This design comes from an exercise in tuning for small area, a short achievable clock period and few clock cycles per item on the open sky130 flow, not from production work. Where RTL was checked, it was by simulation tests only, not by an equivalence proof against the original. The series may have gaps, and a smaller design here may also do less where the tests do not look. The RTL of runs 4, 5 and 13 was laid out without a check of its function.

===== design/flow/config.mk =====
export PLATFORM = sky130hd
export DESIGN_NAME = alu
export DESIGN_NICKNAME = alu
export VERILOG_FILES = /design/flow/design.v
export SDC_FILE = /design/flow/constraint.sdc
export NUM_CORES = 4
export LEC_CHECK = 0
export CAP_MARGIN = 20
export CORE_MARGIN = 2
export CORE_UTILIZATION = 40
export SLEW_MARGIN = 20

===== design/flow/constraint.sdc =====
create_clock -name core_clock -period 14.0 [get_ports {clk}]
set_input_delay 2.8000 -clock core_clock [delete_from_list [all_inputs] [get_ports {clk}]]
set_output_delay 2.8000 -clock core_clock [all_outputs]
set_load 0.01 [all_outputs]

===== design/flow/design.v =====
module addsub(input mul, input sub, input [15:0] a, input [7:0] b,
              input [15:0] mx, input [15:0] my, output [15:0] y);
    wire [15:0] bx = {{8{b[7]}}, b} ^ {16{sub}};
    wire [15:0] p  = mul ? mx : a;
    wire [15:0] q  = mul ? my : bx;
    assign y = p + q + {15'd0, ~mul & sub};
endmodule
module mul8s_tree(input [7:0] a, input [7:0] b, output [15:0] x, output [15:0] y);
    wire m1 = (a[0] & b[0]);
    wire m2 = (a[0] & b[1]);
    wire m3 = (a[1] & b[0]);
    wire m4 = (a[0] & b[2]);
    wire m5 = (a[1] & b[1]);
    wire m6 = (a[2] & b[0]);
    wire m7 = (a[0] & b[3]);
    wire m8 = (a[1] & b[2]);
    wire m9 = (a[2] & b[1]);
    wire m10 = (a[3] & b[0]);
    wire m11 = (a[0] & b[4]);
    wire m12 = (a[1] & b[3]);
    wire m13 = (a[2] & b[2]);
    wire m14 = (a[3] & b[1]);
    wire m15 = (a[4] & b[0]);
    wire m16 = (a[0] & b[5]);
    wire m17 = (a[1] & b[4]);
    wire m18 = (a[2] & b[3]);
    wire m19 = (a[3] & b[2]);
    wire m20 = (a[4] & b[1]);
    wire m21 = (a[5] & b[0]);
    wire m22 = (a[0] & b[6]);
    wire m23 = (a[1] & b[5]);
    wire m24 = (a[2] & b[4]);
    wire m25 = (a[3] & b[3]);
    wire m26 = (a[4] & b[2]);
    wire m27 = (a[5] & b[1]);
    wire m28 = (a[6] & b[0]);
    wire m29 = ~(a[0] & b[7]);
    wire m30 = (a[1] & b[6]);
    wire m31 = (a[2] & b[5]);
    wire m32 = (a[3] & b[4]);
    wire m33 = (a[4] & b[3]);
    wire m34 = (a[5] & b[2]);
    wire m35 = (a[6] & b[1]);
    wire m36 = ~(a[7] & b[0]);
    wire m37 = ~(a[1] & b[7]);
    wire m38 = (a[2] & b[6]);
    wire m39 = (a[3] & b[5]);
    wire m40 = (a[4] & b[4]);
    wire m41 = (a[5] & b[3]);
    wire m42 = (a[6] & b[2]);
    wire m43 = ~(a[7] & b[1]);
    wire m44 = ~(a[2] & b[7]);
    wire m45 = (a[3] & b[6]);
    wire m46 = (a[4] & b[5]);
    wire m47 = (a[5] & b[4]);
    wire m48 = (a[6] & b[3]);
    wire m49 = ~(a[7] & b[2]);
    wire m50 = ~(a[3] & b[7]);
    wire m51 = (a[4] & b[6]);
    wire m52 = (a[5] & b[5]);
    wire m53 = (a[6] & b[4]);
    wire m54 = ~(a[7] & b[3]);
    wire m55 = ~(a[4] & b[7]);
    wire m56 = (a[5] & b[6]);
    wire m57 = (a[6] & b[5]);
    wire m58 = ~(a[7] & b[4]);
    wire m59 = ~(a[5] & b[7]);
    wire m60 = (a[6] & b[6]);
    wire m61 = ~(a[7] & b[5]);
    wire m62 = ~(a[6] & b[7]);
    wire m63 = ~(a[7] & b[6]);
    wire m64 = (a[7] & b[7]);
    wire m65 = m22 ^ m23;
    wire m66 = m22 & m23;
    wire m67 = m29 ^ m30 ^ m31;
    wire m68 = (m29 & m30) | (m31 & (m29 ^ m30));
    wire m69 = m32 ^ m33;
    wire m70 = m32 & m33;
    wire m71 = m37 ^ m38 ^ m39;
    wire m72 = (m37 & m38) | (m39 & (m37 ^ m38));
    wire m73 = m40 ^ m41 ^ m42;
    wire m74 = (m40 & m41) | (m42 & (m40 ^ m41));
    wire m75 = m44 ^ m45 ^ m46;
    wire m76 = (m44 & m45) | (m46 & (m44 ^ m45));
    wire m77 = m11 ^ m12;
    wire m78 = m11 & m12;
    wire m79 = m16 ^ m17 ^ m18;
    wire m80 = (m16 & m17) | (m18 & (m16 ^ m17));
    wire m81 = m19 ^ m20;
    wire m82 = m19 & m20;
    wire m83 = m24 ^ m25 ^ m26;
    wire m84 = (m24 & m25) | (m26 & (m24 ^ m25));
    wire m85 = m27 ^ m28 ^ m65;
    wire m86 = (m27 & m28) | (m65 & (m27 ^ m28));
    wire m87 = m34 ^ m35 ^ m36;
    wire m88 = (m34 & m35) | (m36 & (m34 ^ m35));
    wire m89 = m67 ^ m69 ^ m66;
    wire m90 = (m67 & m69) | (m66 & (m67 ^ m69));
    wire m91 = m43 ^ 1'b1 ^ m71;
    wire m92 = (m43 & 1'b1) | (m71 & (m43 ^ 1'b1));
    wire m93 = m73 ^ m68 ^ m70;
    wire m94 = (m73 & m68) | (m70 & (m73 ^ m68));
    wire m95 = m47 ^ m48 ^ m49;
    wire m96 = (m47 & m48) | (m49 & (m47 ^ m48));
    wire m97 = m75 ^ m72 ^ m74;
    wire m98 = (m75 & m72) | (m74 & (m75 ^ m72));
    wire m99 = m50 ^ m51 ^ m52;
    wire m100 = (m50 & m51) | (m52 & (m50 ^ m51));
    wire m101 = m53 ^ m54 ^ m76;
    wire m102 = (m53 & m54) | (m76 & (m53 ^ m54));
    wire m103 = m55 ^ m56 ^ m57;
    wire m104 = (m55 & m56) | (m57 & (m55 ^ m56));
    wire m105 = m7 ^ m8;
    wire m106 = m7 & m8;
    wire m107 = m13 ^ m14 ^ m15;
    wire m108 = (m13 & m14) | (m15 & (m13 ^ m14));
    wire m109 = m21 ^ m79 ^ m81;
    wire m110 = (m21 & m79) | (m81 & (m21 ^ m79));
    wire m111 = m83 ^ m85 ^ m80;
    wire m112 = (m83 & m85) | (m80 & (m83 ^ m85));
    wire m113 = m87 ^ m89 ^ m84;
    wire m114 = (m87 & m89) | (m84 & (m87 ^ m89));
    wire m115 = m91 ^ m93 ^ m88;
    wire m116 = (m91 & m93) | (m88 & (m91 ^ m93));
    wire m117 = m95 ^ m97 ^ m92;
    wire m118 = (m95 & m97) | (m92 & (m95 ^ m97));
    wire m119 = m99 ^ m101 ^ m96;
    wire m120 = (m99 & m101) | (m96 & (m99 ^ m101));
    wire m121 = m58 ^ m103 ^ m100;
    wire m122 = (m58 & m103) | (m100 & (m58 ^ m103));
    wire m123 = m59 ^ m60 ^ m61;
    wire m124 = (m59 & m60) | (m61 & (m59 ^ m60));
    wire m125 = m4 ^ m5;
    wire m126 = m4 & m5;
    wire m127 = m9 ^ m10 ^ m105;
    wire m128 = (m9 & m10) | (m105 & (m9 ^ m10));
    wire m129 = m77 ^ m107 ^ m106;
    wire m130 = (m77 & m107) | (m106 & (m77 ^ m107));
    wire m131 = m78 ^ m109 ^ m108;
    wire m132 = (m78 & m109) | (m108 & (m78 ^ m109));
    wire m133 = m82 ^ m111 ^ m110;
    wire m134 = (m82 & m111) | (m110 & (m82 ^ m111));
    wire m135 = m86 ^ m113 ^ m112;
    wire m136 = (m86 & m113) | (m112 & (m86 ^ m113));
    wire m137 = m90 ^ m115 ^ m114;
    wire m138 = (m90 & m115) | (m114 & (m90 ^ m115));
    wire m139 = m94 ^ m117 ^ m116;
    wire m140 = (m94 & m117) | (m116 & (m94 ^ m117));
    wire m141 = m98 ^ m119 ^ m118;
    wire m142 = (m98 & m119) | (m118 & (m98 ^ m119));
    wire m143 = m102 ^ m121 ^ m120;
    wire m144 = (m102 & m121) | (m120 & (m102 ^ m121));
    wire m145 = m104 ^ m123 ^ m122;
    wire m146 = (m104 & m123) | (m122 & (m104 ^ m123));
    wire m147 = m62 ^ m63 ^ m124;
    wire m148 = (m62 & m63) | (m124 & (m62 ^ m63));
    assign x = {1'b1, m64, m147, m145, m143, m141, m139, m137, m135, m133, m131, m129, m127, m6, m2, m1};
    assign y = {1'b0, m148, m146, m144, m142, m140, m138, m136, m134, m132, m130, m128, m126, m125, m3, 1'b0};
endmodule
module divrow(input [8:0] t, input [7:0] d, output c, output [7:0] r);
    wire [7:0] g = t[7:0] & ~d;
    wire [7:0] p = t[7:0] | ~d;
    wire [7:0] x = ~(t[7:0] ^ d);
    wire G1 = g[1] | (p[1] & p[0]);
    wire G2 = g[3] | (p[3] & g[2]);
    wire P2 = p[3] & p[2];
    wire G3 = g[5] | (p[5] & g[4]);
    wire P3 = p[5] & p[4];
    wire G4 = g[7] | (p[7] & g[6]);
    wire P4 = p[7] & p[6];
    wire G5 = g[2] | (p[2] & G1);
    wire G6 = G2 | (P2 & G1);
    wire G7 = g[6] | (p[6] & G3);
    wire P7 = p[6] & P3;
    wire G8 = G4 | (P4 & G3);
    wire P8 = P4 & P3;
    wire G9 = g[4] | (p[4] & G6);
    wire G10 = G3 | (P3 & G6);
    wire G11 = G7 | (P7 & G6);
    wire G12 = G8 | (P8 & G6);
    assign c = t[8] | G12;
    assign r[0] = c ? (x[0] ^ 1'b1) : t[0];
    assign r[1] = c ? (x[1] ^ p[0]) : t[1];
    assign r[2] = c ? (x[2] ^ G1) : t[2];
    assign r[3] = c ? (x[3] ^ G5) : t[3];
    assign r[4] = c ? (x[4] ^ G6) : t[4];
    assign r[5] = c ? (x[5] ^ G9) : t[5];
    assign r[6] = c ? (x[6] ^ G10) : t[6];
    assign r[7] = c ? (x[7] ^ G11) : t[7];
endmodule
module alu(
    input wire clk,
    input wire reset,
    input wire start,
    input wire [1:0] op_select,    
    input wire [15:0] op1,
    input wire [7:0] op2,
    output reg [15:0] res,
    output reg done
);
    wire [15:0] mx, my;
    mul8s_tree u_mul (.a(op1[7:0]), .b(op2), .x(mx), .y(my));
    wire [15:0] sum;
    addsub u_add (.mul(op_select[1]), .sub(op_select[0]), .a(op1), .b(op2),
                  .mx(mx), .my(my), .y(sum));
    reg        s1, s2;       
    reg  [7:0] rem_r;        
    reg  [3:0] q_r;          
    reg  [7:0] d_r;          
    reg  [3:0] n_r;          
    always @(posedge clk or posedge reset)
        if (reset) begin
            s1 <= 1'b0;
            s2 <= 1'b0;
        end else begin
            s1 <= start & op_select[1] & op_select[0];
            s2 <= s1;
        end
    wire [7:0] rem [0:4];
    wire [3:0] q;
    assign rem[0] = rem_r;
    genvar i;
    generate
        for (i = 0; i < 4; i = i + 1) begin : rows
            divrow u (.t({rem[i], n_r[3-i]}), .d(d_r), .c(q[3-i]), .r(rem[i+1]));
        end
    endgenerate
    always @(posedge clk) begin
        rem_r <= start ? op1[15:8] : rem[4];
        q_r   <= q;
        d_r   <= op2;
        n_r   <= s1 ? op1[3:0] : op1[7:4];
    end
    always @(*) begin
        if (op_select == 2'b11) begin
            res  = {q_r, q, rem[4]};
            done = s2;
        end else begin
            res  = sum;
            done = 1'b1;
        end
    end
endmodule

===== design/flow/flow/run.sh =====
#!/bin/bash
# Layout flow: the standard synthesis, then the combinational logic re-mapped
# by ABC (flip-flops untouched), then the standard ORFS flow from floorplan on.
# Each tool's output goes to a log file of its own in the work folder.
set -euo pipefail
W=$(pwd)
F=$W/flow
R=$W/orfs/results/${FLOW_PLATFORM}/alu/base
ABC_D=$(cat $F/abc_delay_ps)
bash standard.sh synth > $W/log_1_standard_synth.txt 2>&1
cp $R/1_2_yosys.v $W/standard_1_2_yosys.v
DU=$(make -s -C $FLOW_HOME DESIGN_CONFIG=$FLOW_CONFIG WORK_HOME=$W/orfs print-DONT_USE_CELLS | sed 's/^DONT_USE_CELLS: //')
printf 'set_driving_cell sky130_fd_sc_hd__buf_1\nset_load 5\n' > $W/abc.constr
sed "s/{D}/-D $ABC_D/g" $F/s.abc > $W/resynth.abc
RS_IN=$W/standard_1_2_yosys.v RS_OUT=$W/resynth.v \
  RS_LIB=$FLOW_HOME/platforms/${FLOW_PLATFORM}/lib/sky130_fd_sc_hd__tt_025C_1v80.lib \
  RS_DONTUSE="$DU" RS_D=$ABC_D RS_SCRIPT=$W/resynth.abc RS_CONSTR=$W/abc.constr \
  yosys -c $F/resynth.tcl > $W/log_2_resynth.txt 2>&1
cp $W/resynth.v $R/1_2_yosys.v
rm -f $R/1_synth.odb $R/1_synth.sdc
if [[ -f $F/orfs_env ]]; then source $F/orfs_env; fi
bash standard.sh finish > $W/log_3_standard_finish.txt 2>&1

===== design/flow/flow/abc_delay_ps =====
6000

===== design/flow/flow/orfs_env =====
export BUFFER_PORTS_ARGS="-buffer_cell sky130_fd_sc_hd__buf_2"

===== design/flow/flow/resynth.tcl =====
# Re-map the combinational logic of the standard synthesis netlist with ABC.
# The flip-flops are left as they are (same instances, names and cell types).
# env: RS_IN (netlist in), RS_OUT (netlist out), RS_LIB, RS_DONTUSE, RS_D (ABC delay target, ps),
#      RS_SCRIPT (optional ABC script)
yosys -import
set lib $::env(RS_LIB)
set du {}
foreach c $::env(RS_DONTUSE) { lappend du -dont_use $c }
read_liberty -ignore_miss_func $lib
# keep the sequential and tie cells as black boxes
foreach m [split [string trim [tee -q -s result.string select -list-mod sky130_fd_sc_hd__df* sky130_fd_sc_hd__conb_*]] "\n"] {
  blackbox $m
}
read_verilog $::env(RS_IN)
hierarchy -top alu
flatten alu
select -module alu
opt -purge
select -clear
hierarchy -top alu
set abc_args [list -liberty $lib {*}$du -D $::env(RS_D)]
if {[info exists ::env(RS_SCRIPT)] && $::env(RS_SCRIPT) ne ""} { lappend abc_args -script $::env(RS_SCRIPT) }
if {[info exists ::env(RS_CONSTR)] && $::env(RS_CONSTR) ne ""} { lappend abc_args -constr $::env(RS_CONSTR) }
abc {*}$abc_args
opt_clean -purge
hilomap -singleton -hicell sky130_fd_sc_hd__conb_1 HI -locell sky130_fd_sc_hd__conb_1 LO
splitnets
opt_clean -purge
tee -o $::env(RS_OUT).stat stat -liberty $lib
write_verilog -noattr -noexpr -nohex -nodec $::env(RS_OUT)

===== design/flow/flow/s.abc =====
strash
&get -n
&fraig -x
&put
scorr
dc2
strash
dch -f
balance
resub -K 6
rewrite
resub -K 6 -N 2
refactor
resub -K 8
balance
resub -K 8 -N 2
rewrite
resub -K 10
rewrite -z
resub -K 10 -N 2
balance
resub -K 12
refactor -z
resub -K 12 -N 2
rewrite -z
balance
dch -f
map {D}
topo
buffer -p
upsize {D}
dnsize {D}
stime -p

===== design/flow/standard.sh =====
#!/bin/bash
# synth_recipe.tcl (not shown) runs the flow's synth.tcl, then flattens the netlist and writes it again
# the make line also repeats each setting of config.mk as NAME=value (left out here)
make -C /OpenROAD-flow-scripts/flow DESIGN_CONFIG=/design/flow/config.mk WORK_HOME=/design/flow/orfs CLKGATE_MAP_FILE= SYNTH_SCRIPT=/design/flow/synth_recipe.tcl "${@:-finish}"

run_1/placement_by_type.png
Drawn at 3 px/um. Fill, decap, tap and diode cells in grey.
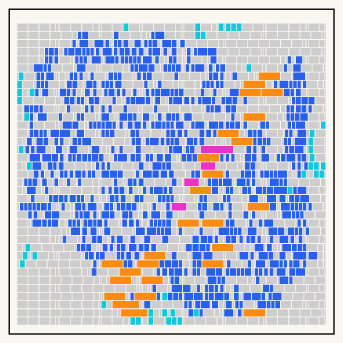
legend:
  cyan:
    class: remaining buffers and delay cells
    cells: 45
    share_of_their_area: 5.0%
  magenta:
    class: clock drivers and dummy loads
    cells: 4
    share_of_their_area: 1.6%
  orange:
    class: sequential cells
    cells: 26
    share_of_their_area: 12%
  blue:
    class: combinational and other logic
    cells: 733
    share_of_their_area: 82%
fin util: 45.1%
core area: 10400 um^2
Final Cell Area: 4680 um^2
num rows: 37
fraction of area in registers: 11.3%

run_1/wires.png
Drawn at 6 px/um.
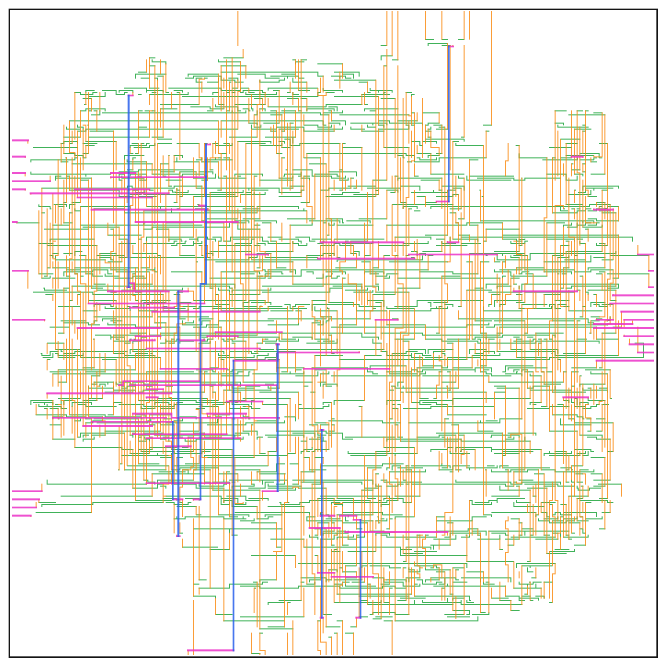
legend:
  magenta:
    layer: metal 3
    wire_length: 704 um
  orange:
    layer: metal 2
    wire_length: 6310 um
  green:
    layer: metal 1
    wire_length: 6160 um
  blue:
    layer: metal 4
    wire_length: 292 um

==> results.ini, run 1 <==
[status]
status=timing/DRC/antenna clean

[routing]
routed_wl_um=13500
drt_pass1_iterations=5
final_antenna_net_count=0
dr_wl_met3_um=704
vias_per_cell=5.31
m1WireLength_um=6160
drtIter0Drc=338
wl_per_cell_um=14.3
wl_met2_um=6310
maxUsedRoutingLayer=met4

[layout]
final_cells=944
area_growth_syn_to_layout_pct=8.66
nets=838
mostFrequentLayoutCells=nand2_1 (203), nor2_1 (96), inv_1 (84), o21ai_0 (55), a21oi_1 (49)
n_antenna_cell=0
seq_area_um2=531
fillers=1154
drive_gt1_share_pct=12.3

[cts]
path_clk_slew_ps=100
root_buffer=clkbuf_8
numCtsBuffers=3
htreeDepth=1
post_cts_resized=0
hold_buffers=0
cts_buffer_depth=2
clk_latency_ps=280

[floorplan]
die_y_um=108
start_util_pct=41.5
die_w_um=108
die_area_um2=11600

[critical_path]
critPathMaxStageDelay_ps=540
start_kind=flop
crit_path_end_kind=output pin
critPathMaxFanout=14
crit_slowest_cell=dfxtp_1
cp_data_arrival_time_ps=8530

[placed_design]
postPlaceCellArea_um2=4610
port_buffers=45
gp_congestion=0.927
dp_slack_ps=3040
dp.cells=940
dp_hpwl_um=10900

[timing]
period_share_pct=80.9
period_needed_ps=11330
fin_skew_ps=12.6
max_freq_ghz=0.0883
tns_ps=0

[logic_synthesis]
synth.avg_cell_area_um2=5.51
syn-cell-area_um2=4310
synthCells=781

[job]
maxCapViolations=0

[grt]
grt_usage_pct=24.0
grt_max_degree=29
grt_pass1_vias=4716

[min_path]
holdCritPathClass=reg2reg

Testbench counts for the RTL of run 1, summed over its fixed seeds: cycles 11,944, ops 8,000.
run_1/power_grid.png
Drawn at 4 px/um. Pins as bars on the die edge. Tap cells in grey.
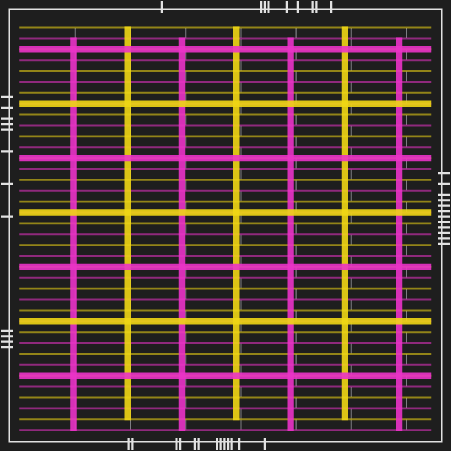
legend:
  yellow:
    net: VDD
  magenta:
    net: VSS
met4 straps: 7
met1 rails: 38

-- run 1: layout make-up --
cell class	instances	area share, %
multi-input combinational	644	71.5
sequential	26	11.3
inverter	89	7.14
timing repair buffer	45	4.81
tap	136	3.64
clock buffer	3	0.883
clock inverter	1	0.642
-- run 1: layer usage --
| layer | GRT usage [%] | vias to the layer above |
|---|---|---|
| li1 | - | 2594 |
| met1 | 31.5 | 2235 |
| met2 | 42.0 | 158 |
| met3 | 1.88 | 21 |
| met4 | 6.50 | 0 |
| met5 | 0 | - |
-- run 1: registers in the layout (all words and copies together) (netlist names) --
name / count
q_r: 4
d_r: 8
n_r: 4
rem_r: 8
s1: 1
s2: 1
-- run 1: final timing paths --
check	from	depth (start not counted)	slack [ps]	end
max in group asynchronous	reset	2	11550	s2
max reg2reg	d_r[1]	59	5810	rem_r[6]
max	d_r[1]	60	2670	res[6]
min	s1	0	540	s2
min reg2reg	s1	0	540	s2
min in group asynchronous	reset	2	2350	s1
-- run 1: critical path, delay by kind of cell (launching register included) --
family	cells	cell delay, ps
xor gates and xnor gates	3	730
AOI/OAI and AO/OA	22	3150
buffers and inverters	2	290
and+or+nand+nor	33	3520
DFF	1	540
run_1/clk_routes.png
Drawn at 4 px/um.
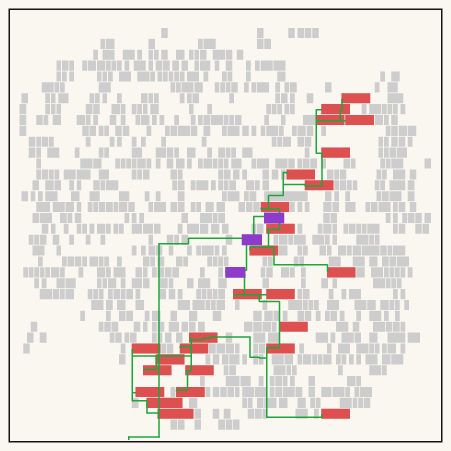

## Run 2: what changed since run 1
==> design/flow/flow/abc_delay_ps (replaced) <==
5000
==> design/flow/flow/orfs_env (replaced) <==
export BUFFER_PORTS_ARGS="-buffer_cell sky130_fd_sc_hd__buf_4"
run_2/clk_routes.png
Drawn at 4 px/um.
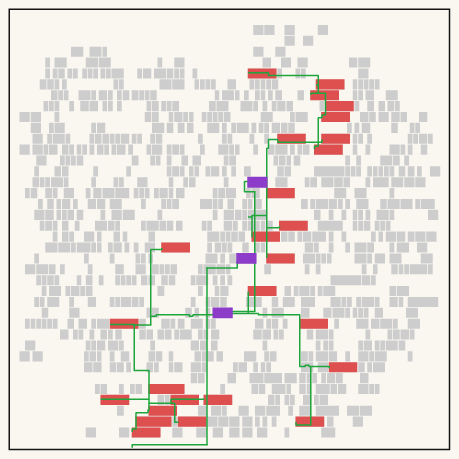
legend:
  red:
    item: flip-flops
    count: 26
  purple:
    item: clock drivers
    count: 3
  green:
    item: clock wires
    length: 409 um
routed clock nets: 4

run_2/ir_drop.png
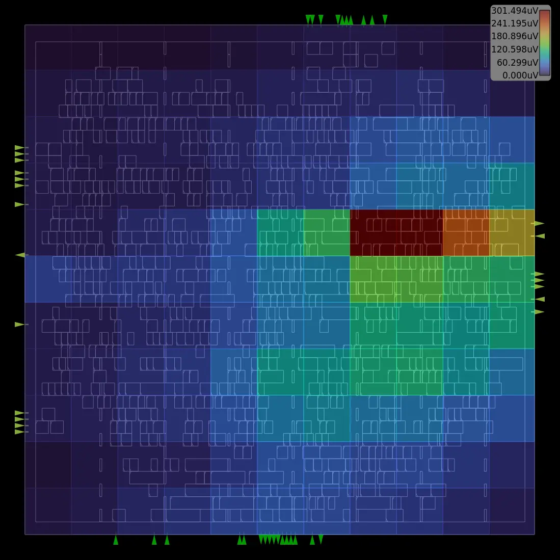

==> run 2 against run 1 <==
Still clean on timing, DRC and antenna. Synthesized cell count increased by 1.5%. Non-clock buffer count increased by 1. Clock skew increased by 5.7 ps. Design area increased by 5.5%. Via count about the same. Core utilization increased by 0.22 points. Hold slack got worse by 10 ps. Clock-buffer cell count increased by 1.
==> results.ini, run 2 <==
[floorplan]
start_util_pct=41.0  ; was 41.5%
die_area_um2=12000  ; was 11600 um^2
core_um2=10900  ; was 10400 um^2
die_y_um=110  ; was 108 um
io_pins=46  ; unchanged
die_w_um=110  ; was 108 um
core.rowCount=38  ; was 37

[cts]
path_clk_slew_ps=110  ; was 100 ps
cts.sinks=26  ; unchanged
root_buffer=clkbuf_8  ; unchanged
clk_latency_ps=290  ; was 280 ps
numCtsBuffers=3  ; unchanged
htreeDepth=1  ; unchanged
post_cts_resized=0  ; unchanged
cts_buffer_depth=2  ; unchanged
cts_setup_buffers=0  ; unchanged
hold_buffers=0  ; unchanged
cts_tree=done  ; unchanged

[routing]
drc_errors=0  ; unchanged
routed_wl_um=14000  ; was 13500 um
wl_per_cell_um=14.6  ; was 14.3 um
vias=5007  ; was 5008
drtIter0Drc=251  ; was 338
drt_pass1_iterations=5  ; unchanged
final_antenna_net_count=0  ; unchanged
vias_per_cell=5.22  ; was 5.31

[timing]
tns_ps=0  ; unchanged
period_needed_ps=10780  ; was 11330 ps
hold_viol=0  ; unchanged
rsz0062_at_grt=false  ; unchanged
tightest_slew_ps=974  ; was 697 ps
maxSlewHeadroom_pct=34.8  ; was 53.4%
finalSetupViolCount=0  ; unchanged
max_freq_ghz=0.0927  ; was 0.0883 GHz
slew_violations=0  ; unchanged
period_share_pct=77.0  ; was 80.9%
fin_skew_ps=18.2  ; was 12.6 ps

[grt]
grt_pass1_vias=4831  ; was 4716
grt_usage_pct=24.5  ; was 24.0%
grt_pass1_wl_um=23400  ; was 22500 um
overflow=0  ; unchanged
antenna_found_initial=0  ; unchanged
grt_max_degree=30  ; was 29

[critical_path]
cp_common_cell=nand2_1  ; unchanged
critPathMaxStageDelay_ps=490  ; was 540 ps
start_kind=primary input  ; was flop
cp_data_required_time_ps=11200  ; about the same
path_class=in2out  ; was reg2out
crit_slowest_cell=clkinv_1  ; was dfxtp_1
critPathMaxFanout=29  ; was 14
cp_data_arrival_time_ps=7980  ; was 8530 ps
crit_path_end_kind=output pin  ; unchanged

[layout]
fin_util_pct=45.3  ; was 45.1%
nets=849  ; was 838
area_growth_syn_to_layout_pct=10.4  ; was 8.66%
final_common_cell=nand2_1  ; unchanged
drive_gt1_share_pct=12.9  ; was 12.3%
top_regs=d_r x8, rem_r x8  ; unchanged
mostFrequentLayoutCells=nand2_1 (217), inv_1 (87), nor2_1 (86), a21oi_1 (47)  ; was nand2_1 (203), nor2_1 (96), inv_1 (84), o21ai_0 (55), a21oi_1 (49)
final_cell_area_um2=4940  ; was 4680 um^2
final_cells=959  ; was 944
n_antenna_cell=0  ; unchanged

[placed_design]
postPlaceCellArea_um2=4880  ; was 4610 um^2
dp_hpwl_um=11600  ; was 10900 um
dp.cells=955  ; was 940
port_buffers=45  ; unchanged
gp_congestion=0.936  ; was 0.927

[logic_synthesis]
yosysWarnings=1  ; unchanged
syn-cell-area_um2=4470  ; was 4310 um^2
synthCells=793  ; was 781
synth.avg_cell_area_um2=5.64  ; was 5.51 um^2
syn_nets=822  ; was 810

[min_path]
holdCritPathClass=reg2reg  ; unchanged

[job]
maxCapViolations=0  ; unchanged

[status]
status=timing/DRC/antenna clean  ; unchanged

run 2: layout make-up:
class / count / area, um^2
Clock buffer: 4 / 55.1
Fill cell: 1190 / 5950
Inverter: 91 / 342
Multi-Input combinational cell: 652 / 3490
Sequential cell: 26 / 531
Tap cell: 140 / 175
Timing Repair Buffer: 46 / 345
run 2: worst max-delay path, delay by kind of cell:
family / cells / cell delay, ps
AO/OA/AOI/OAI: 6 / 1300
XOR/XNOR: 1 / 120
buffers and inverters: 6 / 1070
AND/OR/NAND/NOR: 21 / 2680
run 2: stage by stage:
step                      worst slack (ps)  hold WS, ps
after floorplan                       4010          469
after global placement                3420          518
after detailed placement              3240          511
after CTS                             3230          534
after global routing                  2530          571
final                                 3220          530
run 2: final timing paths:
check                              from        to  slack [ps]  cells after the start
max                        op_select[1]   res[15]        3220                     34
min                                  s1        s2         530                      0
max reg2reg                      d_r[0]  rem_r[5]        7070                     48
min reg2reg                          s1        s2         530                      0
max in group asynchronous         reset        s2       11550                      2
min in group asynchronous         reset        s1        2340                      2
run 2: routing by layer:
layer	global-route usage (%)	up-vias	wire (um)
li1	-	2637	-
met1	31.0	2221	6370
met2	45.5	134	6840
met3	1.36	15	592
met4	5.61	0	199
met5	0	-	0
run_2/placement_by_type.png
Drawn at 3 px/um. Fill, decap, tap and diode cells in grey.
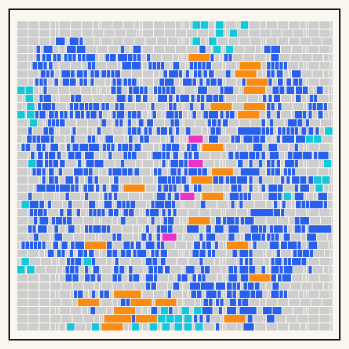

## Run 3: what changed since run 2
--- a/design/flow/config.mk
+++ b/design/flow/config.mk
@@ -8,4 +8,5 @@
 export CAP_MARGIN = 20
 export CORE_MARGIN = 2
 export CORE_UTILIZATION = 40
+export SETUP_SLACK_MARGIN = 4.5
 export SLEW_MARGIN = 20
run_3/placement_by_type.png
Drawn at 3 px/um. Fill, decap, tap and diode cells in grey.
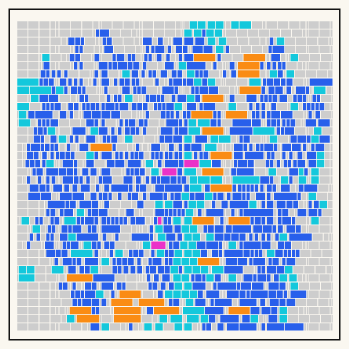
legend:
  cyan:
    class: remaining buffers and delay cells
    cells: 155
    share_of_their_area: 21%
  blue:
    class: combinational and other logic
    cells: 743
    share_of_their_area: 70%
  magenta:
    class: clock drivers and dummy loads
    cells: 4
    share_of_their_area: 0.70%
  orange:
    class: sequential cells
    cells: 26
    share_of_their_area: 8.5%
core area: 10900 um^2
fraction of area in registers: 8.27%
num rows: 38

run_3/wires.png
Drawn at 4 px/um.
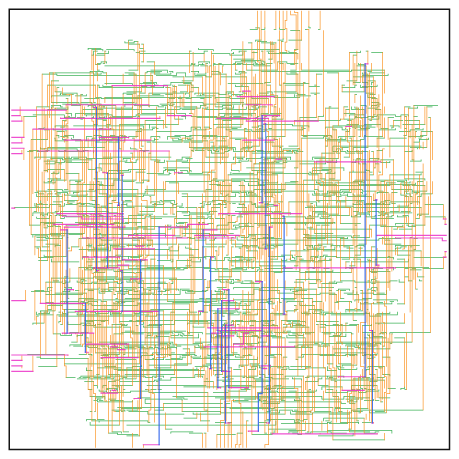
legend:
  blue:
    layer: metal 4
    wire_length: 657 um
  magenta:
    layer: metal 3
    wire_length: 774 um
  orange:
    layer: metal 2
    wire_length: 8470 um
  green:
    layer: metal 1
    wire_length: 7150 um

==> run 3 against run 2 <==
Final cell count increased by 11%. Fmax rose by 8.7%. Clock-buffer cell count did not move. Clock skew decreased by 8.5 ps. Flip-flop and latch count unchanged. Design area is 33% higher. Worst setup slack gained 860 ps. Critical path type unchanged.
==> results.ini, run 3 <==
[timing]
tns_ps=0  ; unchanged
fin_hold_ws_ps=558  ; was 530 ps
hold_viol=0  ; unchanged
period_share_pct=70.9  ; was 77.0%
maxSlewHeadroom_pct=52.0  ; was 34.8%
period_needed_ps=9920  ; was 10780 ps
finalSetupViolCount=0  ; unchanged
fin_skew_ps=9.75  ; was 18.2 ps
tightest_slew_ps=720  ; was 974 ps
setup_slack_ps=4080  ; was 3220 ps
rsz0062_at_grt=true  ; was false
slew_violations=0  ; unchanged

[critical_path]
r2r_cells=50  ; was 48
cp_data_arrival_time_ps=7120  ; was 7980 ps
crit_slowest_cell=xor2_1  ; was clkinv_1
r2r_end=rem_r[2]  ; was rem_r[5]
r2r_start=d_r[2]  ; was d_r[0]
reg2reg_slack_ps=7710  ; was 7070 ps
critPathMaxStageDelay_ps=260  ; was 490 ps
crit_path_end_kind=output pin  ; unchanged
start_kind=primary input  ; unchanged
cp_top_family=buffers and inverters  ; was simple AND/OR/NAND/NOR gates
cp_data_required_time_ps=11200  ; about the same
cp_common_cell=buf_6  ; was nand2_1
critPathMaxFanout=8  ; was 29
cp.buffers_inverters=16  ; was 6
path_class=in2out  ; unchanged

[layout]
nets=958  ; was 849
final_common_cell=nand2_1  ; unchanged
area_growth_syn_to_layout_pct=47.0  ; was 10.4%
seq_area_um2=543  ; was 531 um^2
multiInputGateArea_um2=4110  ; was 3490 um^2
mostFrequentLayoutCells=nand2_1 (194), buf_4 (127), inv_1 (73), nor2_1 (73), a21oi_1 (40)  ; was nand2_1 (217), inv_1 (87), nor2_1 (86), a21oi_1 (47)
drive_gt1_share_pct=35.0  ; was 12.9%
final_cells=1068  ; was 959
final_cell_area_um2=6570  ; was 4940 um^2
n_antenna_cell=0  ; unchanged
fillers=1001  ; was 1190
top_regs=d_r x8, rem_r x8  ; unchanged

[routing]
drc_errors=0  ; unchanged
drt_pass1_iterations=9  ; was 5
wl_per_cell_um=16.0  ; was 14.6 um
final_antenna_net_count=0  ; unchanged
drtIter0Drc=305  ; was 251
routed_wl_um=17100  ; was 14000 um
vias_per_cell=5.30  ; was 5.22
vias=5658  ; was 5007

[placed_design]
gp_congestion=0.977  ; was 0.936
dp_slack_ps=3540  ; was 3240 ps
port_buffers=45  ; unchanged
postPlaceCellArea_um2=4960  ; was 4880 um^2
dp.cells=956  ; was 955
dp_hpwl_um=11500  ; was 11600 um

[cts]
cts.sinks=26  ; unchanged
cts_tree=done  ; unchanged
htreeDepth=1  ; unchanged
path_clk_slew_ps=100  ; was 110 ps
numCtsBuffers=3  ; unchanged
root_buffer=clkbuf_8  ; unchanged
cts_buffer_depth=2  ; unchanged
clk_latency_ps=280  ; was 290 ps

[grt]
overflow=0  ; unchanged
grt_usage_pct=27.4  ; was 24.5%
antenna_found_initial=0  ; unchanged
grt_pass1_wl_um=25900  ; was 23400 um
grt_pass1_vias=5300  ; was 4831

[min_path]
whs_endpoint=s2  ; unchanged
whs_path_depth=0  ; unchanged
min_from=s1  ; unchanged

[logic_synthesis]
syn-cell-area_um2=4470  ; unchanged
yosysWarnings=1  ; unchanged
synthCells=793  ; unchanged
synth.avg_cell_area_um2=5.64  ; unchanged
syn_nets=822  ; unchanged

[floorplan]
io_pins=46  ; unchanged
start_util_pct=41.0  ; unchanged
die_y_um=110  ; unchanged
die_w_um=110  ; unchanged
die_area_um2=12000  ; unchanged

[job]
maxCapViolations=0  ; unchanged

[status]
status=timing/DRC/antenna clean  ; unchanged

-- run 3: cell count changes in the layout (fill, tap and decap cells not counted), sizes merged --
cell / before / now
inv: 89 / 85
clkinvlp: 0 / 5
clkinv: 2 / 1
buf: 46 / 154
clkbuf: 4 / 5
-- run 3: what timing repair did --
action,CTS,global route
buffers inserted,77,29
endpoints found under the setup margin,15,15
gates resized for setup,74,105
pin swaps,34,40
gates cloned,0,2
hold buffers,0,0
-- run 3: worst register-to-register path: cells and delay by family (launching register included) --
family                 cells  cell delay, ps
AND/OR/NAND/NOR           29            3020
AO/OA/AOI/OAI             15            1950
buffers and inverters      4             450
flip-flops                 1             440
XOR/XNOR                   2             340
-- run 3: worst max-delay path by stage --
stage | start | endpoint | slack (ps) | cells after the start
floorplan | op2[5] | res[15] | 4510 | 39
global placement | op_select[1] | res[14] | 3690 | 34
detailed placement | op_select[1] | res[14] | 3540 | 34
CTS | op2[2] | res[9] | 4180 | 38
global route | op2[2] | res[14] | 3800 | 36
finish | op2[6] | res[9] | 4080 | 35
-- run 3: stage by stage --
step / utilization [%]
after floorplan: -
after global placement: 45.5
after detailed placement: 45.5
after CTS: 54.0
after global routing: 60.3
final: 60.3
-- run 3: area by class of cell --
type / count / share of cell area [%]
inverter: 91 / 5.71
multi-input combinational: 652 / 62.5
timing repair buffer: 155 / 20.1
clock buffer: 4 / 0.686
tap: 140 / 2.67
sequential: 26 / 8.27
-- run 3: layer usage --
layer  vias up  GRT usage (%)  part of all wire [%]
met3        48           1.90                   4.5
li1       2843              -                     -
met1      2583           33.9                    42
met2       184           48.8                    50
met4         0           11.5                   3.9
met5         -              0                     0
run_3/placement.png
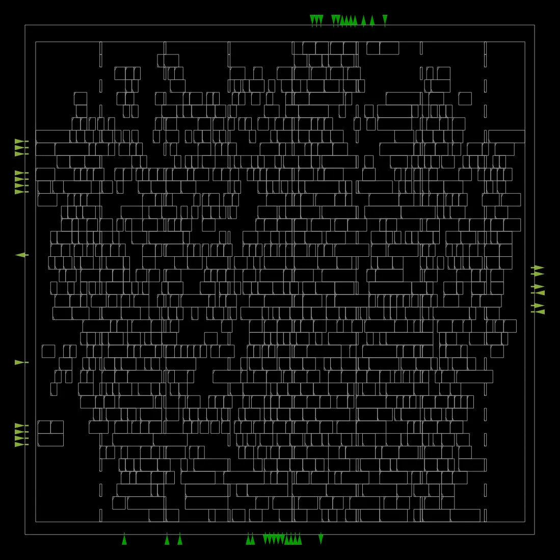

## Run 4: what changed since run 3
--- a/design/flow/design.v
+++ b/design/flow/design.v
@@ -207,7 +207,7 @@
     reg  [7:0] rem_r;        
     reg  [3:0] q_r;          
     reg  [7:0] d_r;          
-    reg  [3:0] n_r;          
+    reg  [7:0] n_r;          
     always @(posedge clk or posedge reset)
         if (reset) begin
             s1 <= 1'b0;
@@ -216,20 +216,21 @@
             s1 <= start & op_select[1] & op_select[0];
             s2 <= s1;
         end
+    wire [3:0] n = s2 ? n_r[3:0] : n_r[7:4];
     wire [7:0] rem [0:4];
     wire [3:0] q;
     assign rem[0] = rem_r;
     genvar i;
     generate
         for (i = 0; i < 4; i = i + 1) begin : rows
-            divrow u (.t({rem[i], n_r[3-i]}), .d(d_r), .c(q[3-i]), .r(rem[i+1]));
+            divrow u (.t({rem[i], n[3-i]}), .d(d_r), .c(q[3-i]), .r(rem[i+1]));
         end
     endgenerate
     always @(posedge clk) begin
         rem_r <= start ? op1[15:8] : rem[4];
         q_r   <= q;
         d_r   <= op2;
-        n_r   <= s1 ? op1[3:0] : op1[7:4];
+        n_r   <= op1[7:0];
     end
     always @(*) begin
         if (op_select == 2'b11) begin
--- a/design/flow/config.mk
+++ b/design/flow/config.mk
@@ -8,5 +8,4 @@
 export CAP_MARGIN = 20
 export CORE_MARGIN = 2
 export CORE_UTILIZATION = 40
-export SETUP_SLACK_MARGIN = 4.5
 export SLEW_MARGIN = 20
run_4/placement.png
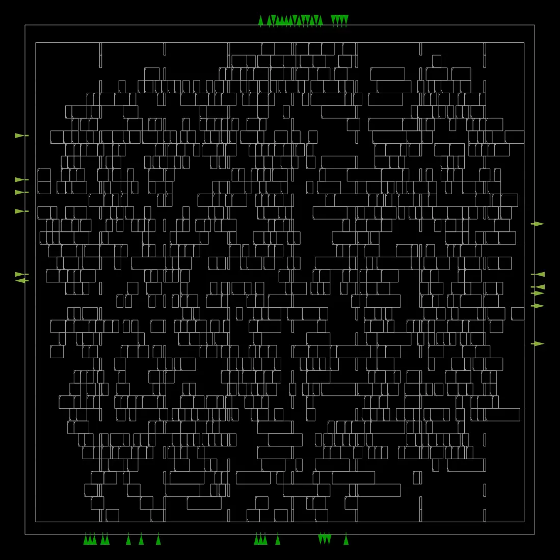
fin util: 45.9%
Layout fillers: 1206
seq_cells: 30

==> run 4 against run 3 <==
Clock-buffer cell count increased by 3. Non-clock buffer count decreased by 110. Highest routed layer unchanged. Die area increased by 0.29%. First-iteration DRC count increased by 3.6%. Register-to-register slack got worse by 970 ps. Clock skew increased by 0.77 ps. Critical path type is now reg2out. Still clean on timing, DRC and antenna. Worst setup slack got worse by 630 ps.
==> results.ini, run 4 <==
[grt]
grt_pass1_vias=4741  ; was 5300
overflow=0  ; unchanged
grt_pass1_wl_um=22800  ; was 25900 um
grt_max_degree=26  ; was 30
antenna_found_initial=0  ; unchanged
grt_usage_pct=23.8  ; was 27.4%

[routing]
drt_pass1_iterations=5  ; was 9
vias=5017  ; was 5658
final_antenna_net_count=0  ; unchanged
wl_per_cell_um=14.3  ; was 16.0 um
drc_errors=0  ; unchanged
routed_wl_um=13800  ; was 17100 um
vias_per_cell=5.22  ; was 5.30
drtIter0Drc=316  ; was 305

[cts]
htreeDepth=2  ; was 1
cts.sinks=30  ; was 26
root_buffer=clkbuf_8  ; unchanged
clk_latency_ps=280  ; about the same
cts_setup_buffers=0  ; was 77
cts_tree=done  ; unchanged
post_cts_resized=0  ; was 74
path_clk_slew_ps=60  ; was 100 ps
numCtsBuffers=5  ; was 3
hold_buffers=0  ; unchanged
cts_buffer_depth=2  ; unchanged

[placed_design]
dp_hpwl_um=11400  ; was 11500 um
port_buffers=45  ; unchanged
dp_slack_ps=3670  ; was 3540 ps
gp_congestion=0.897  ; was 0.977

[critical_path]
path_class=reg2out  ; was in2out
critPathMaxFanout=12  ; was 8
crit_path_end_kind=output pin  ; unchanged
critPathMaxStageDelay_ps=480  ; was 260 ps
cp_data_arrival_time_ps=7750  ; was 7120 ps
start_kind=flop  ; was primary input
crit_slowest_cell=a31oi_2  ; was xor2_1
cp_data_required_time_ps=11200  ; about the same
cp_common_cell=nand3_2  ; was buf_6

[timing]
max_freq_ghz=0.0948  ; was 0.101 GHz
fin_skew_ps=10.5  ; was 9.75 ps
slew_violations=0  ; unchanged
period_needed_ps=10550  ; was 9920 ps
finalSetupViolCount=0  ; unchanged
period_share_pct=75.4  ; was 70.9%
maxSlewHeadroom_pct=38.5  ; was 52.0%
tightest_slew_ps=920  ; was 720 ps
setup_slack_ps=3450  ; was 4080 ps
hold_viol=0  ; unchanged
rsz0062_at_grt=false  ; was true
tns_ps=0  ; unchanged

[logic_synthesis]
synthCells=787  ; was 793
syn-cell-area_um2=4480  ; was 4470 um^2
synth.avg_cell_area_um2=5.70  ; was 5.64 um^2
syn_nets=816  ; was 822
yosysWarnings=1  ; unchanged

[job]
maxCapViolations=0  ; unchanged

[layout]
final_common_cell=nand2_1  ; unchanged
n_antenna_cell=0  ; unchanged
top_regs=d_r x8, n_r x8, rem_r x8  ; was d_r x8, rem_r x8
area_growth_syn_to_layout_pct=11.6  ; was 47.0%
mostFrequentLayoutCells=nand2_1 (211), nor2_1 (107), inv_1 (84), a21oi_1 (45), buf_4 (45)  ; was nand2_1 (194), buf_4 (127), inv_1 (73), nor2_1 (73), a21oi_1 (40)
nets=850  ; was 958
drive_gt1_share_pct=12.0  ; was 35.0%

[floorplan]
start_util_pct=41.2  ; was 41.0%
io_pins=46  ; unchanged
die_y_um=110  ; about the same
die_w_um=110  ; about the same
core_um2=10900  ; unchanged
core.rowCount=38  ; unchanged
die_area_um2=12100  ; was 12000 um^2

[status]
status=timing/DRC/antenna clean  ; unchanged

[min_path]
holdCritPathClass=reg2reg  ; unchanged

run_4/ir_drop.png
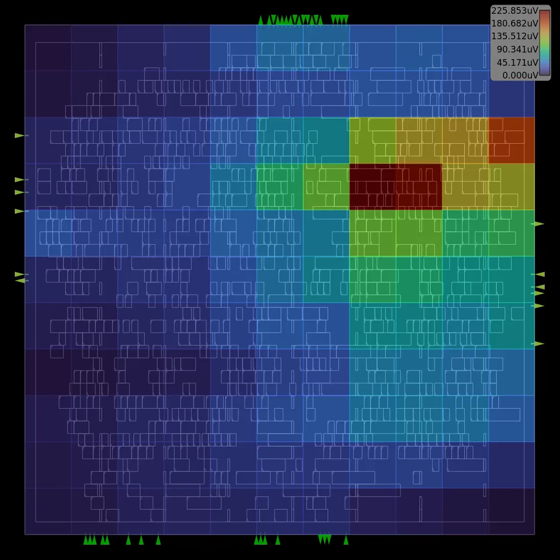

==> run 4: changes by cell type in the layout (fill, tap and decap cells not counted), moves of 8 or more <==
cell | previous run | this run
buf_4 | 127 | 45
buf_6 | 20 | 0
dfxtp_1 | 20 | 28
inv_1 | 73 | 84
nand2_1 | 194 | 211
nand2_2 | 20 | 4
nand2_4 | 11 | 2
nand3_4 | 11 | 0
nor2_1 | 73 | 107
nor2_2 | 10 | 1
o21ai_2 | 15 | 3
or2_4 | 8 | 0
==> run 4: per-stage QoR <==
step / instance area [um^2] / instances / hold slack, ps
floorplan: 4480 / 787 / 331
global placement: 4910 / 954 / 339
detailed placement: 4910 / 954 / 343
CTS: 5000 / 962 / 353
global route: 5000 / 962 / 359
finish: 5000 / 962 / 351
==> run 4: worst max-delay path: cells and delay by family, from the launching register on <==
family                    cells  cell delay (ps)
muxes                         1              350
and+or+nand+nor              29             3050
DFF                           1              460
xor gates and xnor gates      1              110
AOI/OAI and AO/OA            16             3130
buffers and inverters         2              320
==> run 4: worst paths after layout <==
path | start | endpoint | slack (ps) | cells after the start
setup / recovery | s2 | res[6] | 3450 | 49
hold / removal | s1 | s2 | 350 | 0
setup reg to reg | s2 | rem_r[6] | 6740 | 49
hold reg to reg | s1 | s2 | 350 | 0
max in group asynchronous | reset | s1 | 11520 | 2
min in group asynchronous | reset | s2 | 2380 | 2
==> run 4: area by class of cell <==
cell class / count / area (um^2) / share of cell area, %
inverters: 89 / 334 / 6.68
multi-input cells: 650 / 3450 / 69.0
clock buffers: 7 / 86.3 / 1.73
well taps: 140 / 175 / 3.50
repair buffers: 45 / 338 / 6.75
flip-flops and latches: 30 / 611 / 12.2
clock inverters: 1 / 5.00 / 0.100
==> run 4: per-layer routing <==
layer	track usage [%]	vias to the layer above	part of all wire (%)
met5	0	-	0
met4	6.78	0	1.6
met3	1.19	16	3.0
met2	41.8	86	48
li1	-	2648	-
met1	31.4	2267	47
## Run 5: what changed since run 4
--- a/design/flow/config.mk
+++ b/design/flow/config.mk
@@ -8,4 +8,5 @@
 export CAP_MARGIN = 20
 export CORE_MARGIN = 2
 export CORE_UTILIZATION = 40
+export SETUP_SLACK_MARGIN = 2
 export SLEW_MARGIN = 20
run_5/placement_by_type.png
Drawn at 3 px/um. Fill, decap, tap and diode cells in grey.
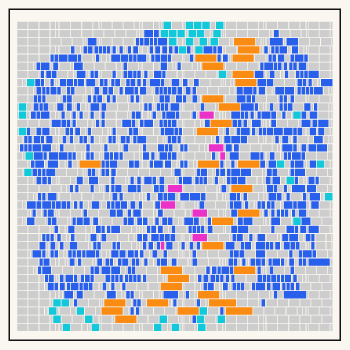
legend:
  orange:
    class: sequential cells
    cells: 30
    share_of_their_area: 13%
  magenta:
    class: clock drivers and dummy loads
    cells: 8
    share_of_their_area: 1.9%
  cyan:
    class: remaining buffers and delay cells
    cells: 45
    share_of_their_area: 7.0%
  blue:
    class: combinational and other logic
    cells: 739
    share_of_their_area: 78%

==> run 5 against run 4 <==
Via count did not move. Global-route usage stayed put. Worst setup slack is the same. Area after synthesis is the same. Critical path type unchanged. Largest cell class unchanged.
==> results.ini, run 5 <==
[status]
status=timing/DRC/antenna clean  ; unchanged

[cts]
hold_buffers=0  ; unchanged
root_buffer=clkbuf_8  ; unchanged
htreeDepth=2  ; unchanged
clk_latency_ps=280  ; about the same
cts_setup_buffers=0  ; unchanged
cts_tree=done  ; unchanged
cts_buffer_depth=2  ; unchanged
numCtsBuffers=5  ; unchanged
cts.sinks=30  ; unchanged
post_cts_resized=0  ; unchanged
path_clk_slew_ps=60  ; about the same

[timing]
hold_viol=0  ; unchanged
rsz0062_at_grt=false  ; unchanged
period_share_pct=75.4  ; unchanged
slew_violations=0  ; unchanged
tns_ps=0  ; unchanged
fin_skew_ps=10.5  ; unchanged
period_needed_ps=10550  ; unchanged
tightest_slew_ps=920  ; unchanged
max_freq_ghz=0.0948  ; unchanged
setup_slack_ps=3450  ; unchanged
finalSetupViolCount=0  ; unchanged
maxSlewHeadroom_pct=38.5  ; unchanged

[layout]
mostFrequentLayoutCells=nand2_1 (211), nor2_1 (107), inv_1 (84), a21oi_1 (45), buf_4 (45)  ; unchanged
top_regs=d_r x8, n_r x8, rem_r x8  ; unchanged
final_common_cell=nand2_1  ; unchanged
drive_gt1_share_pct=12.0  ; unchanged
fin_util_pct=45.9  ; unchanged
final_cells=962  ; unchanged
n_antenna_cell=0  ; unchanged
area_growth_syn_to_layout_pct=11.6  ; unchanged
fillers=1206  ; unchanged
nets=850  ; unchanged

[grt]
overflow=0  ; unchanged
grt_max_degree=26  ; unchanged
grt_pass1_vias=4741  ; unchanged
grt_pass1_wl_um=22800  ; unchanged
antenna_found_initial=0  ; unchanged

[routing]
final_antenna_net_count=0  ; unchanged
drc_errors=0  ; unchanged
drt_pass1_iterations=5  ; unchanged
vias=5017  ; unchanged
drtIter0Drc=316  ; unchanged
vias_per_cell=5.22  ; unchanged
wl_per_cell_um=14.3  ; unchanged

[critical_path]
cp_data_arrival_time_ps=7750  ; about the same
r2r_cells=49  ; unchanged
r2r_start=s2  ; unchanged
start_kind=flop  ; unchanged
cp_common_cell=nand3_2  ; unchanged
path_class=reg2out  ; unchanged
worstSetupStartpoint=s2  ; unchanged
crit_path_end_kind=output pin  ; unchanged
critPathMaxFanout=12  ; unchanged
crit_slowest_cell=a31oi_2  ; unchanged
critPathMaxStageDelay_ps=480  ; about the same
cp_data_required_time_ps=11200  ; about the same
reg2reg_slack_ps=6740  ; about the same

[placed_design]
dp_slack_ps=3670  ; unchanged
dp_hpwl_um=11400  ; unchanged
dp.cells=954  ; unchanged
port_buffers=45  ; unchanged
gp_congestion=0.897  ; unchanged

[logic_synthesis]
syn-cell-area_um2=4480  ; unchanged
synth.avg_cell_area_um2=5.70  ; unchanged
yosysWarnings=1  ; unchanged
synthCells=787  ; unchanged
syn_nets=816  ; unchanged

[floorplan]
die_w_um=110  ; unchanged
start_util_pct=41.2  ; unchanged
io_pins=46  ; unchanged
die_y_um=110  ; unchanged
core_um2=10900  ; unchanged
die_area_um2=12100  ; unchanged

[job]
maxCapViolations=0  ; unchanged

[min_path]
min_from=s1  ; unchanged
holdCritPathClass=reg2reg  ; unchanged
whs_endpoint=s2  ; unchanged
whs_path_depth=0  ; unchanged

run_5/wires.png
Drawn at 4 px/um.
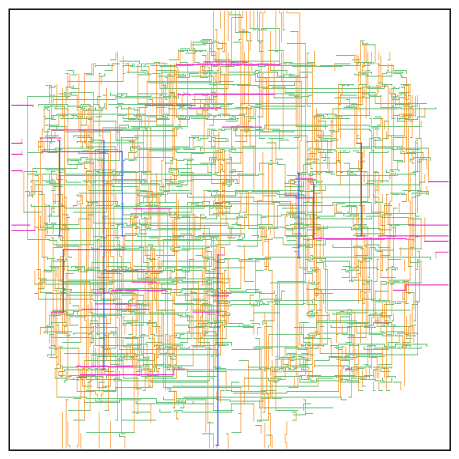
legend:
  blue:
    layer: metal 4
    wire_length: 223 um
  orange:
    layer: metal 2
    wire_length: 6690 um
  green:
    layer: metal 1
    wire_length: 6480 um
  magenta:
    layer: metal 3
    wire_length: 410 um
GRT Overall Usage: 23.8%
final wirelength: 13800 um

## run 5: cell counts in the layout (fill, tap and decap cells not counted)
No cell type changed its count.
## run 5: critical path, delay by kind of cell, from the launching register on
family          cells  cell delay [ps]
compound gates     16             3130
simple gates       29             3050
flops               1              460
mux                 1              350
buf+inv             2              320
xor+xnor            1              110
## run 5: layout make-up
| type | count | area, um^2 | area share, % |
|---|---|---|---|
| clock buffer | 7 | 86.3 | 1.73 |
| clock inverter | 1 | 5.00 | 0.100 |
| inverter | 89 | 334 | 6.68 |
| multi-input combinational | 650 | 3450 | 69.0 |
| sequential | 30 | 611 | 12.2 |
| tap | 140 | 175 | 3.50 |
| timing repair buffer | 45 | 338 | 6.75 |
## run 5: worst max-delay path by stage
stage / endpoint / slack [ps] / cells past startpoint
6_report: res[6] / 3450 / 49
2_1_floorplan: res[15] / 4300 / 32
4_1_cts: res[6] / 3460 / 49
3_3_place_gp: res[15] / 3840 / 35
5_1_grt: res[6] / 2600 / 51
3_5_place_dp: res[15] / 3670 / 39
## run 5: routing by layer
metal / up-vias / routed length [um] / share of wire [%] / global-route usage (%)
li1: 2648 / - / - / -
met1: 2267 / 6480 / 47 / 31.4
met2: 86 / 6690 / 48 / 41.8
met3: 16 / 409 / 3.0 / 1.19
met4: 0 / 223 / 1.6 / 6.78
met5: - / 0 / 0 / 0
## run 5: per-stage QoR
step	area (um^2)	hold slack, ps
floorplan	4480	331
global placement	4910	339
detailed placement	4910	343
CTS	5000	353
global route	5000	359
finish	5000	351
run_5/clk_routes.png
Drawn at 4 px/um.
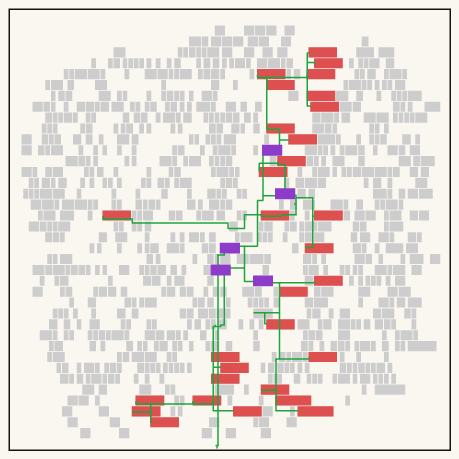

## Run 6: what changed since run 5
--- a/design/flow/design.v
+++ b/design/flow/design.v
@@ -203,39 +203,30 @@
     wire [15:0] sum;
     addsub u_add (.mul(op_select[1]), .sub(op_select[0]), .a(op1), .b(op2),
                   .mx(mx), .my(my), .y(sum));
-    reg        s1, s2;       
+    reg        busy;         
     reg  [7:0] rem_r;        
     reg  [3:0] q_r;          
-    reg  [7:0] d_r;          
-    reg  [7:0] n_r;          
     always @(posedge clk or posedge reset)
-        if (reset) begin
-            s1 <= 1'b0;
-            s2 <= 1'b0;
-        end else begin
-            s1 <= start & op_select[1] & op_select[0];
-            s2 <= s1;
-        end
-    wire [3:0] n = s2 ? n_r[3:0] : n_r[7:4];
+        if (reset) busy <= 1'b0;
+        else       busy <= start & op_select[1] & op_select[0];
+    wire [3:0] n = busy ? op1[3:0] : op1[7:4];
     wire [7:0] rem [0:4];
     wire [3:0] q;
-    assign rem[0] = rem_r;
+    assign rem[0] = busy ? rem_r : op1[15:8];
     genvar i;
     generate
         for (i = 0; i < 4; i = i + 1) begin : rows
-            divrow u (.t({rem[i], n[3-i]}), .d(d_r), .c(q[3-i]), .r(rem[i+1]));
+            divrow u (.t({rem[i], n[3-i]}), .d(op2), .c(q[3-i]), .r(rem[i+1]));
         end
     endgenerate
     always @(posedge clk) begin
-        rem_r <= start ? op1[15:8] : rem[4];
+        rem_r <= rem[4];
         q_r   <= q;
-        d_r   <= op2;
-        n_r   <= op1[7:0];
     end
     always @(*) begin
         if (op_select == 2'b11) begin
             res  = {q_r, q, rem[4]};
-            done = s2;
+            done = busy;
         end else begin
             res  = sum;
             done = 1'b1;
==> design/flow/flow/abc_delay_ps (replaced) <==
3500
==> design/flow/flow/orfs_env (replaced) <==
export BUFFER_PORTS_ARGS="-buffer_cell sky130_fd_sc_hd__buf_2"
==> design/flow/flow/s.abc (replaced) <==
strash
dch -f
map {D}
topo
buffer -p
upsize {D}
dnsize {D}
stime -p
--- a/design/flow/config.mk
+++ b/design/flow/config.mk
@@ -8,5 +8,4 @@
 export CAP_MARGIN = 20
 export CORE_MARGIN = 2
 export CORE_UTILIZATION = 40
-export SETUP_SLACK_MARGIN = 2
 export SLEW_MARGIN = 20
run_6/clk_routes.png
Drawn at 4 px/um.
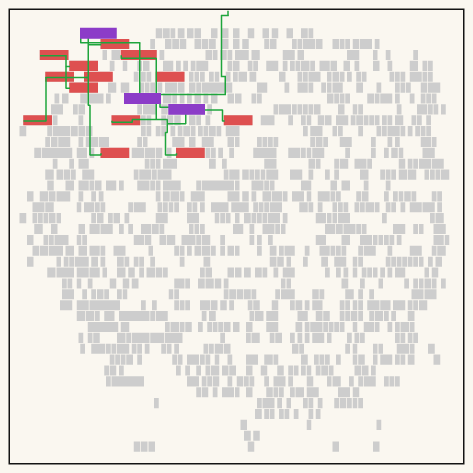
legend:
  purple:
    item: clock drivers
    count: 3
  red:
    item: flip-flops
    count: 13
  green:
    item: clock wires
    length: 240 um
flops lie: top left

run_6/power_grid.png
Drawn at 4 px/um. Pins as bars on the die edge. Tap cells in grey.
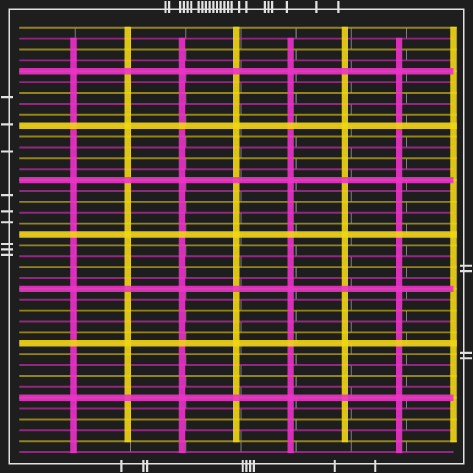
legend:
  magenta:
    net: VSS
  yellow:
    net: VDD
rows: 39
met4 straps: 8
signal pins: 46
tap cells: 143
met5 straps: 7

==> run 6 against run 5 <==
Still clean on timing, DRC and antenna. Register-to-register slack improved by 1100 ps. Via count increased by 13%. Clock skew shrank 8.5 ps. Critical path type is now in2out. Highest routed layer unchanged.
==> results.ini, run 6 <==
[layout]
drive_gt1_share_pct=11.8  ; was 12.0%
largest_register=rem_r
mostFrequentLayoutCells=nand2_1 (254), nor2_1 (140), inv_1 (122), o21ai_0 (57), buf_2 (45)  ; was nand2_1 (211), nor2_1 (107), inv_1 (84), a21oi_1 (45), buf_4 (45)
final_common_cell=nand2_1  ; unchanged
n_antenna_cell=0  ; unchanged
largest_reg_flops=8
fin_util_pct=44.7  ; was 45.9%
top_regs=rem_r x8, q_r x4, busy x1  ; was d_r x8, n_r x8, rem_r x8
area_growth_syn_to_layout_pct=7.92  ; was 11.6%
nets=956  ; was 850

[grt]
grt_pass1_wl_um=26100  ; was 22800 um
overflow=0  ; unchanged
grt_pass1_vias=5158  ; was 4741
antenna_found_initial=0  ; unchanged
grt_max_degree=27  ; was 26
grt_usage_pct=25.5  ; was 23.8%

[cts]
cts_setup_buffers=0  ; unchanged
hold_buffers=0  ; unchanged
numCtsBuffers=3  ; was 5
htreeDepth=1  ; was 2
path_clk_slew_ps=50  ; was 60 ps
root_buffer=clkbuf_16  ; was clkbuf_8
clk_latency_ps=240  ; was 280 ps
cts.sinks=13  ; was 30
cts_buffer_depth=2  ; unchanged
cts_tree=done  ; unchanged

[logic_synthesis]
synth.avg_cell_area_um2=5.31  ; was 5.70 um^2
yosysWarnings=1  ; unchanged
syn-cell-area_um2=4770  ; was 4480 um^2
syn_nets=928  ; was 816
synthCells=899  ; was 787

[critical_path]
crit_end=res[7]  ; was res[6]
path_class=in2out  ; was reg2out
worstSetupStartpoint=op1[3]  ; was s2
cp_data_required_time_ps=11200  ; about the same
start_kind=primary input  ; was flop
cp_data_arrival_time_ps=8360  ; was 7750 ps
critPathMaxStageDelay_ps=510  ; was 480 ps
cp_common_cell=nand2_1  ; was nand3_2
reg2reg_slack_ps=7880  ; was 6740 ps
crit_slowest_cell=o21ai_2  ; was a31oi_2
r2r_start=busy  ; was s2
r2r_end=rem_r[2]  ; was rem_r[6]
critPathMaxFanout=14  ; was 12

[routing]
final_antenna_net_count=0  ; unchanged
drc_errors=0  ; unchanged
drt_pass1_iterations=18  ; was 5
vias_per_cell=5.31  ; was 5.22
drtIter0Drc=458  ; was 316
wl_per_cell_um=15.4  ; was 14.3 um
routed_wl_um=16500  ; was 13800 um
vias=5679  ; was 5017

[timing]
max_freq_ghz=0.0896  ; was 0.0948 GHz
tns_ps=0  ; unchanged
fin_hold_ws_ps=849  ; was 351 ps
hold_viol=0  ; unchanged
setup_slack_ps=2840  ; was 3450 ps
period_needed_ps=11160  ; was 10550 ps
slew_violations=0  ; unchanged
tightest_slew_ps=769  ; was 920 ps
fin_skew_ps=2.03  ; was 10.5 ps
maxSlewHeadroom_pct=48.7  ; was 38.5%
finalSetupViolCount=0  ; unchanged
rsz0062_at_grt=false  ; unchanged
period_share_pct=79.7  ; was 75.4%

[floorplan]
io_pins=46  ; unchanged
die_w_um=113  ; was 110 um
die_y_um=113  ; was 110 um
core_um2=11500  ; was 10900 um^2
die_area_um2=12800  ; was 12100 um^2
start_util_pct=41.4  ; was 41.2%

[status]
status=timing/DRC/antenna clean  ; unchanged

[placed_design]
gp_congestion=0.949  ; was 0.897
port_buffers=45  ; unchanged
dp_hpwl_um=13200  ; was 11400 um

[job]
maxCapViolations=0  ; unchanged

[min_path]
holdCritPathClass=reg2reg  ; unchanged

Testbench counts for the RTL of run 6, summed over its fixed seeds: cycles 9,972, ops 8,000.
## run 6: how the worst min path moves through the flow
stage | end | slack (ps) | startpoint | cells after the start
floorplan | q_r[2] | 700 | rem_r[6] | 4
global placement | q_r[2] | 810 | rem_r[6] | 4
detailed placement | q_r[2] | 810 | rem_r[6] | 4
CTS | q_r[2] | 840 | rem_r[6] | 4
global route | q_r[2] | 910 | rem_r[6] | 4
finish | q_r[2] | 850 | rem_r[6] | 4
## run 6: routing by layer
metal / global-route usage, % / up-vias / wire length, um
met1: 33.1 / 2498 / 7250
li1: - / 2940 / -
met3: 2.46 / 34 / 995
met2: 45.1 / 207 / 7970
met5: 0 / - / 0
met4: 6.75 / 0 / 304
## run 6: final cells by class
| cell class | count | area (um^2) |
|---|---|---|
| Fill cell | 1314 | 6360 |
| Timing Repair Buffer | 46 | 233 |
| Clock buffer | 3 | 75.1 |
| Tap cell | 143 | 179 |
| Sequential cell | 13 | 265 |
| Multi-Input combinational cell | 734 | 3910 |
| Inverter | 129 | 484 |
| Clock inverter | 1 | 5.00 |
## run 6: critical path: cells and delay by family
kind / cells / cell delay [ps]
AO/OA/AOI/OAI: 14 / 2990
buffers and inverters: 3 / 430
AND/OR/NAND/NOR: 18 / 2110
## run 6: through the flow
stage          instance area, um^2  instances
2_1_floorplan                 4770        899
3_3_place_gp                  5070       1065
3_5_place_dp                  5070       1065
4_1_cts                       5150       1069
5_1_grt                       5150       1069
6_report                      5150       1069
run_6/wires.png
Drawn at 4 px/um.
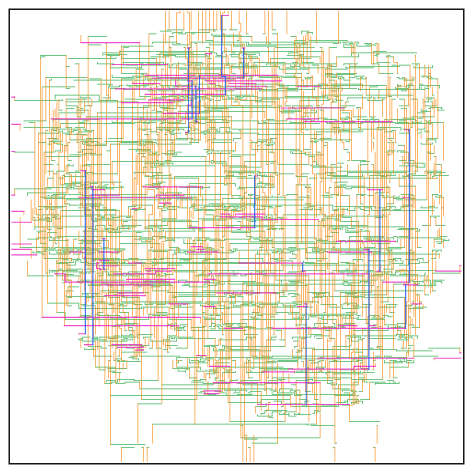

## Run 7: what changed since run 6
==> design/flow/flow/abc_delay_ps (replaced) <==
3000
==> design/flow/flow/s.abc (replaced) <==
strash
&get -n
&fraig -x
&put
scorr
dc2
strash
dch -f
balance
resub -K 6
rewrite
resub -K 6 -N 2
refactor
resub -K 8
balance
resub -K 8 -N 2
rewrite
resub -K 10
rewrite -z
resub -K 10 -N 2
balance
resub -K 12
refactor -z
resub -K 12 -N 2
rewrite -z
balance
dch -f
map {D}
topo
buffer -p
upsize {D}
dnsize {D}
stime -p
--- a/design/flow/config.mk
+++ b/design/flow/config.mk
@@ -8,4 +8,5 @@
 export CAP_MARGIN = 20
 export CORE_MARGIN = 2
 export CORE_UTILIZATION = 40
+export SETUP_SLACK_MARGIN = 2.6
 export SLEW_MARGIN = 20
run_7/wires.png
Drawn at 4 px/um.
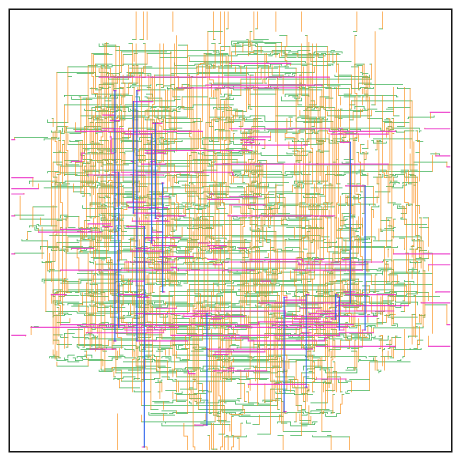
legend:
  magenta:
    layer: metal 3
    wire_length: 1430 um
  green:
    layer: metal 1
    wire_length: 7500 um
  orange:
    layer: metal 2
    wire_length: 8000 um
  blue:
    layer: metal 4
    wire_length: 495 um
WL/cell: 16.9 um
vias: 5800
final wirelength: 17400 um
GRT Overall Usage: 26.6%

==> run 7 against run 6 <==
Area after synthesis fell by 5.4%. Global-route usage rose by 1.1 points. Die area fell by 5.2%. Critical path type unchanged. Critical endpoint is now res[0]. Synthesized cell count fell by 8.0%. Core utilization rose by 7.2 points.
==> results.ini, run 7 <==
[status]
status=timing/DRC/antenna clean  ; unchanged

[critical_path]
critPathMaxFanout=13  ; was 14
critPathMaxStageDelay_ps=370  ; was 510 ps
worstSetupStartpoint=op2[2]  ; was op1[3]
cp_data_arrival_time_ps=8650  ; was 8360 ps
cp_common_cell=nand2_2  ; was nand2_1
cp_data_required_time_ps=11200  ; about the same
cp_top_family=compound AO/OA/AOI/OAI gates  ; unchanged
crit_path_end_kind=output pin  ; unchanged
start_kind=primary input  ; unchanged
crit_slowest_cell=o211ai_1  ; was o21ai_2
cp.buffers_inverters=4  ; was 3
r2r_start=busy  ; unchanged

[timing]
max_freq_ghz=0.0873  ; was 0.0896 GHz
fin_skew_ps=7.69  ; was 2.03 ps
hold_viol=0  ; unchanged
fin_hold_ws_ps=837  ; was 849 ps
tns_ps=0  ; unchanged
maxSlewHeadroom_pct=35.1  ; was 48.7%
setup_slack_ps=2550  ; was 2840 ps
period_share_pct=81.8  ; was 79.7%
finalSetupViolCount=0  ; unchanged
slew_violations=0  ; unchanged
tightest_slew_ps=973  ; was 769 ps

[logic_synthesis]
yosysWarnings=1  ; unchanged
syn-cell-area_um2=4520  ; was 4770 um^2
syn_nets=856  ; was 928
synth.avg_cell_area_um2=5.46  ; was 5.31 um^2

[layout]
mostFrequentLayoutCells=nand2_1 (198), nor2_1 (97), inv_1 (84), a21oi_1 (44)  ; was nand2_1 (254), nor2_1 (140), inv_1 (122), o21ai_0 (57), buf_2 (45)
drive_gt1_share_pct=23.1  ; was 11.8%
largest_reg_flops=8  ; unchanged
largest_register=rem_r  ; unchanged
final_common_cell=nand2_1  ; unchanged
n_antenna_cell=0  ; unchanged
fillers=1158  ; was 1314
top_regs=rem_r x8, q_r x4, busy x1  ; unchanged
fin_util_pct=51.9  ; was 44.7%
nets=922  ; was 956
area_growth_syn_to_layout_pct=25.7  ; was 7.92%

[cts]
htreeDepth=1  ; unchanged
cts_buffer_depth=2  ; unchanged
path_clk_slew_ps=50  ; about the same
root_buffer=clkbuf_16  ; unchanged
cts_tree=done  ; unchanged
cts.sinks=13  ; unchanged
numCtsBuffers=3  ; unchanged

[floorplan]
die_w_um=110  ; was 113 um
die_y_um=110  ; was 113 um
start_util_pct=41.3  ; was 41.4%
core.rowCount=38  ; was 39
die_area_um2=12200  ; was 12800 um^2
io_pins=46  ; unchanged
core_um2=10900  ; was 11500 um^2

[grt]
grt.met1_usage_pct=37.0  ; was 33.1%
grt_pass1_wl_um=25000  ; was 26100 um
overflow=0  ; unchanged
use_met3_pct=3.00  ; was 2.46%
top_usage_layer=met2  ; unchanged
grtUsageMet2_pct=42.9  ; was 45.1%
grt_max_degree=37  ; was 27
antenna_found_initial=0  ; unchanged
grt_pass1_vias=4887  ; was 5158

[min_path]
holdCritPathClass=reg2reg  ; unchanged
min_from=rem_r[6]  ; unchanged

[job]
maxCapViolations=0  ; unchanged

[placed_design]
port_buffers=45  ; unchanged
dp_hpwl_um=12000  ; was 13200 um
dp_slack_ps=2280  ; was 2940 ps

[routing]
drt_pass1_iterations=5  ; was 18
final_antenna_net_count=0  ; unchanged
drtIter0Drc=513  ; was 458

run_7/ir_drop.png
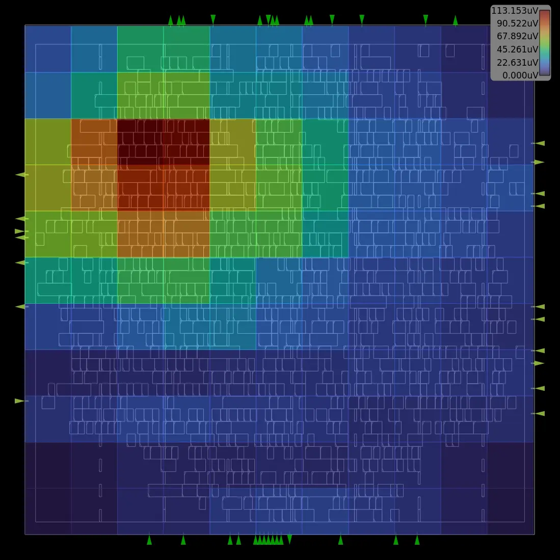

run 7: worst register-to-register path, delay by kind of cell (launching register included):
kind             cells  cell delay (ps)
AO/OA/AOI/OAI       16             3120
flip-flops           1              980
AND/OR/NAND/NOR     21             2580
run 7: final timing paths:
| path | cells past startpoint | end | slack, ps |
|---|---|---|---|
| setup / recovery | 39 | res[0] | 2550 |
| hold / removal | 4 | q_r[3] | 840 |
| setup reg to reg | 37 | rem_r[2] | 7180 |
| hold reg to reg | 4 | q_r[3] | 840 |
| max in group asynchronous | 2 | busy | 11550 |
| min in group asynchronous | 2 | busy | 2360 |
run 7: area by class of cell:
type                    count  area, um^2  area share (%)
clock buffers               4        78.8            1.39
inverters                  95         374            6.59
repair buffers             90         683            12.0
multi-input cells         690        4100            72.2
flip-flops and latches     13         265            4.67
well taps                 140         175            3.09
run 7: routing by layer:
layer | up-vias | share of wire (%)
li1 | 2872 | -
met1 | 2632 | 43
met2 | 260 | 46
met3 | 36 | 8.2
met4 | 0 | 2.8
met5 | - | 0
run 7: through the flow:
step                cell area [um^2]  cells
floorplan                       4520    827
global placement                4790    982
detailed placement              4790    982
CTS                             4950    992
global route                    5680   1032
finish                          5680   1032
run 7: what timing repair did:
| action | CTS | global route |
|---|---|---|
| gates resized for setup | 6 | 100 |
| pin swaps | 1 | 46 |
| endpoints found under the setup margin | 10 | 10 |
| cloned | 0 | 5 |
| setup buffers | 6 | 35 |
| hold buffers | 0 | 0 |
run_7/placement_by_type.png
Drawn at 3 px/um. Fill, decap, tap and diode cells in grey.
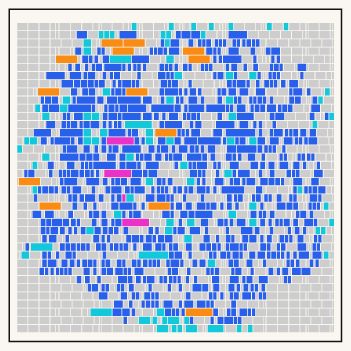

## Run 8: what changed since run 7
--- a/design/flow/config.mk
+++ b/design/flow/config.mk
@@ -8,5 +8,4 @@
 export CAP_MARGIN = 20
 export CORE_MARGIN = 2
 export CORE_UTILIZATION = 40
-export SETUP_SLACK_MARGIN = 2.6
 export SLEW_MARGIN = 20
run_8/placement_by_type.png
Drawn at 3 px/um. Fill, decap, tap and diode cells in grey.
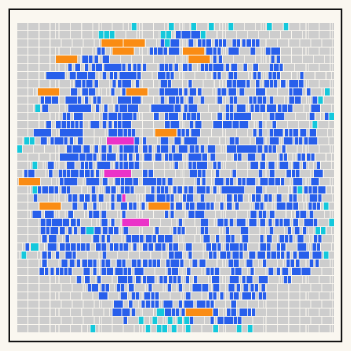
legend:
  blue:
    class: combinational and other logic
    cells: 781
    share_of_their_area: 87%
  orange:
    class: sequential cells
    cells: 13
    share_of_their_area: 5.6%
  magenta:
    class: clock drivers and dummy loads
    cells: 4
    share_of_their_area: 1.7%
  cyan:
    class: remaining buffers and delay cells
    cells: 48
    share_of_their_area: 5.3%

run_8/ir_drop.png
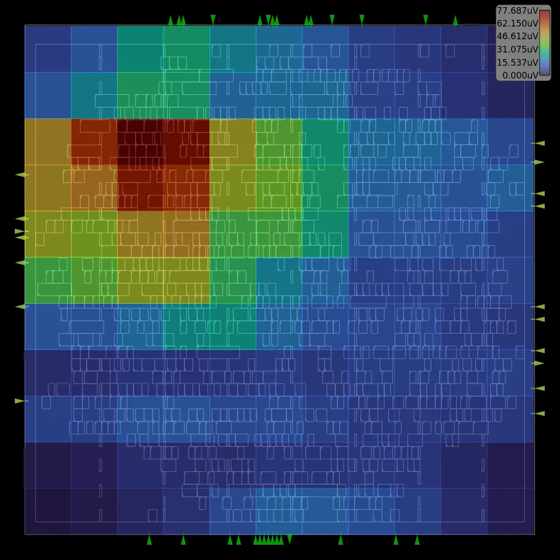

==> run 8 against run 7 <==
Still clean on timing, DRC and antenna. Die area unchanged. Wire length down 9.5%. Final cell count down 4.5%. First-iteration DRC count down 12%. Worst setup slack worse by 390 ps. Global-route usage about the same. Flip-flop and latch count unchanged. Core utilization down 7.4 points. Critical endpoint is now res[2]. Largest cell class unchanged.
==> results.ini, run 8 <==
[status]
status=timing/DRC/antenna clean  ; unchanged

[timing]
rsz0062_at_grt=false  ; was true
setup_slack_ps=2160  ; was 2550 ps
hold_viol=0  ; unchanged
period_needed_ps=11840  ; was 11450 ps
tightest_slew_ps=858  ; was 973 ps

[cts]
hold_buffers=0  ; unchanged
post_cts_resized=0  ; was 6
path_clk_slew_ps=50  ; about the same
cts_buffer_depth=2  ; unchanged
numCtsBuffers=3  ; unchanged
cts_tree=done  ; unchanged
root_buffer=clkbuf_16  ; unchanged

[layout]
final_common_cell=nand2_1  ; unchanged
nets=876  ; was 922
n_antenna_cell=0  ; unchanged
largest_register=rem_r  ; unchanged

[logic_synthesis]
syn_nets=856  ; unchanged

[floorplan]
die_y_um=110  ; unchanged
io_pins=46  ; unchanged
core.rowCount=38  ; unchanged

[critical_path]
cp_data_arrival_time_ps=9040  ; was 8650 ps
crit_slowest_cell=o211ai_1  ; unchanged
critPathMaxFanout=20  ; was 13
start_kind=primary input  ; unchanged

[routing]
maxUsedRoutingLayer=met4  ; unchanged
dr_wl_met3_um=1140  ; was 1430 um
routed_wl_um=15800  ; was 17400 um
vias=5445  ; was 5800
final_antenna_net_count=0  ; unchanged
drc_errors=0  ; unchanged
wl_met2_um=6940  ; was 8000 um

[grt]
grt_max_degree=37  ; unchanged
grt_usage_pct=26.6  ; about the same
grt_pass1_vias=4868  ; was 4887
overflow=0  ; unchanged

[placed_design]
dp_slack_ps=2280  ; unchanged
dp.cells=982  ; unchanged
port_buffers=45  ; unchanged

[min_path]
min_from=rem_r[7]  ; was rem_r[6]

## run 8: critical path: cells and delay by family
kind | cells | cell delay (ps)
AO/OA/AOI/OAI | 16 | 2930
buffers and inverters | 3 | 780
AND/OR/NAND/NOR | 20 | 2500
## run 8: through the flow
step,hold slack [ps],util (%)
6_report,813,44.6
5_1_grt,868,44.6
4_1_cts,812,44.6
3_5_place_dp,798,43.8
3_3_place_gp,776,43.8
2_1_floorplan,663,-
## run 8: path summary, 6_finish.rpt
check,slack [ps],to,cells after the start
setup / recovery,2160,res[2],39
hold / removal,810,q_r[3],2
setup reg to reg,7310,rem_r[2],36
hold reg to reg,810,q_r[3],2
max in group asynchronous,11550,busy,2
min in group asynchronous,2360,busy,2
## run 8: cell type report
type | instances | area share [%]
inverter | 95 | 7.32
timing repair buffer | 48 | 5.08
tap | 140 | 3.59
multi-input combinational | 686 | 76.9
clock buffer | 4 | 1.62
sequential | 13 | 5.44
## run 8: layer usage
metal  vias to the layer above  GRT usage, %
met3                        25          3.12
li1                       2779             -
met1                      2435          36.9
met4                         0          8.30
met2                       206          42.9
met5                         -             0
run_8/wires.png
Drawn at 4 px/um.
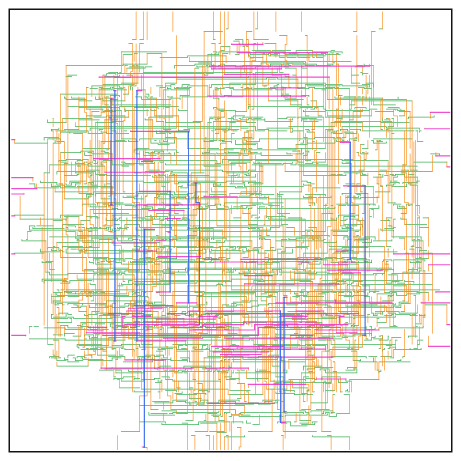

## Run 9: what changed since run 8
--- a/design/flow/config.mk
+++ b/design/flow/config.mk
@@ -7,5 +7,9 @@
 export LEC_CHECK = 0
 export CAP_MARGIN = 20
 export CORE_MARGIN = 2
-export CORE_UTILIZATION = 40
+export CORE_UTILIZATION = 60
+export CTS_BUF_LIST = sky130_fd_sc_hd__clkbuf_4
+export CTS_CLUSTER_DIAMETER = 300
+export CTS_CLUSTER_SIZE = 30
+export PLACE_DENSITY = 0.7
 export SLEW_MARGIN = 20
run_9/wires.png
Drawn at 6 px/um.
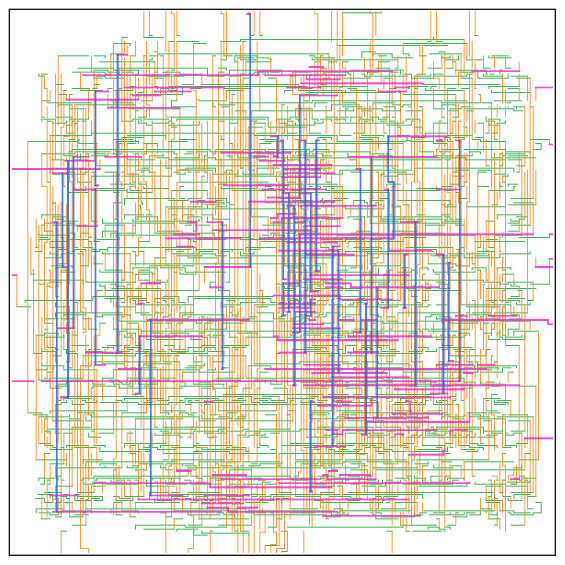
legend:
  blue:
    layer: metal 4
    wire_length: 848 um
  orange:
    layer: metal 2
    wire_length: 7300 um
  magenta:
    layer: metal 3
    wire_length: 1330 um
  green:
    layer: metal 1
    wire_length: 6110 um
vias: 5675
WL/cell: 16.5 um
final wirelength: 15600 um

==> run 9 against run 8 <==
Critical path type unchanged. Via count up 4.2%. Largest cell class unchanged. Area after synthesis unchanged. Clock-buffer cell count unchanged. Clock skew up 0.85 ps. Hold slack better by 20 ps. Critical endpoint is now res[4]. Worst setup slack worse by 270 ps.
==> results.ini, run 9 <==
[status]
status=timing/DRC/antenna clean  ; unchanged

[cts]
post_cts_resized=0  ; unchanged
root_buffer=clkbuf_4  ; was clkbuf_16
htreeDepth=1  ; unchanged
clk_latency_ps=290  ; was 260 ps
path_clk_slew_ps=90  ; was 50 ps
cts_setup_buffers=0  ; unchanged
numCtsBuffers=3  ; unchanged
cts_tree=done  ; unchanged
cts_buffer_depth=2  ; unchanged
cts.sinks=13  ; unchanged
hold_buffers=0  ; unchanged

[layout]
largest_register=rem_r  ; unchanged
seq_area_um2=265  ; unchanged
fillers=723  ; was 1245
n_antenna_cell=0  ; unchanged
nets=874  ; was 876
multiInputGateArea_um2=3750  ; about the same
fin_util_pct=65.6  ; was 44.6%
largest_reg_flops=8  ; unchanged
drive_gt1_share_pct=12.1  ; was 12.3%
mostFrequentLayoutCells=nand2_1 (214), nor2_1 (104), inv_1 (90), nand3_1 (50), a21oi_1 (48)  ; was nand2_1 (214), nor2_1 (103), inv_1 (90), nand3_1 (50), a21oi_1 (48)
top_regs=rem_r x8, q_r x4, busy x1  ; unchanged
final_cells=943  ; was 986
area_growth_syn_to_layout_pct=5.29  ; was 7.89%
final_common_cell=nand2_1  ; unchanged

[routing]
drtIter0Drc=605  ; was 454
vias_per_cell=6.02  ; was 5.52
final_antenna_net_count=0  ; unchanged
drt_pass1_iterations=7  ; was 5
drc_errors=0  ; unchanged

[critical_path]
r2r_cells=33  ; was 36
critPathMaxFanout=20  ; unchanged
path_class=in2out  ; unchanged
crit_path_end_kind=output pin  ; unchanged
start_kind=primary input  ; unchanged
crit_slowest_cell=o211ai_1  ; unchanged
cp_data_required_time_ps=11200  ; about the same
cp_top_family=compound AO/OA/AOI/OAI gates  ; unchanged
reg2reg_slack_ps=7130  ; was 7310 ps
cp.depth=34  ; was 39
cp_data_arrival_time_ps=9310  ; was 9040 ps
critPathMaxStageDelay_ps=380  ; was 360 ps
cp.buffers_inverters=3  ; unchanged

[timing]
period_needed_ps=12110  ; was 11840 ps
slew_violations=0  ; unchanged
period_share_pct=86.5  ; was 84.6%
finalSetupViolCount=0  ; unchanged
hold_viol=0  ; unchanged
tns_ps=0  ; unchanged
tightest_slew_ps=792  ; was 858 ps
rsz0062_at_grt=false  ; unchanged
maxSlewHeadroom_pct=47.2  ; was 42.8%
fin_skew_ps=9.72  ; was 8.87 ps
max_freq_ghz=0.0826  ; was 0.0844 GHz

[logic_synthesis]
synthCells=827  ; unchanged
yosysWarnings=1  ; unchanged
syn-cell-area_um2=4520  ; unchanged
syn_nets=856  ; unchanged
synth.avg_cell_area_um2=5.46  ; unchanged

[placed_design]
port_buffers=45  ; unchanged
gp_congestion=1.02  ; was 0.899
dp.cells=939  ; was 982
dp_hpwl_um=12000  ; about the same

[job]
maxCapViolations=0  ; unchanged

[grt]
antenna_found_initial=0  ; unchanged
grtUsageMet2_pct=65.2  ; was 42.9%
use_met3_pct=6.01  ; was 3.12%
grt_pass1_wl_um=24900  ; was 25000 um
grt_pass1_vias=5323  ; was 4868
grt_max_degree=37  ; unchanged
overflow=0  ; unchanged
grt_usage_pct=37.3  ; was 26.6%
grt.met1_usage_pct=43.1  ; was 36.9%
top_usage_layer=met2  ; unchanged

[floorplan]
core_um2=7250  ; was 10900 um^2
start_util_pct=62.3  ; was 41.3%
io_pins=46  ; unchanged
die_area_um2=8240  ; was 12200 um^2
die_w_um=90.8  ; was 110 um
core.rowCount=31  ; was 38
die_y_um=90.8  ; was 110 um

[min_path]
holdCritPathClass=reg2reg  ; unchanged
whs_path_depth=2  ; unchanged

run_9/clk_routes.png
Drawn at 4 px/um.
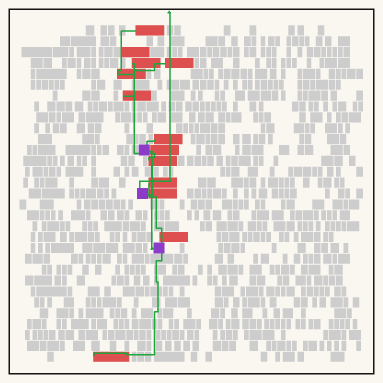
legend:
  purple:
    item: clock drivers
    count: 3
  green:
    item: clock wires
    length: 227 um
  red:
    item: flip-flops
    count: 13
routed clock nets: 4

[run 9: final timing paths]
path	end	startpoint
max in group asynchronous	busy	reset
min in group asynchronous	busy	reset
min reg2reg	q_r[3]	rem_r[7]
max reg2reg	rem_r[4]	busy
min	q_r[3]	rem_r[7]
max	res[4]	op2[2]
[run 9: metrics by stage]
stage               hold slack (ps)  area (um^2)  worst slack (ps)
floorplan                       663         4520              3630
global placement                792         4730              2250
detailed placement              806         4730              2090
CTS                             820         4760              2050
global route                    873         4760              1340
finish                          833         4760              1890
[run 9: area by class of cell]
cell class                      count  share of cell area [%]
Inverter                           95                    7.50
Multi-Input combinational cell    686                    78.8
Clock buffer                        4                   0.631
Timing Repair Buffer               46                    4.89
Tap cell                           99                    2.60
Sequential cell                    13                    5.58
[run 9: layer usage]
| layer | vias up | part of all wire (%) |
|---|---|---|
| met3 | 78 | 8.6 |
| met1 | 2516 | 39 |
| met5 | - | 0 |
| li1 | 2767 | - |
| met2 | 314 | 47 |
| met4 | 0 | 5.4 |
[run 9: tightest hold or removal path: cells and delay by family, from the launching register on]
kind          cells  cell delay, ps
simple gates      1             300
mux               1             140
flops             1             320
run_9/placement_by_type.png
Drawn at 4 px/um. Fill, decap, tap and diode cells in grey.
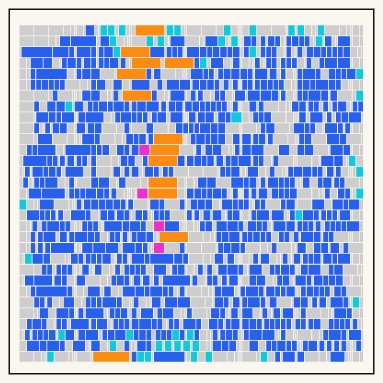

## Run 10: what changed since run 9
--- a/design/flow/flow/run.sh
+++ b/design/flow/flow/run.sh
@@ -15,7 +15,7 @@
 RS_IN=$W/standard_1_2_yosys.v RS_OUT=$W/resynth.v \
   RS_LIB=$FLOW_HOME/platforms/${FLOW_PLATFORM}/lib/sky130_fd_sc_hd__tt_025C_1v80.lib \
   RS_DONTUSE="$DU" RS_D=$ABC_D RS_SCRIPT=$W/resynth.abc RS_CONSTR=$W/abc.constr \
-  yosys -c $F/resynth.tcl > $W/log_2_resynth.txt 2>&1
+  RS_KEEP_FA=$(cat $F/keep_fa 2>/dev/null || echo 0) yosys -c $F/resynth.tcl > $W/log_2_resynth.txt 2>&1
 cp $W/resynth.v $R/1_2_yosys.v
 rm -f $R/1_synth.odb $R/1_synth.sdc
 if [[ -f $F/orfs_env ]]; then source $F/orfs_env; fi
==> design/flow/flow/keep_fa (new file) <==
1
--- a/design/flow/flow/resynth.tcl
+++ b/design/flow/flow/resynth.tcl
@@ -13,6 +13,20 @@
 }
 read_verilog $::env(RS_IN)
 hierarchy -top alu
+# Keep the full-adder cells that no flip-flop feeds (the multiplier's tree) as they are.
+if {[info exists ::env(RS_KEEP_FA)] && $::env(RS_KEEP_FA)} {
+  set fh [open $::env(RS_IN) r]; set ntxt [read $fh]; close $fh
+  set fft [lsort -unique [regexp -all -inline {sky130_fd_sc_hd__df[a-z0-9_]+} $ntxt]]
+  set ffsel {}
+  set rules {}
+  foreach m $fft { lappend ffsel "alu/t:$m"; append rules ":-${m}\[D,RESET_B,SET_B\]" }
+  select -set ffs {*}$ffsel
+  select -set regcone @ffs %co*$rules
+  select -set keepfa alu/t:sky130_fd_sc_hd__fa_1 @regcone %d
+  select -count @keepfa
+  setattr -set keep_hierarchy 1 @keepfa
+  select -clear
+}
 flatten alu
 select -module alu
 opt -purge
@@ -23,6 +37,9 @@
 if {[info exists ::env(RS_CONSTR)] && $::env(RS_CONSTR) ne ""} { lappend abc_args -constr $::env(RS_CONSTR) }
 abc {*}$abc_args
 opt_clean -purge
+if {[info exists ::env(RS_KEEP_FA)] && $::env(RS_KEEP_FA)} {
+  blackbox sky130_fd_sc_hd__fa_1
+}
 hilomap -singleton -hicell sky130_fd_sc_hd__conb_1 HI -locell sky130_fd_sc_hd__conb_1 LO
 splitnets
 opt_clean -purge
==> design/flow/config.mk (replaced) <==
export PLATFORM = sky130hd
export DESIGN_NAME = alu
export DESIGN_NICKNAME = alu
export VERILOG_FILES = /design/flow/design.v
export SDC_FILE = /design/flow/constraint.sdc
export NUM_CORES = 4
export LEC_CHECK = 0
export CAP_MARGIN = 20
export CORE_MARGIN = 2
export CORE_UTILIZATION = 40
export CTS_BUF_LIST = sky130_fd_sc_hd__clkbuf_4
export SLEW_MARGIN = 20
run_10/placement_by_type.png
Drawn at 3 px/um. Fill, decap, tap and diode cells in grey.
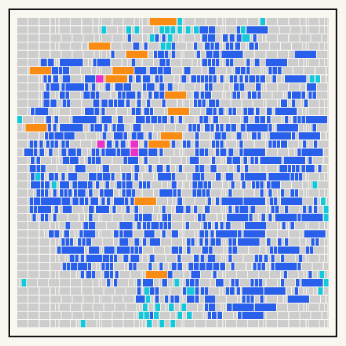
legend:
  cyan:
    class: remaining buffers and delay cells
    cells: 47
    share_of_their_area: 5.3%
  blue:
    class: combinational and other logic
    cells: 680
    share_of_their_area: 88%
  orange:
    class: sequential cells
    cells: 13
    share_of_their_area: 5.9%
  magenta:
    class: clock drivers and dummy loads
    cells: 4
    share_of_their_area: 0.67%

run_10/clk_routes.png
Drawn at 4 px/um.
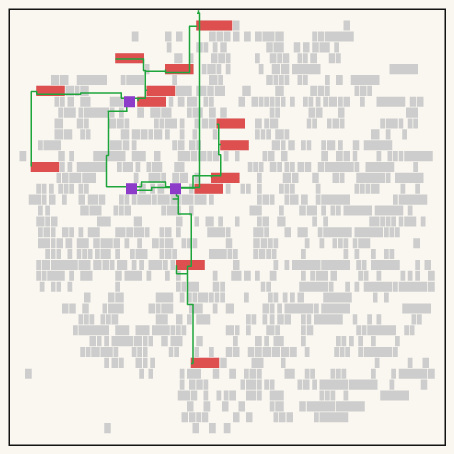
legend:
  red:
    item: flip-flops
    count: 13
  purple:
    item: clock drivers
    count: 3
  green:
    item: clock wires
    length: 287 um
routed clock nets: 4

==> run 10 against run 9 <==
Still clean on timing, DRC and antenna. Flip-flop and latch count unchanged. Non-clock buffer count up 1. Final cell count down 6.3%. Synthesized cell count down 12%. Worst setup slack better by 5.9 ps. Die area up 43%. Critical path type unchanged.
==> results.ini, run 10 <==
[layout]
drive_gt1_share_pct=12.9  ; was 12.1%
top_regs=rem_r x8, q_r x4, busy x1  ; unchanged
largest_register=rem_r  ; unchanged
area_growth_syn_to_layout_pct=6.60  ; was 5.29%
final_common_cell=nand2_1  ; unchanged
nets=811  ; was 874
mostFrequentLayoutCells=nand2_1 (178), inv_1 (109), nor2_1 (99), o21ai_0 (49), buf_2 (45)  ; was nand2_1 (214), nor2_1 (104), inv_1 (90), nand3_1 (50), a21oi_1 (48)
fin_util_pct=43.4  ; was 65.6%
largest_reg_flops=8  ; unchanged
n_antenna_cell=0  ; unchanged
final_cells=884  ; was 943

[cts]
path_clk_slew_ps=90  ; about the same
cts_buffer_depth=2  ; unchanged
clk_latency_ps=290  ; about the same
cts_tree=done  ; unchanged
root_buffer=clkbuf_4  ; unchanged
htreeDepth=1  ; unchanged
numCtsBuffers=3  ; unchanged
post_cts_resized=0  ; unchanged
hold_buffers=0  ; unchanged
cts.sinks=13  ; unchanged
cts_setup_buffers=0  ; unchanged

[routing]
drtIter0Drc=218  ; was 605
drt_pass1_iterations=5  ; was 7
vias_per_cell=5.34  ; was 6.02
routed_wl_um=14400  ; was 15600 um
vias=4721  ; was 5675
final_antenna_net_count=0  ; unchanged
drc_errors=0  ; unchanged
wl_per_cell_um=16.3  ; was 16.5 um

[critical_path]
cp_data_arrival_time_ps=9310  ; about the same
critPathMaxFanout=19  ; was 20
worstSetupStartpoint=op2[1]  ; was op2[2]
cp_top_family=compound AO/OA/AOI/OAI gates  ; unchanged
cp_data_required_time_ps=11200  ; about the same
cp.buffers_inverters=3  ; unchanged
start_kind=primary input  ; unchanged
path_class=in2out  ; unchanged
crit_slowest_cell=a31oi_2  ; was o211ai_1
crit_path_end_kind=output pin  ; unchanged
critPathMaxStageDelay_ps=410  ; was 380 ps
r2r_start=busy  ; unchanged

[floorplan]
start_util_pct=40.7  ; was 62.3%
core_um2=10700  ; was 7250 um^2
core.rowCount=38  ; was 31
die_area_um2=11800  ; was 8240 um^2
die_y_um=109  ; was 90.8 um
die_w_um=109  ; was 90.8 um
io_pins=46  ; unchanged

[timing]
finalSetupViolCount=0  ; unchanged
max_freq_ghz=0.0826  ; about the same
maxSlewHeadroom_pct=52.4  ; was 47.2%
tightest_slew_ps=714  ; was 792 ps
rsz0062_at_grt=false  ; unchanged
period_needed_ps=12110  ; about the same
fin_skew_ps=3.00  ; was 9.72 ps
hold_viol=0  ; unchanged
period_share_pct=86.5  ; about the same
tns_ps=0  ; unchanged
slew_violations=0  ; unchanged
fin_hold_ws_ps=883  ; was 833 ps

[logic_synthesis]
synthCells=724  ; was 827
yosysWarnings=1  ; unchanged
syn_nets=790  ; was 856
syn-cell-area_um2=4380  ; was 4520 um^2
synth.avg_cell_area_um2=6.05  ; was 5.46 um^2

[placed_design]
port_buffers=45  ; unchanged
dp.cells=880  ; was 939
dp_hpwl_um=11700  ; was 12000 um
gp_congestion=0.922  ; was 1.02

[grt]
grt_max_degree=31  ; was 37
overflow=0  ; unchanged
grt_pass1_vias=4586  ; was 5323
grt_usage_pct=25.3  ; was 37.3%
antenna_found_initial=0  ; unchanged
grt_pass1_wl_um=23000  ; was 24900 um

[min_path]
min_from=rem_r[6]  ; was rem_r[7]
holdCritPathClass=reg2reg  ; unchanged

[job]
maxCapViolations=0  ; unchanged

[status]
status=timing/DRC/antenna clean  ; unchanged

==> run 10: worst paths after layout <==
check                      depth (start not counted)       end  slack [ps]
setup / recovery                                  38    res[5]        1890
hold / removal                                     4    q_r[3]         880
setup reg to reg                                  37  rem_r[5]        7100
hold reg to reg                                    4    q_r[3]         880
max in group asynchronous                          2      busy       11580
min in group asynchronous                          2      busy        2330
==> run 10: tightest hold or removal path, stage by stage, from the launching register on <==
cell	delay [ps]
dfxtp_1	370
nand2_1	60
o21ai_0	200
o2bb2ai_2	120
nand2_4	100
==> run 10: stage by stage <==
| stage | setup slack (ps) | instance area (um^2) |
|---|---|---|
| after detailed placement | 2010 | 4640 |
| after global placement | 2100 | 4640 |
| final | 1890 | 4670 |
| after global routing | 1290 | 4670 |
| after floorplan | 3690 | 4380 |
| after CTS | 1990 | 4670 |
==> run 10: layout make-up <==
| cell class | count | area (um^2) |
|---|---|---|
| inverter | 111 | 417 |
| fill | 1203 | 6080 |
| timing repair buffer | 47 | 240 |
| sequential | 13 | 265 |
| clock buffer | 4 | 30.0 |
| tap | 140 | 175 |
| multi-input combinational | 569 | 3540 |
==> run 10: routing by layer <==
layer | part of all wire (%) | GRT usage [%] | routed length, um
met1 | 43 | 31.7 | 6220
met2 | 49 | 45.4 | 7080
met3 | 3.6 | 1.14 | 522
met4 | 4.0 | 10.2 | 573
met5 | 0 | 0 | 0
run_10/placement.png
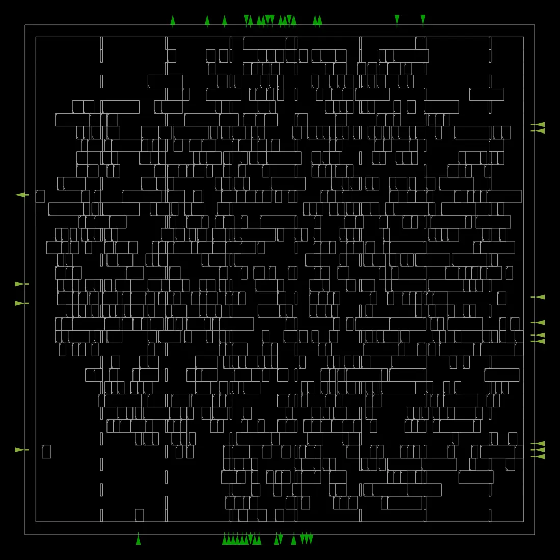

## Run 11: what changed since run 10
--- a/design/flow/config.mk
+++ b/design/flow/config.mk
@@ -8,5 +8,4 @@
 export CAP_MARGIN = 20
 export CORE_MARGIN = 2
 export CORE_UTILIZATION = 40
-export CTS_BUF_LIST = sky130_fd_sc_hd__clkbuf_4
 export SLEW_MARGIN = 20
run_11/placement.png
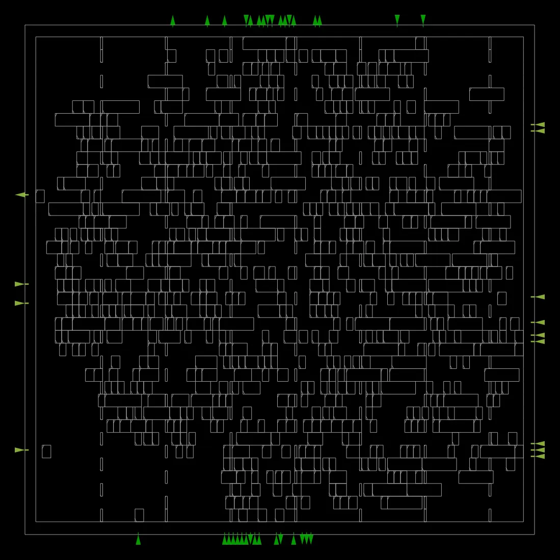
final std cells w/o fill: 884
seq_cells: 13
fin util: 43.6%
Tap Cells: 140
fraction of area in registers: 5.67%

==> run 11 against run 10 <==
Still clean on timing, DRC and antenna. Synthesized cell count did not move. First-iteration DRC count rose by 2.8%. Worst setup slack got worse by 19 ps. Register-to-register slack got worse by 20 ps. Hold slack got worse by 8.3 ps. Flip-flop and latch count did not move. Critical path type unchanged. Critical endpoint unchanged. Highest routed layer unchanged.
==> results.ini, run 11 <==
[timing]
period_share_pct=86.6  ; was 86.5%
finalSetupViolCount=0  ; unchanged
period_needed_ps=12130  ; was 12110 ps
rsz0062_at_grt=false  ; unchanged
tightest_slew_ps=714  ; about the same
maxSlewHeadroom_pct=52.4  ; about the same
tns_ps=0  ; unchanged
fin_hold_ws_ps=874  ; was 883 ps
max_freq_ghz=0.0825  ; was 0.0826 GHz
slew_violations=0  ; unchanged

[grt]
grt_max_degree=31  ; unchanged
grt_pass1_wl_um=23000  ; about the same
overflow=0  ; unchanged
grt_usage_pct=25.3  ; about the same
antenna_found_initial=0  ; unchanged
grt_pass1_vias=4585  ; was 4586

[status]
status=timing/DRC/antenna clean  ; unchanged

[floorplan]
die_area_um2=11800  ; unchanged
die_w_um=109  ; unchanged
io_pins=46  ; unchanged
die_y_um=109  ; unchanged
core_um2=10700  ; unchanged
start_util_pct=40.7  ; unchanged
core.rowCount=38  ; unchanged

[critical_path]
path_class=in2out  ; unchanged
r2r_end=rem_r[5]  ; unchanged
worstSetupStartpoint=op2[1]  ; unchanged
r2r_cells=37  ; unchanged
reg2reg_slack_ps=7080  ; was 7100 ps
cp_data_required_time_ps=11200  ; about the same
r2r_start=busy  ; unchanged
crit_slowest_cell=a31oi_2  ; unchanged
critPathMaxStageDelay_ps=420  ; was 410 ps
crit_path_end_kind=output pin  ; unchanged
start_kind=primary input  ; unchanged
critPathMaxFanout=19  ; unchanged

[logic_synthesis]
synthCells=724  ; unchanged
syn_nets=790  ; unchanged
syn-cell-area_um2=4380  ; unchanged
yosysWarnings=1  ; unchanged
synth.avg_cell_area_um2=6.05  ; unchanged

[layout]
nets=811  ; unchanged
top_regs=rem_r x8, q_r x4, busy x1  ; unchanged
seq_area_um2=265  ; unchanged
final_common_cell=nand2_1  ; unchanged
drive_gt1_share_pct=12.8  ; was 12.9%
mostFrequentLayoutCells=nand2_1 (178), inv_1 (109), nor2_1 (99), o21ai_0 (49), buf_2 (45)  ; unchanged
n_antenna_cell=0  ; unchanged

[routing]
final_antenna_net_count=0  ; unchanged
routed_wl_um=14400  ; about the same
drtIter0Drc=224  ; was 218
wl_per_cell_um=16.3  ; about the same
drt_pass1_iterations=5  ; unchanged
vias_per_cell=5.32  ; was 5.34

[placed_design]
gp_congestion=0.922  ; unchanged
dp_hpwl_um=11700  ; unchanged

[min_path]
holdCritPathClass=reg2reg  ; unchanged

[cts]
cts_tree=done  ; unchanged
cts_buffer_depth=2  ; unchanged
hold_buffers=0  ; unchanged
htreeDepth=1  ; unchanged
cts_setup_buffers=0  ; unchanged
post_cts_resized=0  ; unchanged
cts.sinks=13  ; unchanged

[job]
maxCapViolations=0  ; unchanged

run_11/clk_routes.png
Drawn at 4 px/um.
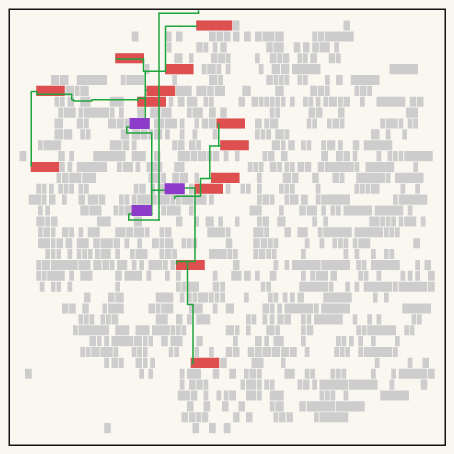
legend:
  green:
    item: clock wires
    length: 294 um
  purple:
    item: clock drivers
    count: 3
  red:
    item: flip-flops
    count: 13
routed clock nets: 4
worst skew pair latency: 250 ps
Worst Clk Skew: 2.14 ps

## run 11: how the worst min path moves through the flow
stage / slack (ps) / endpoint / cells after the start / startpoint
global route: 960 / q_r[3] / 4 / rem_r[6]
CTS: 870 / q_r[3] / 4 / rem_r[6]
floorplan: 700 / q_r[3] / 4 / rem_r[6]
finish: 870 / q_r[3] / 4 / rem_r[6]
global placement: 840 / q_r[3] / 4 / rem_r[6]
detailed placement: 860 / q_r[3] / 4 / rem_r[6]
## run 11: metrics by stage
| step | setup WS [ps] | util [%] | instance area [um^2] | cells |
|---|---|---|---|---|
| 2_1_floorplan | 3690 | - | 4380 | 724 |
| 3_3_place_gp | 2100 | 43.2 | 4640 | 880 |
| 3_5_place_dp | 2010 | 43.2 | 4640 | 880 |
| 4_1_cts | 1990 | 43.6 | 4680 | 884 |
| 5_1_grt | 1290 | 43.6 | 4680 | 884 |
| 6_report | 1870 | 43.6 | 4680 | 884 |
## run 11: cell type report
type | count | share of cell area, %
repair buffers | 47 | 5.13
inverters | 111 | 8.90
multi-input cells | 569 | 75.6
well taps | 140 | 3.74
clock buffers | 4 | 0.962
flip-flops and latches | 13 | 5.67
## run 11: metal layers
| metal | part of all wire (%) | vias up | track usage (%) | wire length (um) |
|---|---|---|---|---|
| met4 | 4.2 | 0 | 10.4 | 605 |
| met2 | 49 | 125 | 45.4 | 7030 |
| met1 | 44 | 2198 | 31.7 | 6270 |
| met5 | 0 | - | 0 | 0 |
| li1 | - | 2346 | - | - |
| met3 | 3.5 | 34 | 1.14 | 506 |
## run 11: worst max-delay path: cells and delay by family
kind	cells	cell delay, ps
AO/OA/AOI/OAI	15	3120
AND/OR/NAND/NOR	20	2610
buffers and inverters	3	740
run_11/placement_by_type.png
Drawn at 3 px/um. Fill, decap, tap and diode cells in grey.
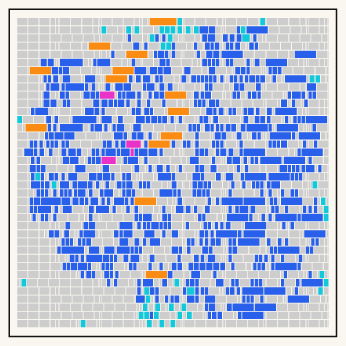

## Run 12: what changed since run 11
==> design/flow/flow/orfs_env (replaced) <==
export BUFFER_PORTS_ARGS="-buffer_cell sky130_fd_sc_hd__buf_1"
--- a/design/flow/config.mk
+++ b/design/flow/config.mk
@@ -8,4 +8,5 @@
 export CAP_MARGIN = 20
 export CORE_MARGIN = 2
 export CORE_UTILIZATION = 40
+export CTS_BUF_LIST = sky130_fd_sc_hd__clkbuf_4
 export SLEW_MARGIN = 20
run_12/placement_by_type.png
Drawn at 3 px/um. Fill, decap, tap and diode cells in grey.
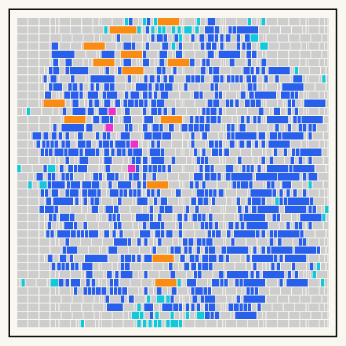
legend:
  blue:
    class: combinational and other logic
    cells: 680
    share_of_their_area: 88%
  cyan:
    class: remaining buffers and delay cells
    cells: 55
    share_of_their_area: 5.4%
  magenta:
    class: clock drivers and dummy loads
    cells: 4
    share_of_their_area: 0.67%
  orange:
    class: sequential cells
    cells: 13
    share_of_their_area: 5.9%
fin util: 43.5%
core area: 10700 um^2

run_12/ir_drop.png
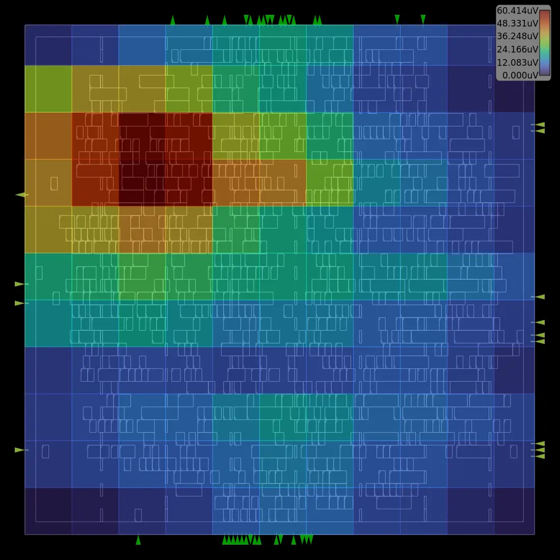

==> run 12 against run 11 <==
Still clean on timing, DRC and antenna. Area after synthesis unchanged. Highest routed layer unchanged. Critical path depth is 1 lower. Sequential share of layout area about the same. Critical path type unchanged.
==> results.ini, run 12 <==
[critical_path]
start_kind=primary input  ; unchanged
cp_data_required_time_ps=11200  ; about the same
cp.buffers_inverters=3  ; unchanged
crit_path_end_kind=output pin  ; unchanged
cp_data_arrival_time_ps=9230  ; was 9330 ps
cp_top_family=compound AO/OA/AOI/OAI gates  ; unchanged
path_class=in2out  ; unchanged

[timing]
tightest_slew_ps=823  ; was 714 ps
tns_ps=0  ; unchanged
setup_slack_ps=1970  ; was 1870 ps
fin_skew_ps=8.64  ; was 2.14 ps
finalSetupViolCount=0  ; unchanged
rsz0062_at_grt=false  ; unchanged
fin_hold_ws_ps=904  ; was 874 ps

[floorplan]
start_util_pct=40.7  ; unchanged
die_w_um=109  ; unchanged
core.rowCount=38  ; unchanged
die_area_um2=11800  ; unchanged

[cts]
cts_setup_buffers=0  ; unchanged
cts.sinks=13  ; unchanged
cts_buffer_depth=2  ; unchanged

[job]
maxCapViolations=0  ; unchanged

[logic_synthesis]
syn_nets=790  ; unchanged
synthCells=724  ; unchanged

[placed_design]
dp_slack_ps=2090  ; was 2010 ps
port_buffers=45  ; unchanged
gp_congestion=0.891  ; was 0.922

[routing]
drtIter0Drc=329  ; was 224
wl_per_cell_um=16.6  ; was 16.3 um
final_antenna_net_count=0  ; unchanged
drc_errors=0  ; unchanged

[layout]
n_antenna_cell=0  ; unchanged
largest_reg_flops=8  ; unchanged
final_common_cell=nand2_1  ; unchanged
area_growth_syn_to_layout_pct=6.69  ; was 6.94%
mostFrequentLayoutCells=nand2_1 (178), inv_1 (109), nor2_1 (99), o21ai_0 (49), buf_1 (45)  ; was nand2_1 (178), inv_1 (109), nor2_1 (99), o21ai_0 (49), buf_2 (45)
final_cells=892  ; was 884
largest_register=rem_r  ; unchanged

[grt]
grt_usage_pct=25.5  ; was 25.3%
overflow=0  ; unchanged
grt_pass1_vias=4572  ; was 4585

[status]
status=timing/DRC/antenna clean  ; unchanged

[run 12: routing by layer]
layer	vias up	share of wire, %	track usage (%)
li1	2353	-	-
met1	2233	43	32.8
met2	114	50	46.6
met3	18	4.4	1.14
met4	0	2.1	6.50
met5	-	0	0
[run 12: worst reg2reg max path, delay by kind of cell (launching register included)]
| kind | cells | cell delay, ps |
|---|---|---|
| AO/OA/AOI/OAI | 14 | 2980 |
| AND/OR/NAND/NOR | 22 | 2820 |
| flip-flops | 1 | 800 |
[run 12: worst paths after layout]
| kind | startpoint | end | slack (ps) | depth (start not counted) |
|---|---|---|---|---|
| max | op2[2] | res[5] | 1970 | 37 |
| min | rem_r[6] | q_r[3] | 900 | 4 |
| max reg2reg | busy | rem_r[5] | 7350 | 36 |
| min reg2reg | rem_r[6] | q_r[3] | 900 | 4 |
| max in group asynchronous | reset | busy | 11610 | 2 |
| min in group asynchronous | reset | busy | 2300 | 2 |
[run 12: layout make-up]
| class | count | area [um^2] | share of cell area (%) |
|---|---|---|---|
| multi-input combinational | 569 | 3540 | 75.8 |
| inverter | 111 | 417 | 8.92 |
| sequential | 13 | 265 | 5.68 |
| timing repair buffer | 55 | 244 | 5.22 |
| tap | 140 | 175 | 3.75 |
| clock buffer | 4 | 30.0 | 0.643 |
[run 12: metrics by stage]
| step | instance area, um^2 |
|---|---|
| floorplan | 4380 |
| global placement | 4640 |
| detailed placement | 4640 |
| CTS | 4670 |
| global route | 4670 |
| finish | 4670 |
run_12/clk_routes.png
Drawn at 4 px/um.
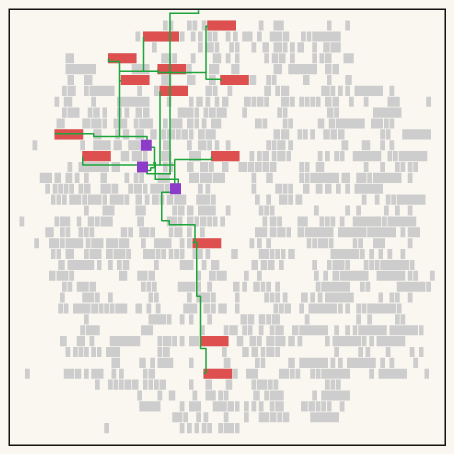

## Run 13: what changed since run 12
--- a/design/flow/design.v
+++ b/design/flow/design.v
@@ -205,27 +205,27 @@
                   .mx(mx), .my(my), .y(sum));
     reg        busy;         
     reg  [7:0] rem_r;        
-    reg  [3:0] q_r;          
+    reg  [7:3] q_r;          
     always @(posedge clk or posedge reset)
         if (reset) busy <= 1'b0;
         else       busy <= start & op_select[1] & op_select[0];
-    wire [3:0] n = busy ? op1[3:0] : op1[7:4];
-    wire [7:0] rem [0:4];
-    wire [3:0] q;
+    wire [4:0] n = {busy ? op1[2:0] : op1[7:5], op1[4:3]};
+    wire [7:0] rem [0:5];
+    wire [4:0] q;
     assign rem[0] = busy ? rem_r : op1[15:8];
     genvar i;
     generate
-        for (i = 0; i < 4; i = i + 1) begin : rows
-            divrow u (.t({rem[i], n[3-i]}), .d(op2), .c(q[3-i]), .r(rem[i+1]));
+        for (i = 0; i < 5; i = i + 1) begin : rows
+            divrow u (.t({rem[i], n[4-i]}), .d(op2), .c(q[4-i]), .r(rem[i+1]));
         end
     endgenerate
     always @(posedge clk) begin
-        rem_r <= rem[4];
+        rem_r <= rem[5];
         q_r   <= q;
     end
     always @(*) begin
         if (op_select == 2'b11) begin
-            res  = {q_r, q, rem[4]};
+            res  = {q_r, q[4:2], rem[3]};
             done = busy;
         end else begin
             res  = sum;
==> design/flow/flow/orfs_env (replaced) <==
export BUFFER_PORTS_ARGS="-buffer_cell sky130_fd_sc_hd__buf_2"
run_13/clk_routes.png
Drawn at 4 px/um.
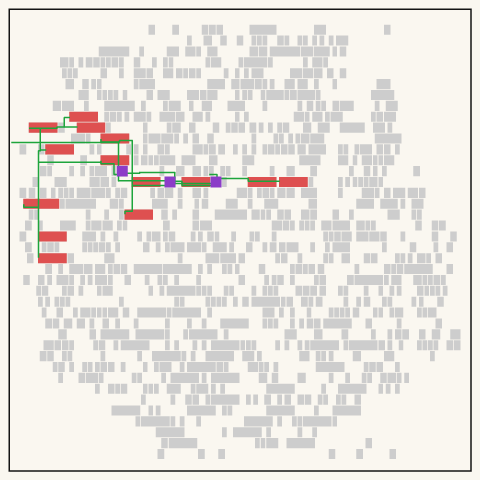
legend:
  red:
    item: flip-flops
    count: 14
  purple:
    item: clock drivers
    count: 3
  green:
    item: clock wires
    length: 227 um
routed clock nets: 4

==> run 13 against run 12 <==
Largest cell class unchanged. Worst setup slack improved by 950 ps. First-iteration DRC count increased by 45%. Critical path type unchanged. Die area increased by 12%. Design area increased by 12%. Still clean on timing, DRC and antenna. Core utilization about the same. Final cell count increased by 9.3%. Global-route usage increased by 0.66 points.
==> results.ini, run 13 <==
[critical_path]
critPathMaxStageDelay_ps=530  ; was 420 ps
start_kind=primary input  ; unchanged
critPathMaxFanout=19  ; was 13
r2r_cells=48  ; was 36
cp.depth=32  ; was 37
cp.buffers_inverters=5  ; was 3
cp_data_required_time_ps=11200  ; about the same
cp_data_arrival_time_ps=8280  ; was 9230 ps
crit_path_end_kind=output pin  ; unchanged
path_class=in2out  ; unchanged

[grt]
overflow=0  ; unchanged
grt_usage_pct=26.1  ; was 25.5%
grt_max_degree=31  ; unchanged
grt_pass1_wl_um=27000  ; was 23300 um
grt_pass1_vias=5033  ; was 4572
antenna_found_initial=0  ; unchanged

[timing]
finalSetupViolCount=0  ; unchanged
slew_violations=0  ; unchanged
hold_viol=0  ; unchanged
rsz0062_at_grt=false  ; unchanged
period_needed_ps=11080  ; was 12030 ps
tns_ps=0  ; unchanged
period_share_pct=79.1  ; was 85.9%
fin_skew_ps=2.51  ; was 8.64 ps
tightest_slew_ps=821  ; was 823 ps
fin_hold_ws_ps=797  ; was 904 ps
maxSlewHeadroom_pct=45.3  ; was 45.1%
max_freq_ghz=0.0903  ; was 0.0831 GHz

[routing]
final_antenna_net_count=0  ; unchanged
wl_per_cell_um=17.2  ; was 16.6 um
drc_errors=0  ; unchanged
drt_pass1_iterations=5  ; unchanged
vias=5323  ; was 4718
routed_wl_um=16800  ; was 14800 um
drtIter0Drc=478  ; was 329
vias_per_cell=5.46  ; was 5.29

[placed_design]
dp.cells=971  ; was 888
gp_congestion=0.942  ; was 0.891
dp_hpwl_um=13300  ; was 11500 um
port_buffers=45  ; unchanged

[layout]
largest_register=rem_r  ; unchanged
mostFrequentLayoutCells=nand2_1 (206), inv_1 (111), nor2_1 (103), o21ai_0 (49), buf_2 (45)  ; was nand2_1 (178), inv_1 (109), nor2_1 (99), o21ai_0 (49), buf_1 (45)
final_common_cell=nand2_1  ; unchanged
final_cells=975  ; was 892
area_growth_syn_to_layout_pct=5.86  ; was 6.69%
top_regs=rem_r x8, q_r x5, busy x1  ; was rem_r x8, q_r x4, busy x1
drive_gt1_share_pct=13.3  ; was 7.85%
nets=895  ; was 819
largest_reg_flops=8  ; unchanged
n_antenna_cell=0  ; unchanged

[cts]
post_cts_resized=0  ; unchanged
clk_latency_ps=280  ; was 290 ps
cts.sinks=14  ; was 13
cts_tree=done  ; unchanged
numCtsBuffers=3  ; unchanged
path_clk_slew_ps=90  ; was 110 ps
hold_buffers=0  ; unchanged
root_buffer=clkbuf_4  ; unchanged

[status]
status=timing/DRC/antenna clean  ; unchanged

[floorplan]
core.rowCount=40  ; was 38
io_pins=46  ; unchanged
die_w_um=115  ; was 109 um
start_util_pct=41.1  ; was 40.7%
die_y_um=115  ; was 109 um
core_um2=12000  ; was 10700 um^2

[logic_synthesis]
synth.avg_cell_area_um2=6.11  ; was 6.05 um^2
yosysWarnings=1  ; unchanged
syn_nets=874  ; was 790
syn-cell-area_um2=4940  ; was 4380 um^2

[min_path]
holdCritPathClass=reg2reg  ; unchanged
whs_path_depth=4  ; unchanged

[job]
maxCapViolations=0  ; unchanged

run_13/power_grid.png
Drawn at 4 px/um. Pins as bars on the die edge. Tap cells in grey.
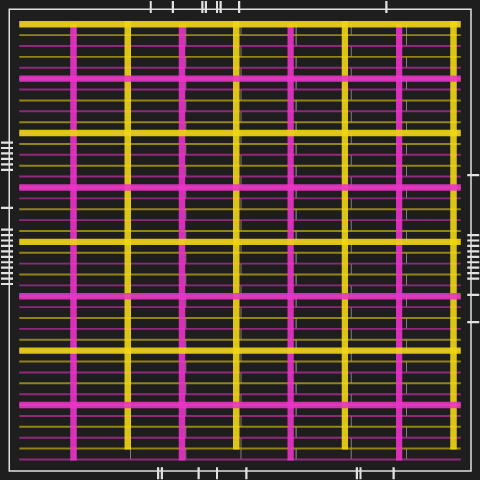
legend:
  magenta:
    net: VSS
  yellow:
    net: VDD
signal pins: 46
tap cells: 147
rows: 40
met1 rails: 41
met4 straps: 8

-- run 13: path summary, 6_finish.rpt --
kind                       slack [ps]        to  startpoint
max                              2920    res[4]      op2[3]
min                               800    q_r[7]    rem_r[7]
max reg2reg                      5300  rem_r[1]        busy
min reg2reg                       800    q_r[7]    rem_r[7]
max in group asynchronous       11590      busy       reset
min in group asynchronous        2330      busy       reset
-- run 13: worst reg2reg max path, delay by kind of cell, from the launching register on --
kind,cells,cell delay [ps]
buffers and inverters,2,350
AO/OA/AOI/OAI,20,3910
AND/OR/NAND/NOR,25,3150
flip-flops,1,890
XOR/XNOR,1,330
-- run 13: cell type report --
type / count / area [um^2] / area share [%]
tap: 147 / 184 / 3.52
inverter: 117 / 439 / 8.41
clock buffer: 3 / 22.5 / 0.431
clock inverter: 1 / 3.75 / 0.0718
multi-input combinational: 646 / 4050 / 77.5
sequential: 14 / 285 / 5.46
timing repair buffer: 47 / 240 / 4.60
-- run 13: metal layers --
metal / share of wire (%) / vias to the layer above / wire length (um) / GRT usage, %
met5: 0 / - / 0 / 0
met4: 1.2 / 0 / 196 / 3.05
met3: 7.7 / 12 / 1290 / 3.00
met2: 45 / 205 / 7600 / 43.3
met1: 46 / 2463 / 7670 / 37.9
li1: - / 2643 / - / -
-- run 13: per-stage QoR --
| step | setup WS (ps) | area [um^2] | utilization [%] |
|---|---|---|---|
| after floorplan | 4270 | 4940 | - |
| after global placement | 3090 | 5200 | 43.3 |
| after detailed placement | 2980 | 5200 | 43.3 |
| after CTS | 2980 | 5230 | 43.5 |
| after global routing | 2410 | 5230 | 43.5 |
| final | 2920 | 5230 | 43.5 |

what the ideal ports hide:
The flow's constraints put no driver on any port. The routed layouts listed below were extracted and timed again, unchanged, in two steps. Step 1, drivers: a clkbuf_16 drives clk and a buf_2 each remaining input, both assumed. Step 2 moves the port delays by t, midway between the first and last clock arrival at a register: inputs arrive t later, outputs are due t later. That takes back most of the time a late clock gives input paths. a / b / c = ideal / step 1 / step 2; a / b = the first two.
run | shift t [ns] | setup slack, ns | worst hold slack (ns) | worst slew at a driven data input, ns
run 1 | 0.301 | 2.674 / 2.643 / 2.944 | 0.540 / 0.540 / 0.540 | 0.03
run 2 | 0.311 | 3.216 / 3.168 / 3.168 | 0.530 / 0.530 / 0.530 | 0.05
run 3 | 0.308 | 4.081 / 4.029 / 4.029 | 0.558 / 0.558 / 0.558 | 0.06
run 4 | 0.297 | 3.446 / 3.419 / 3.504 | 0.351 / 0.351 / 0.351 | 0.04
run 5 | 0.297 | 3.446 / 3.419 / 3.504 | 0.351 / 0.351 / 0.351 | 0.04
run 6 | 0.273 | 2.840 / 2.819 / 2.819 | 0.849 / 0.849 / 0.849 | 0.03
run 7 | 0.286 | 2.550 / 2.487 / 2.487 | 0.837 / 0.837 / 0.837 | 0.10
run 8 | 0.285 | 2.158 / 2.138 / 2.138 | 0.813 / 0.813 / 0.813 | 0.03
run 9 | 0.310 | 1.887 / 1.860 / 1.860 | 0.833 / 0.833 / 0.833 | 0.03
run 10 | 0.315 | 1.893 / 1.872 / 1.872 | 0.883 / 0.883 / 0.883 | 0.03
run 11 | 0.278 | 1.874 / 1.853 / 1.853 | 0.874 / 0.874 / 0.874 | 0.03
run 12 | 0.311 | 1.972 / 1.949 / 1.949 | 0.904 / 0.904 / 0.904 | 0.04
run 13 | 0.306 | 2.924 / 2.902 / 2.902 | 0.797 / 0.797 / 0.797 | 0.04
After both steps setup and hold are still met in every run listed. For run 7, which loses most, drivers alone change the setup slack by -0.063 ns; drivers and shift together by -0.063 ns.
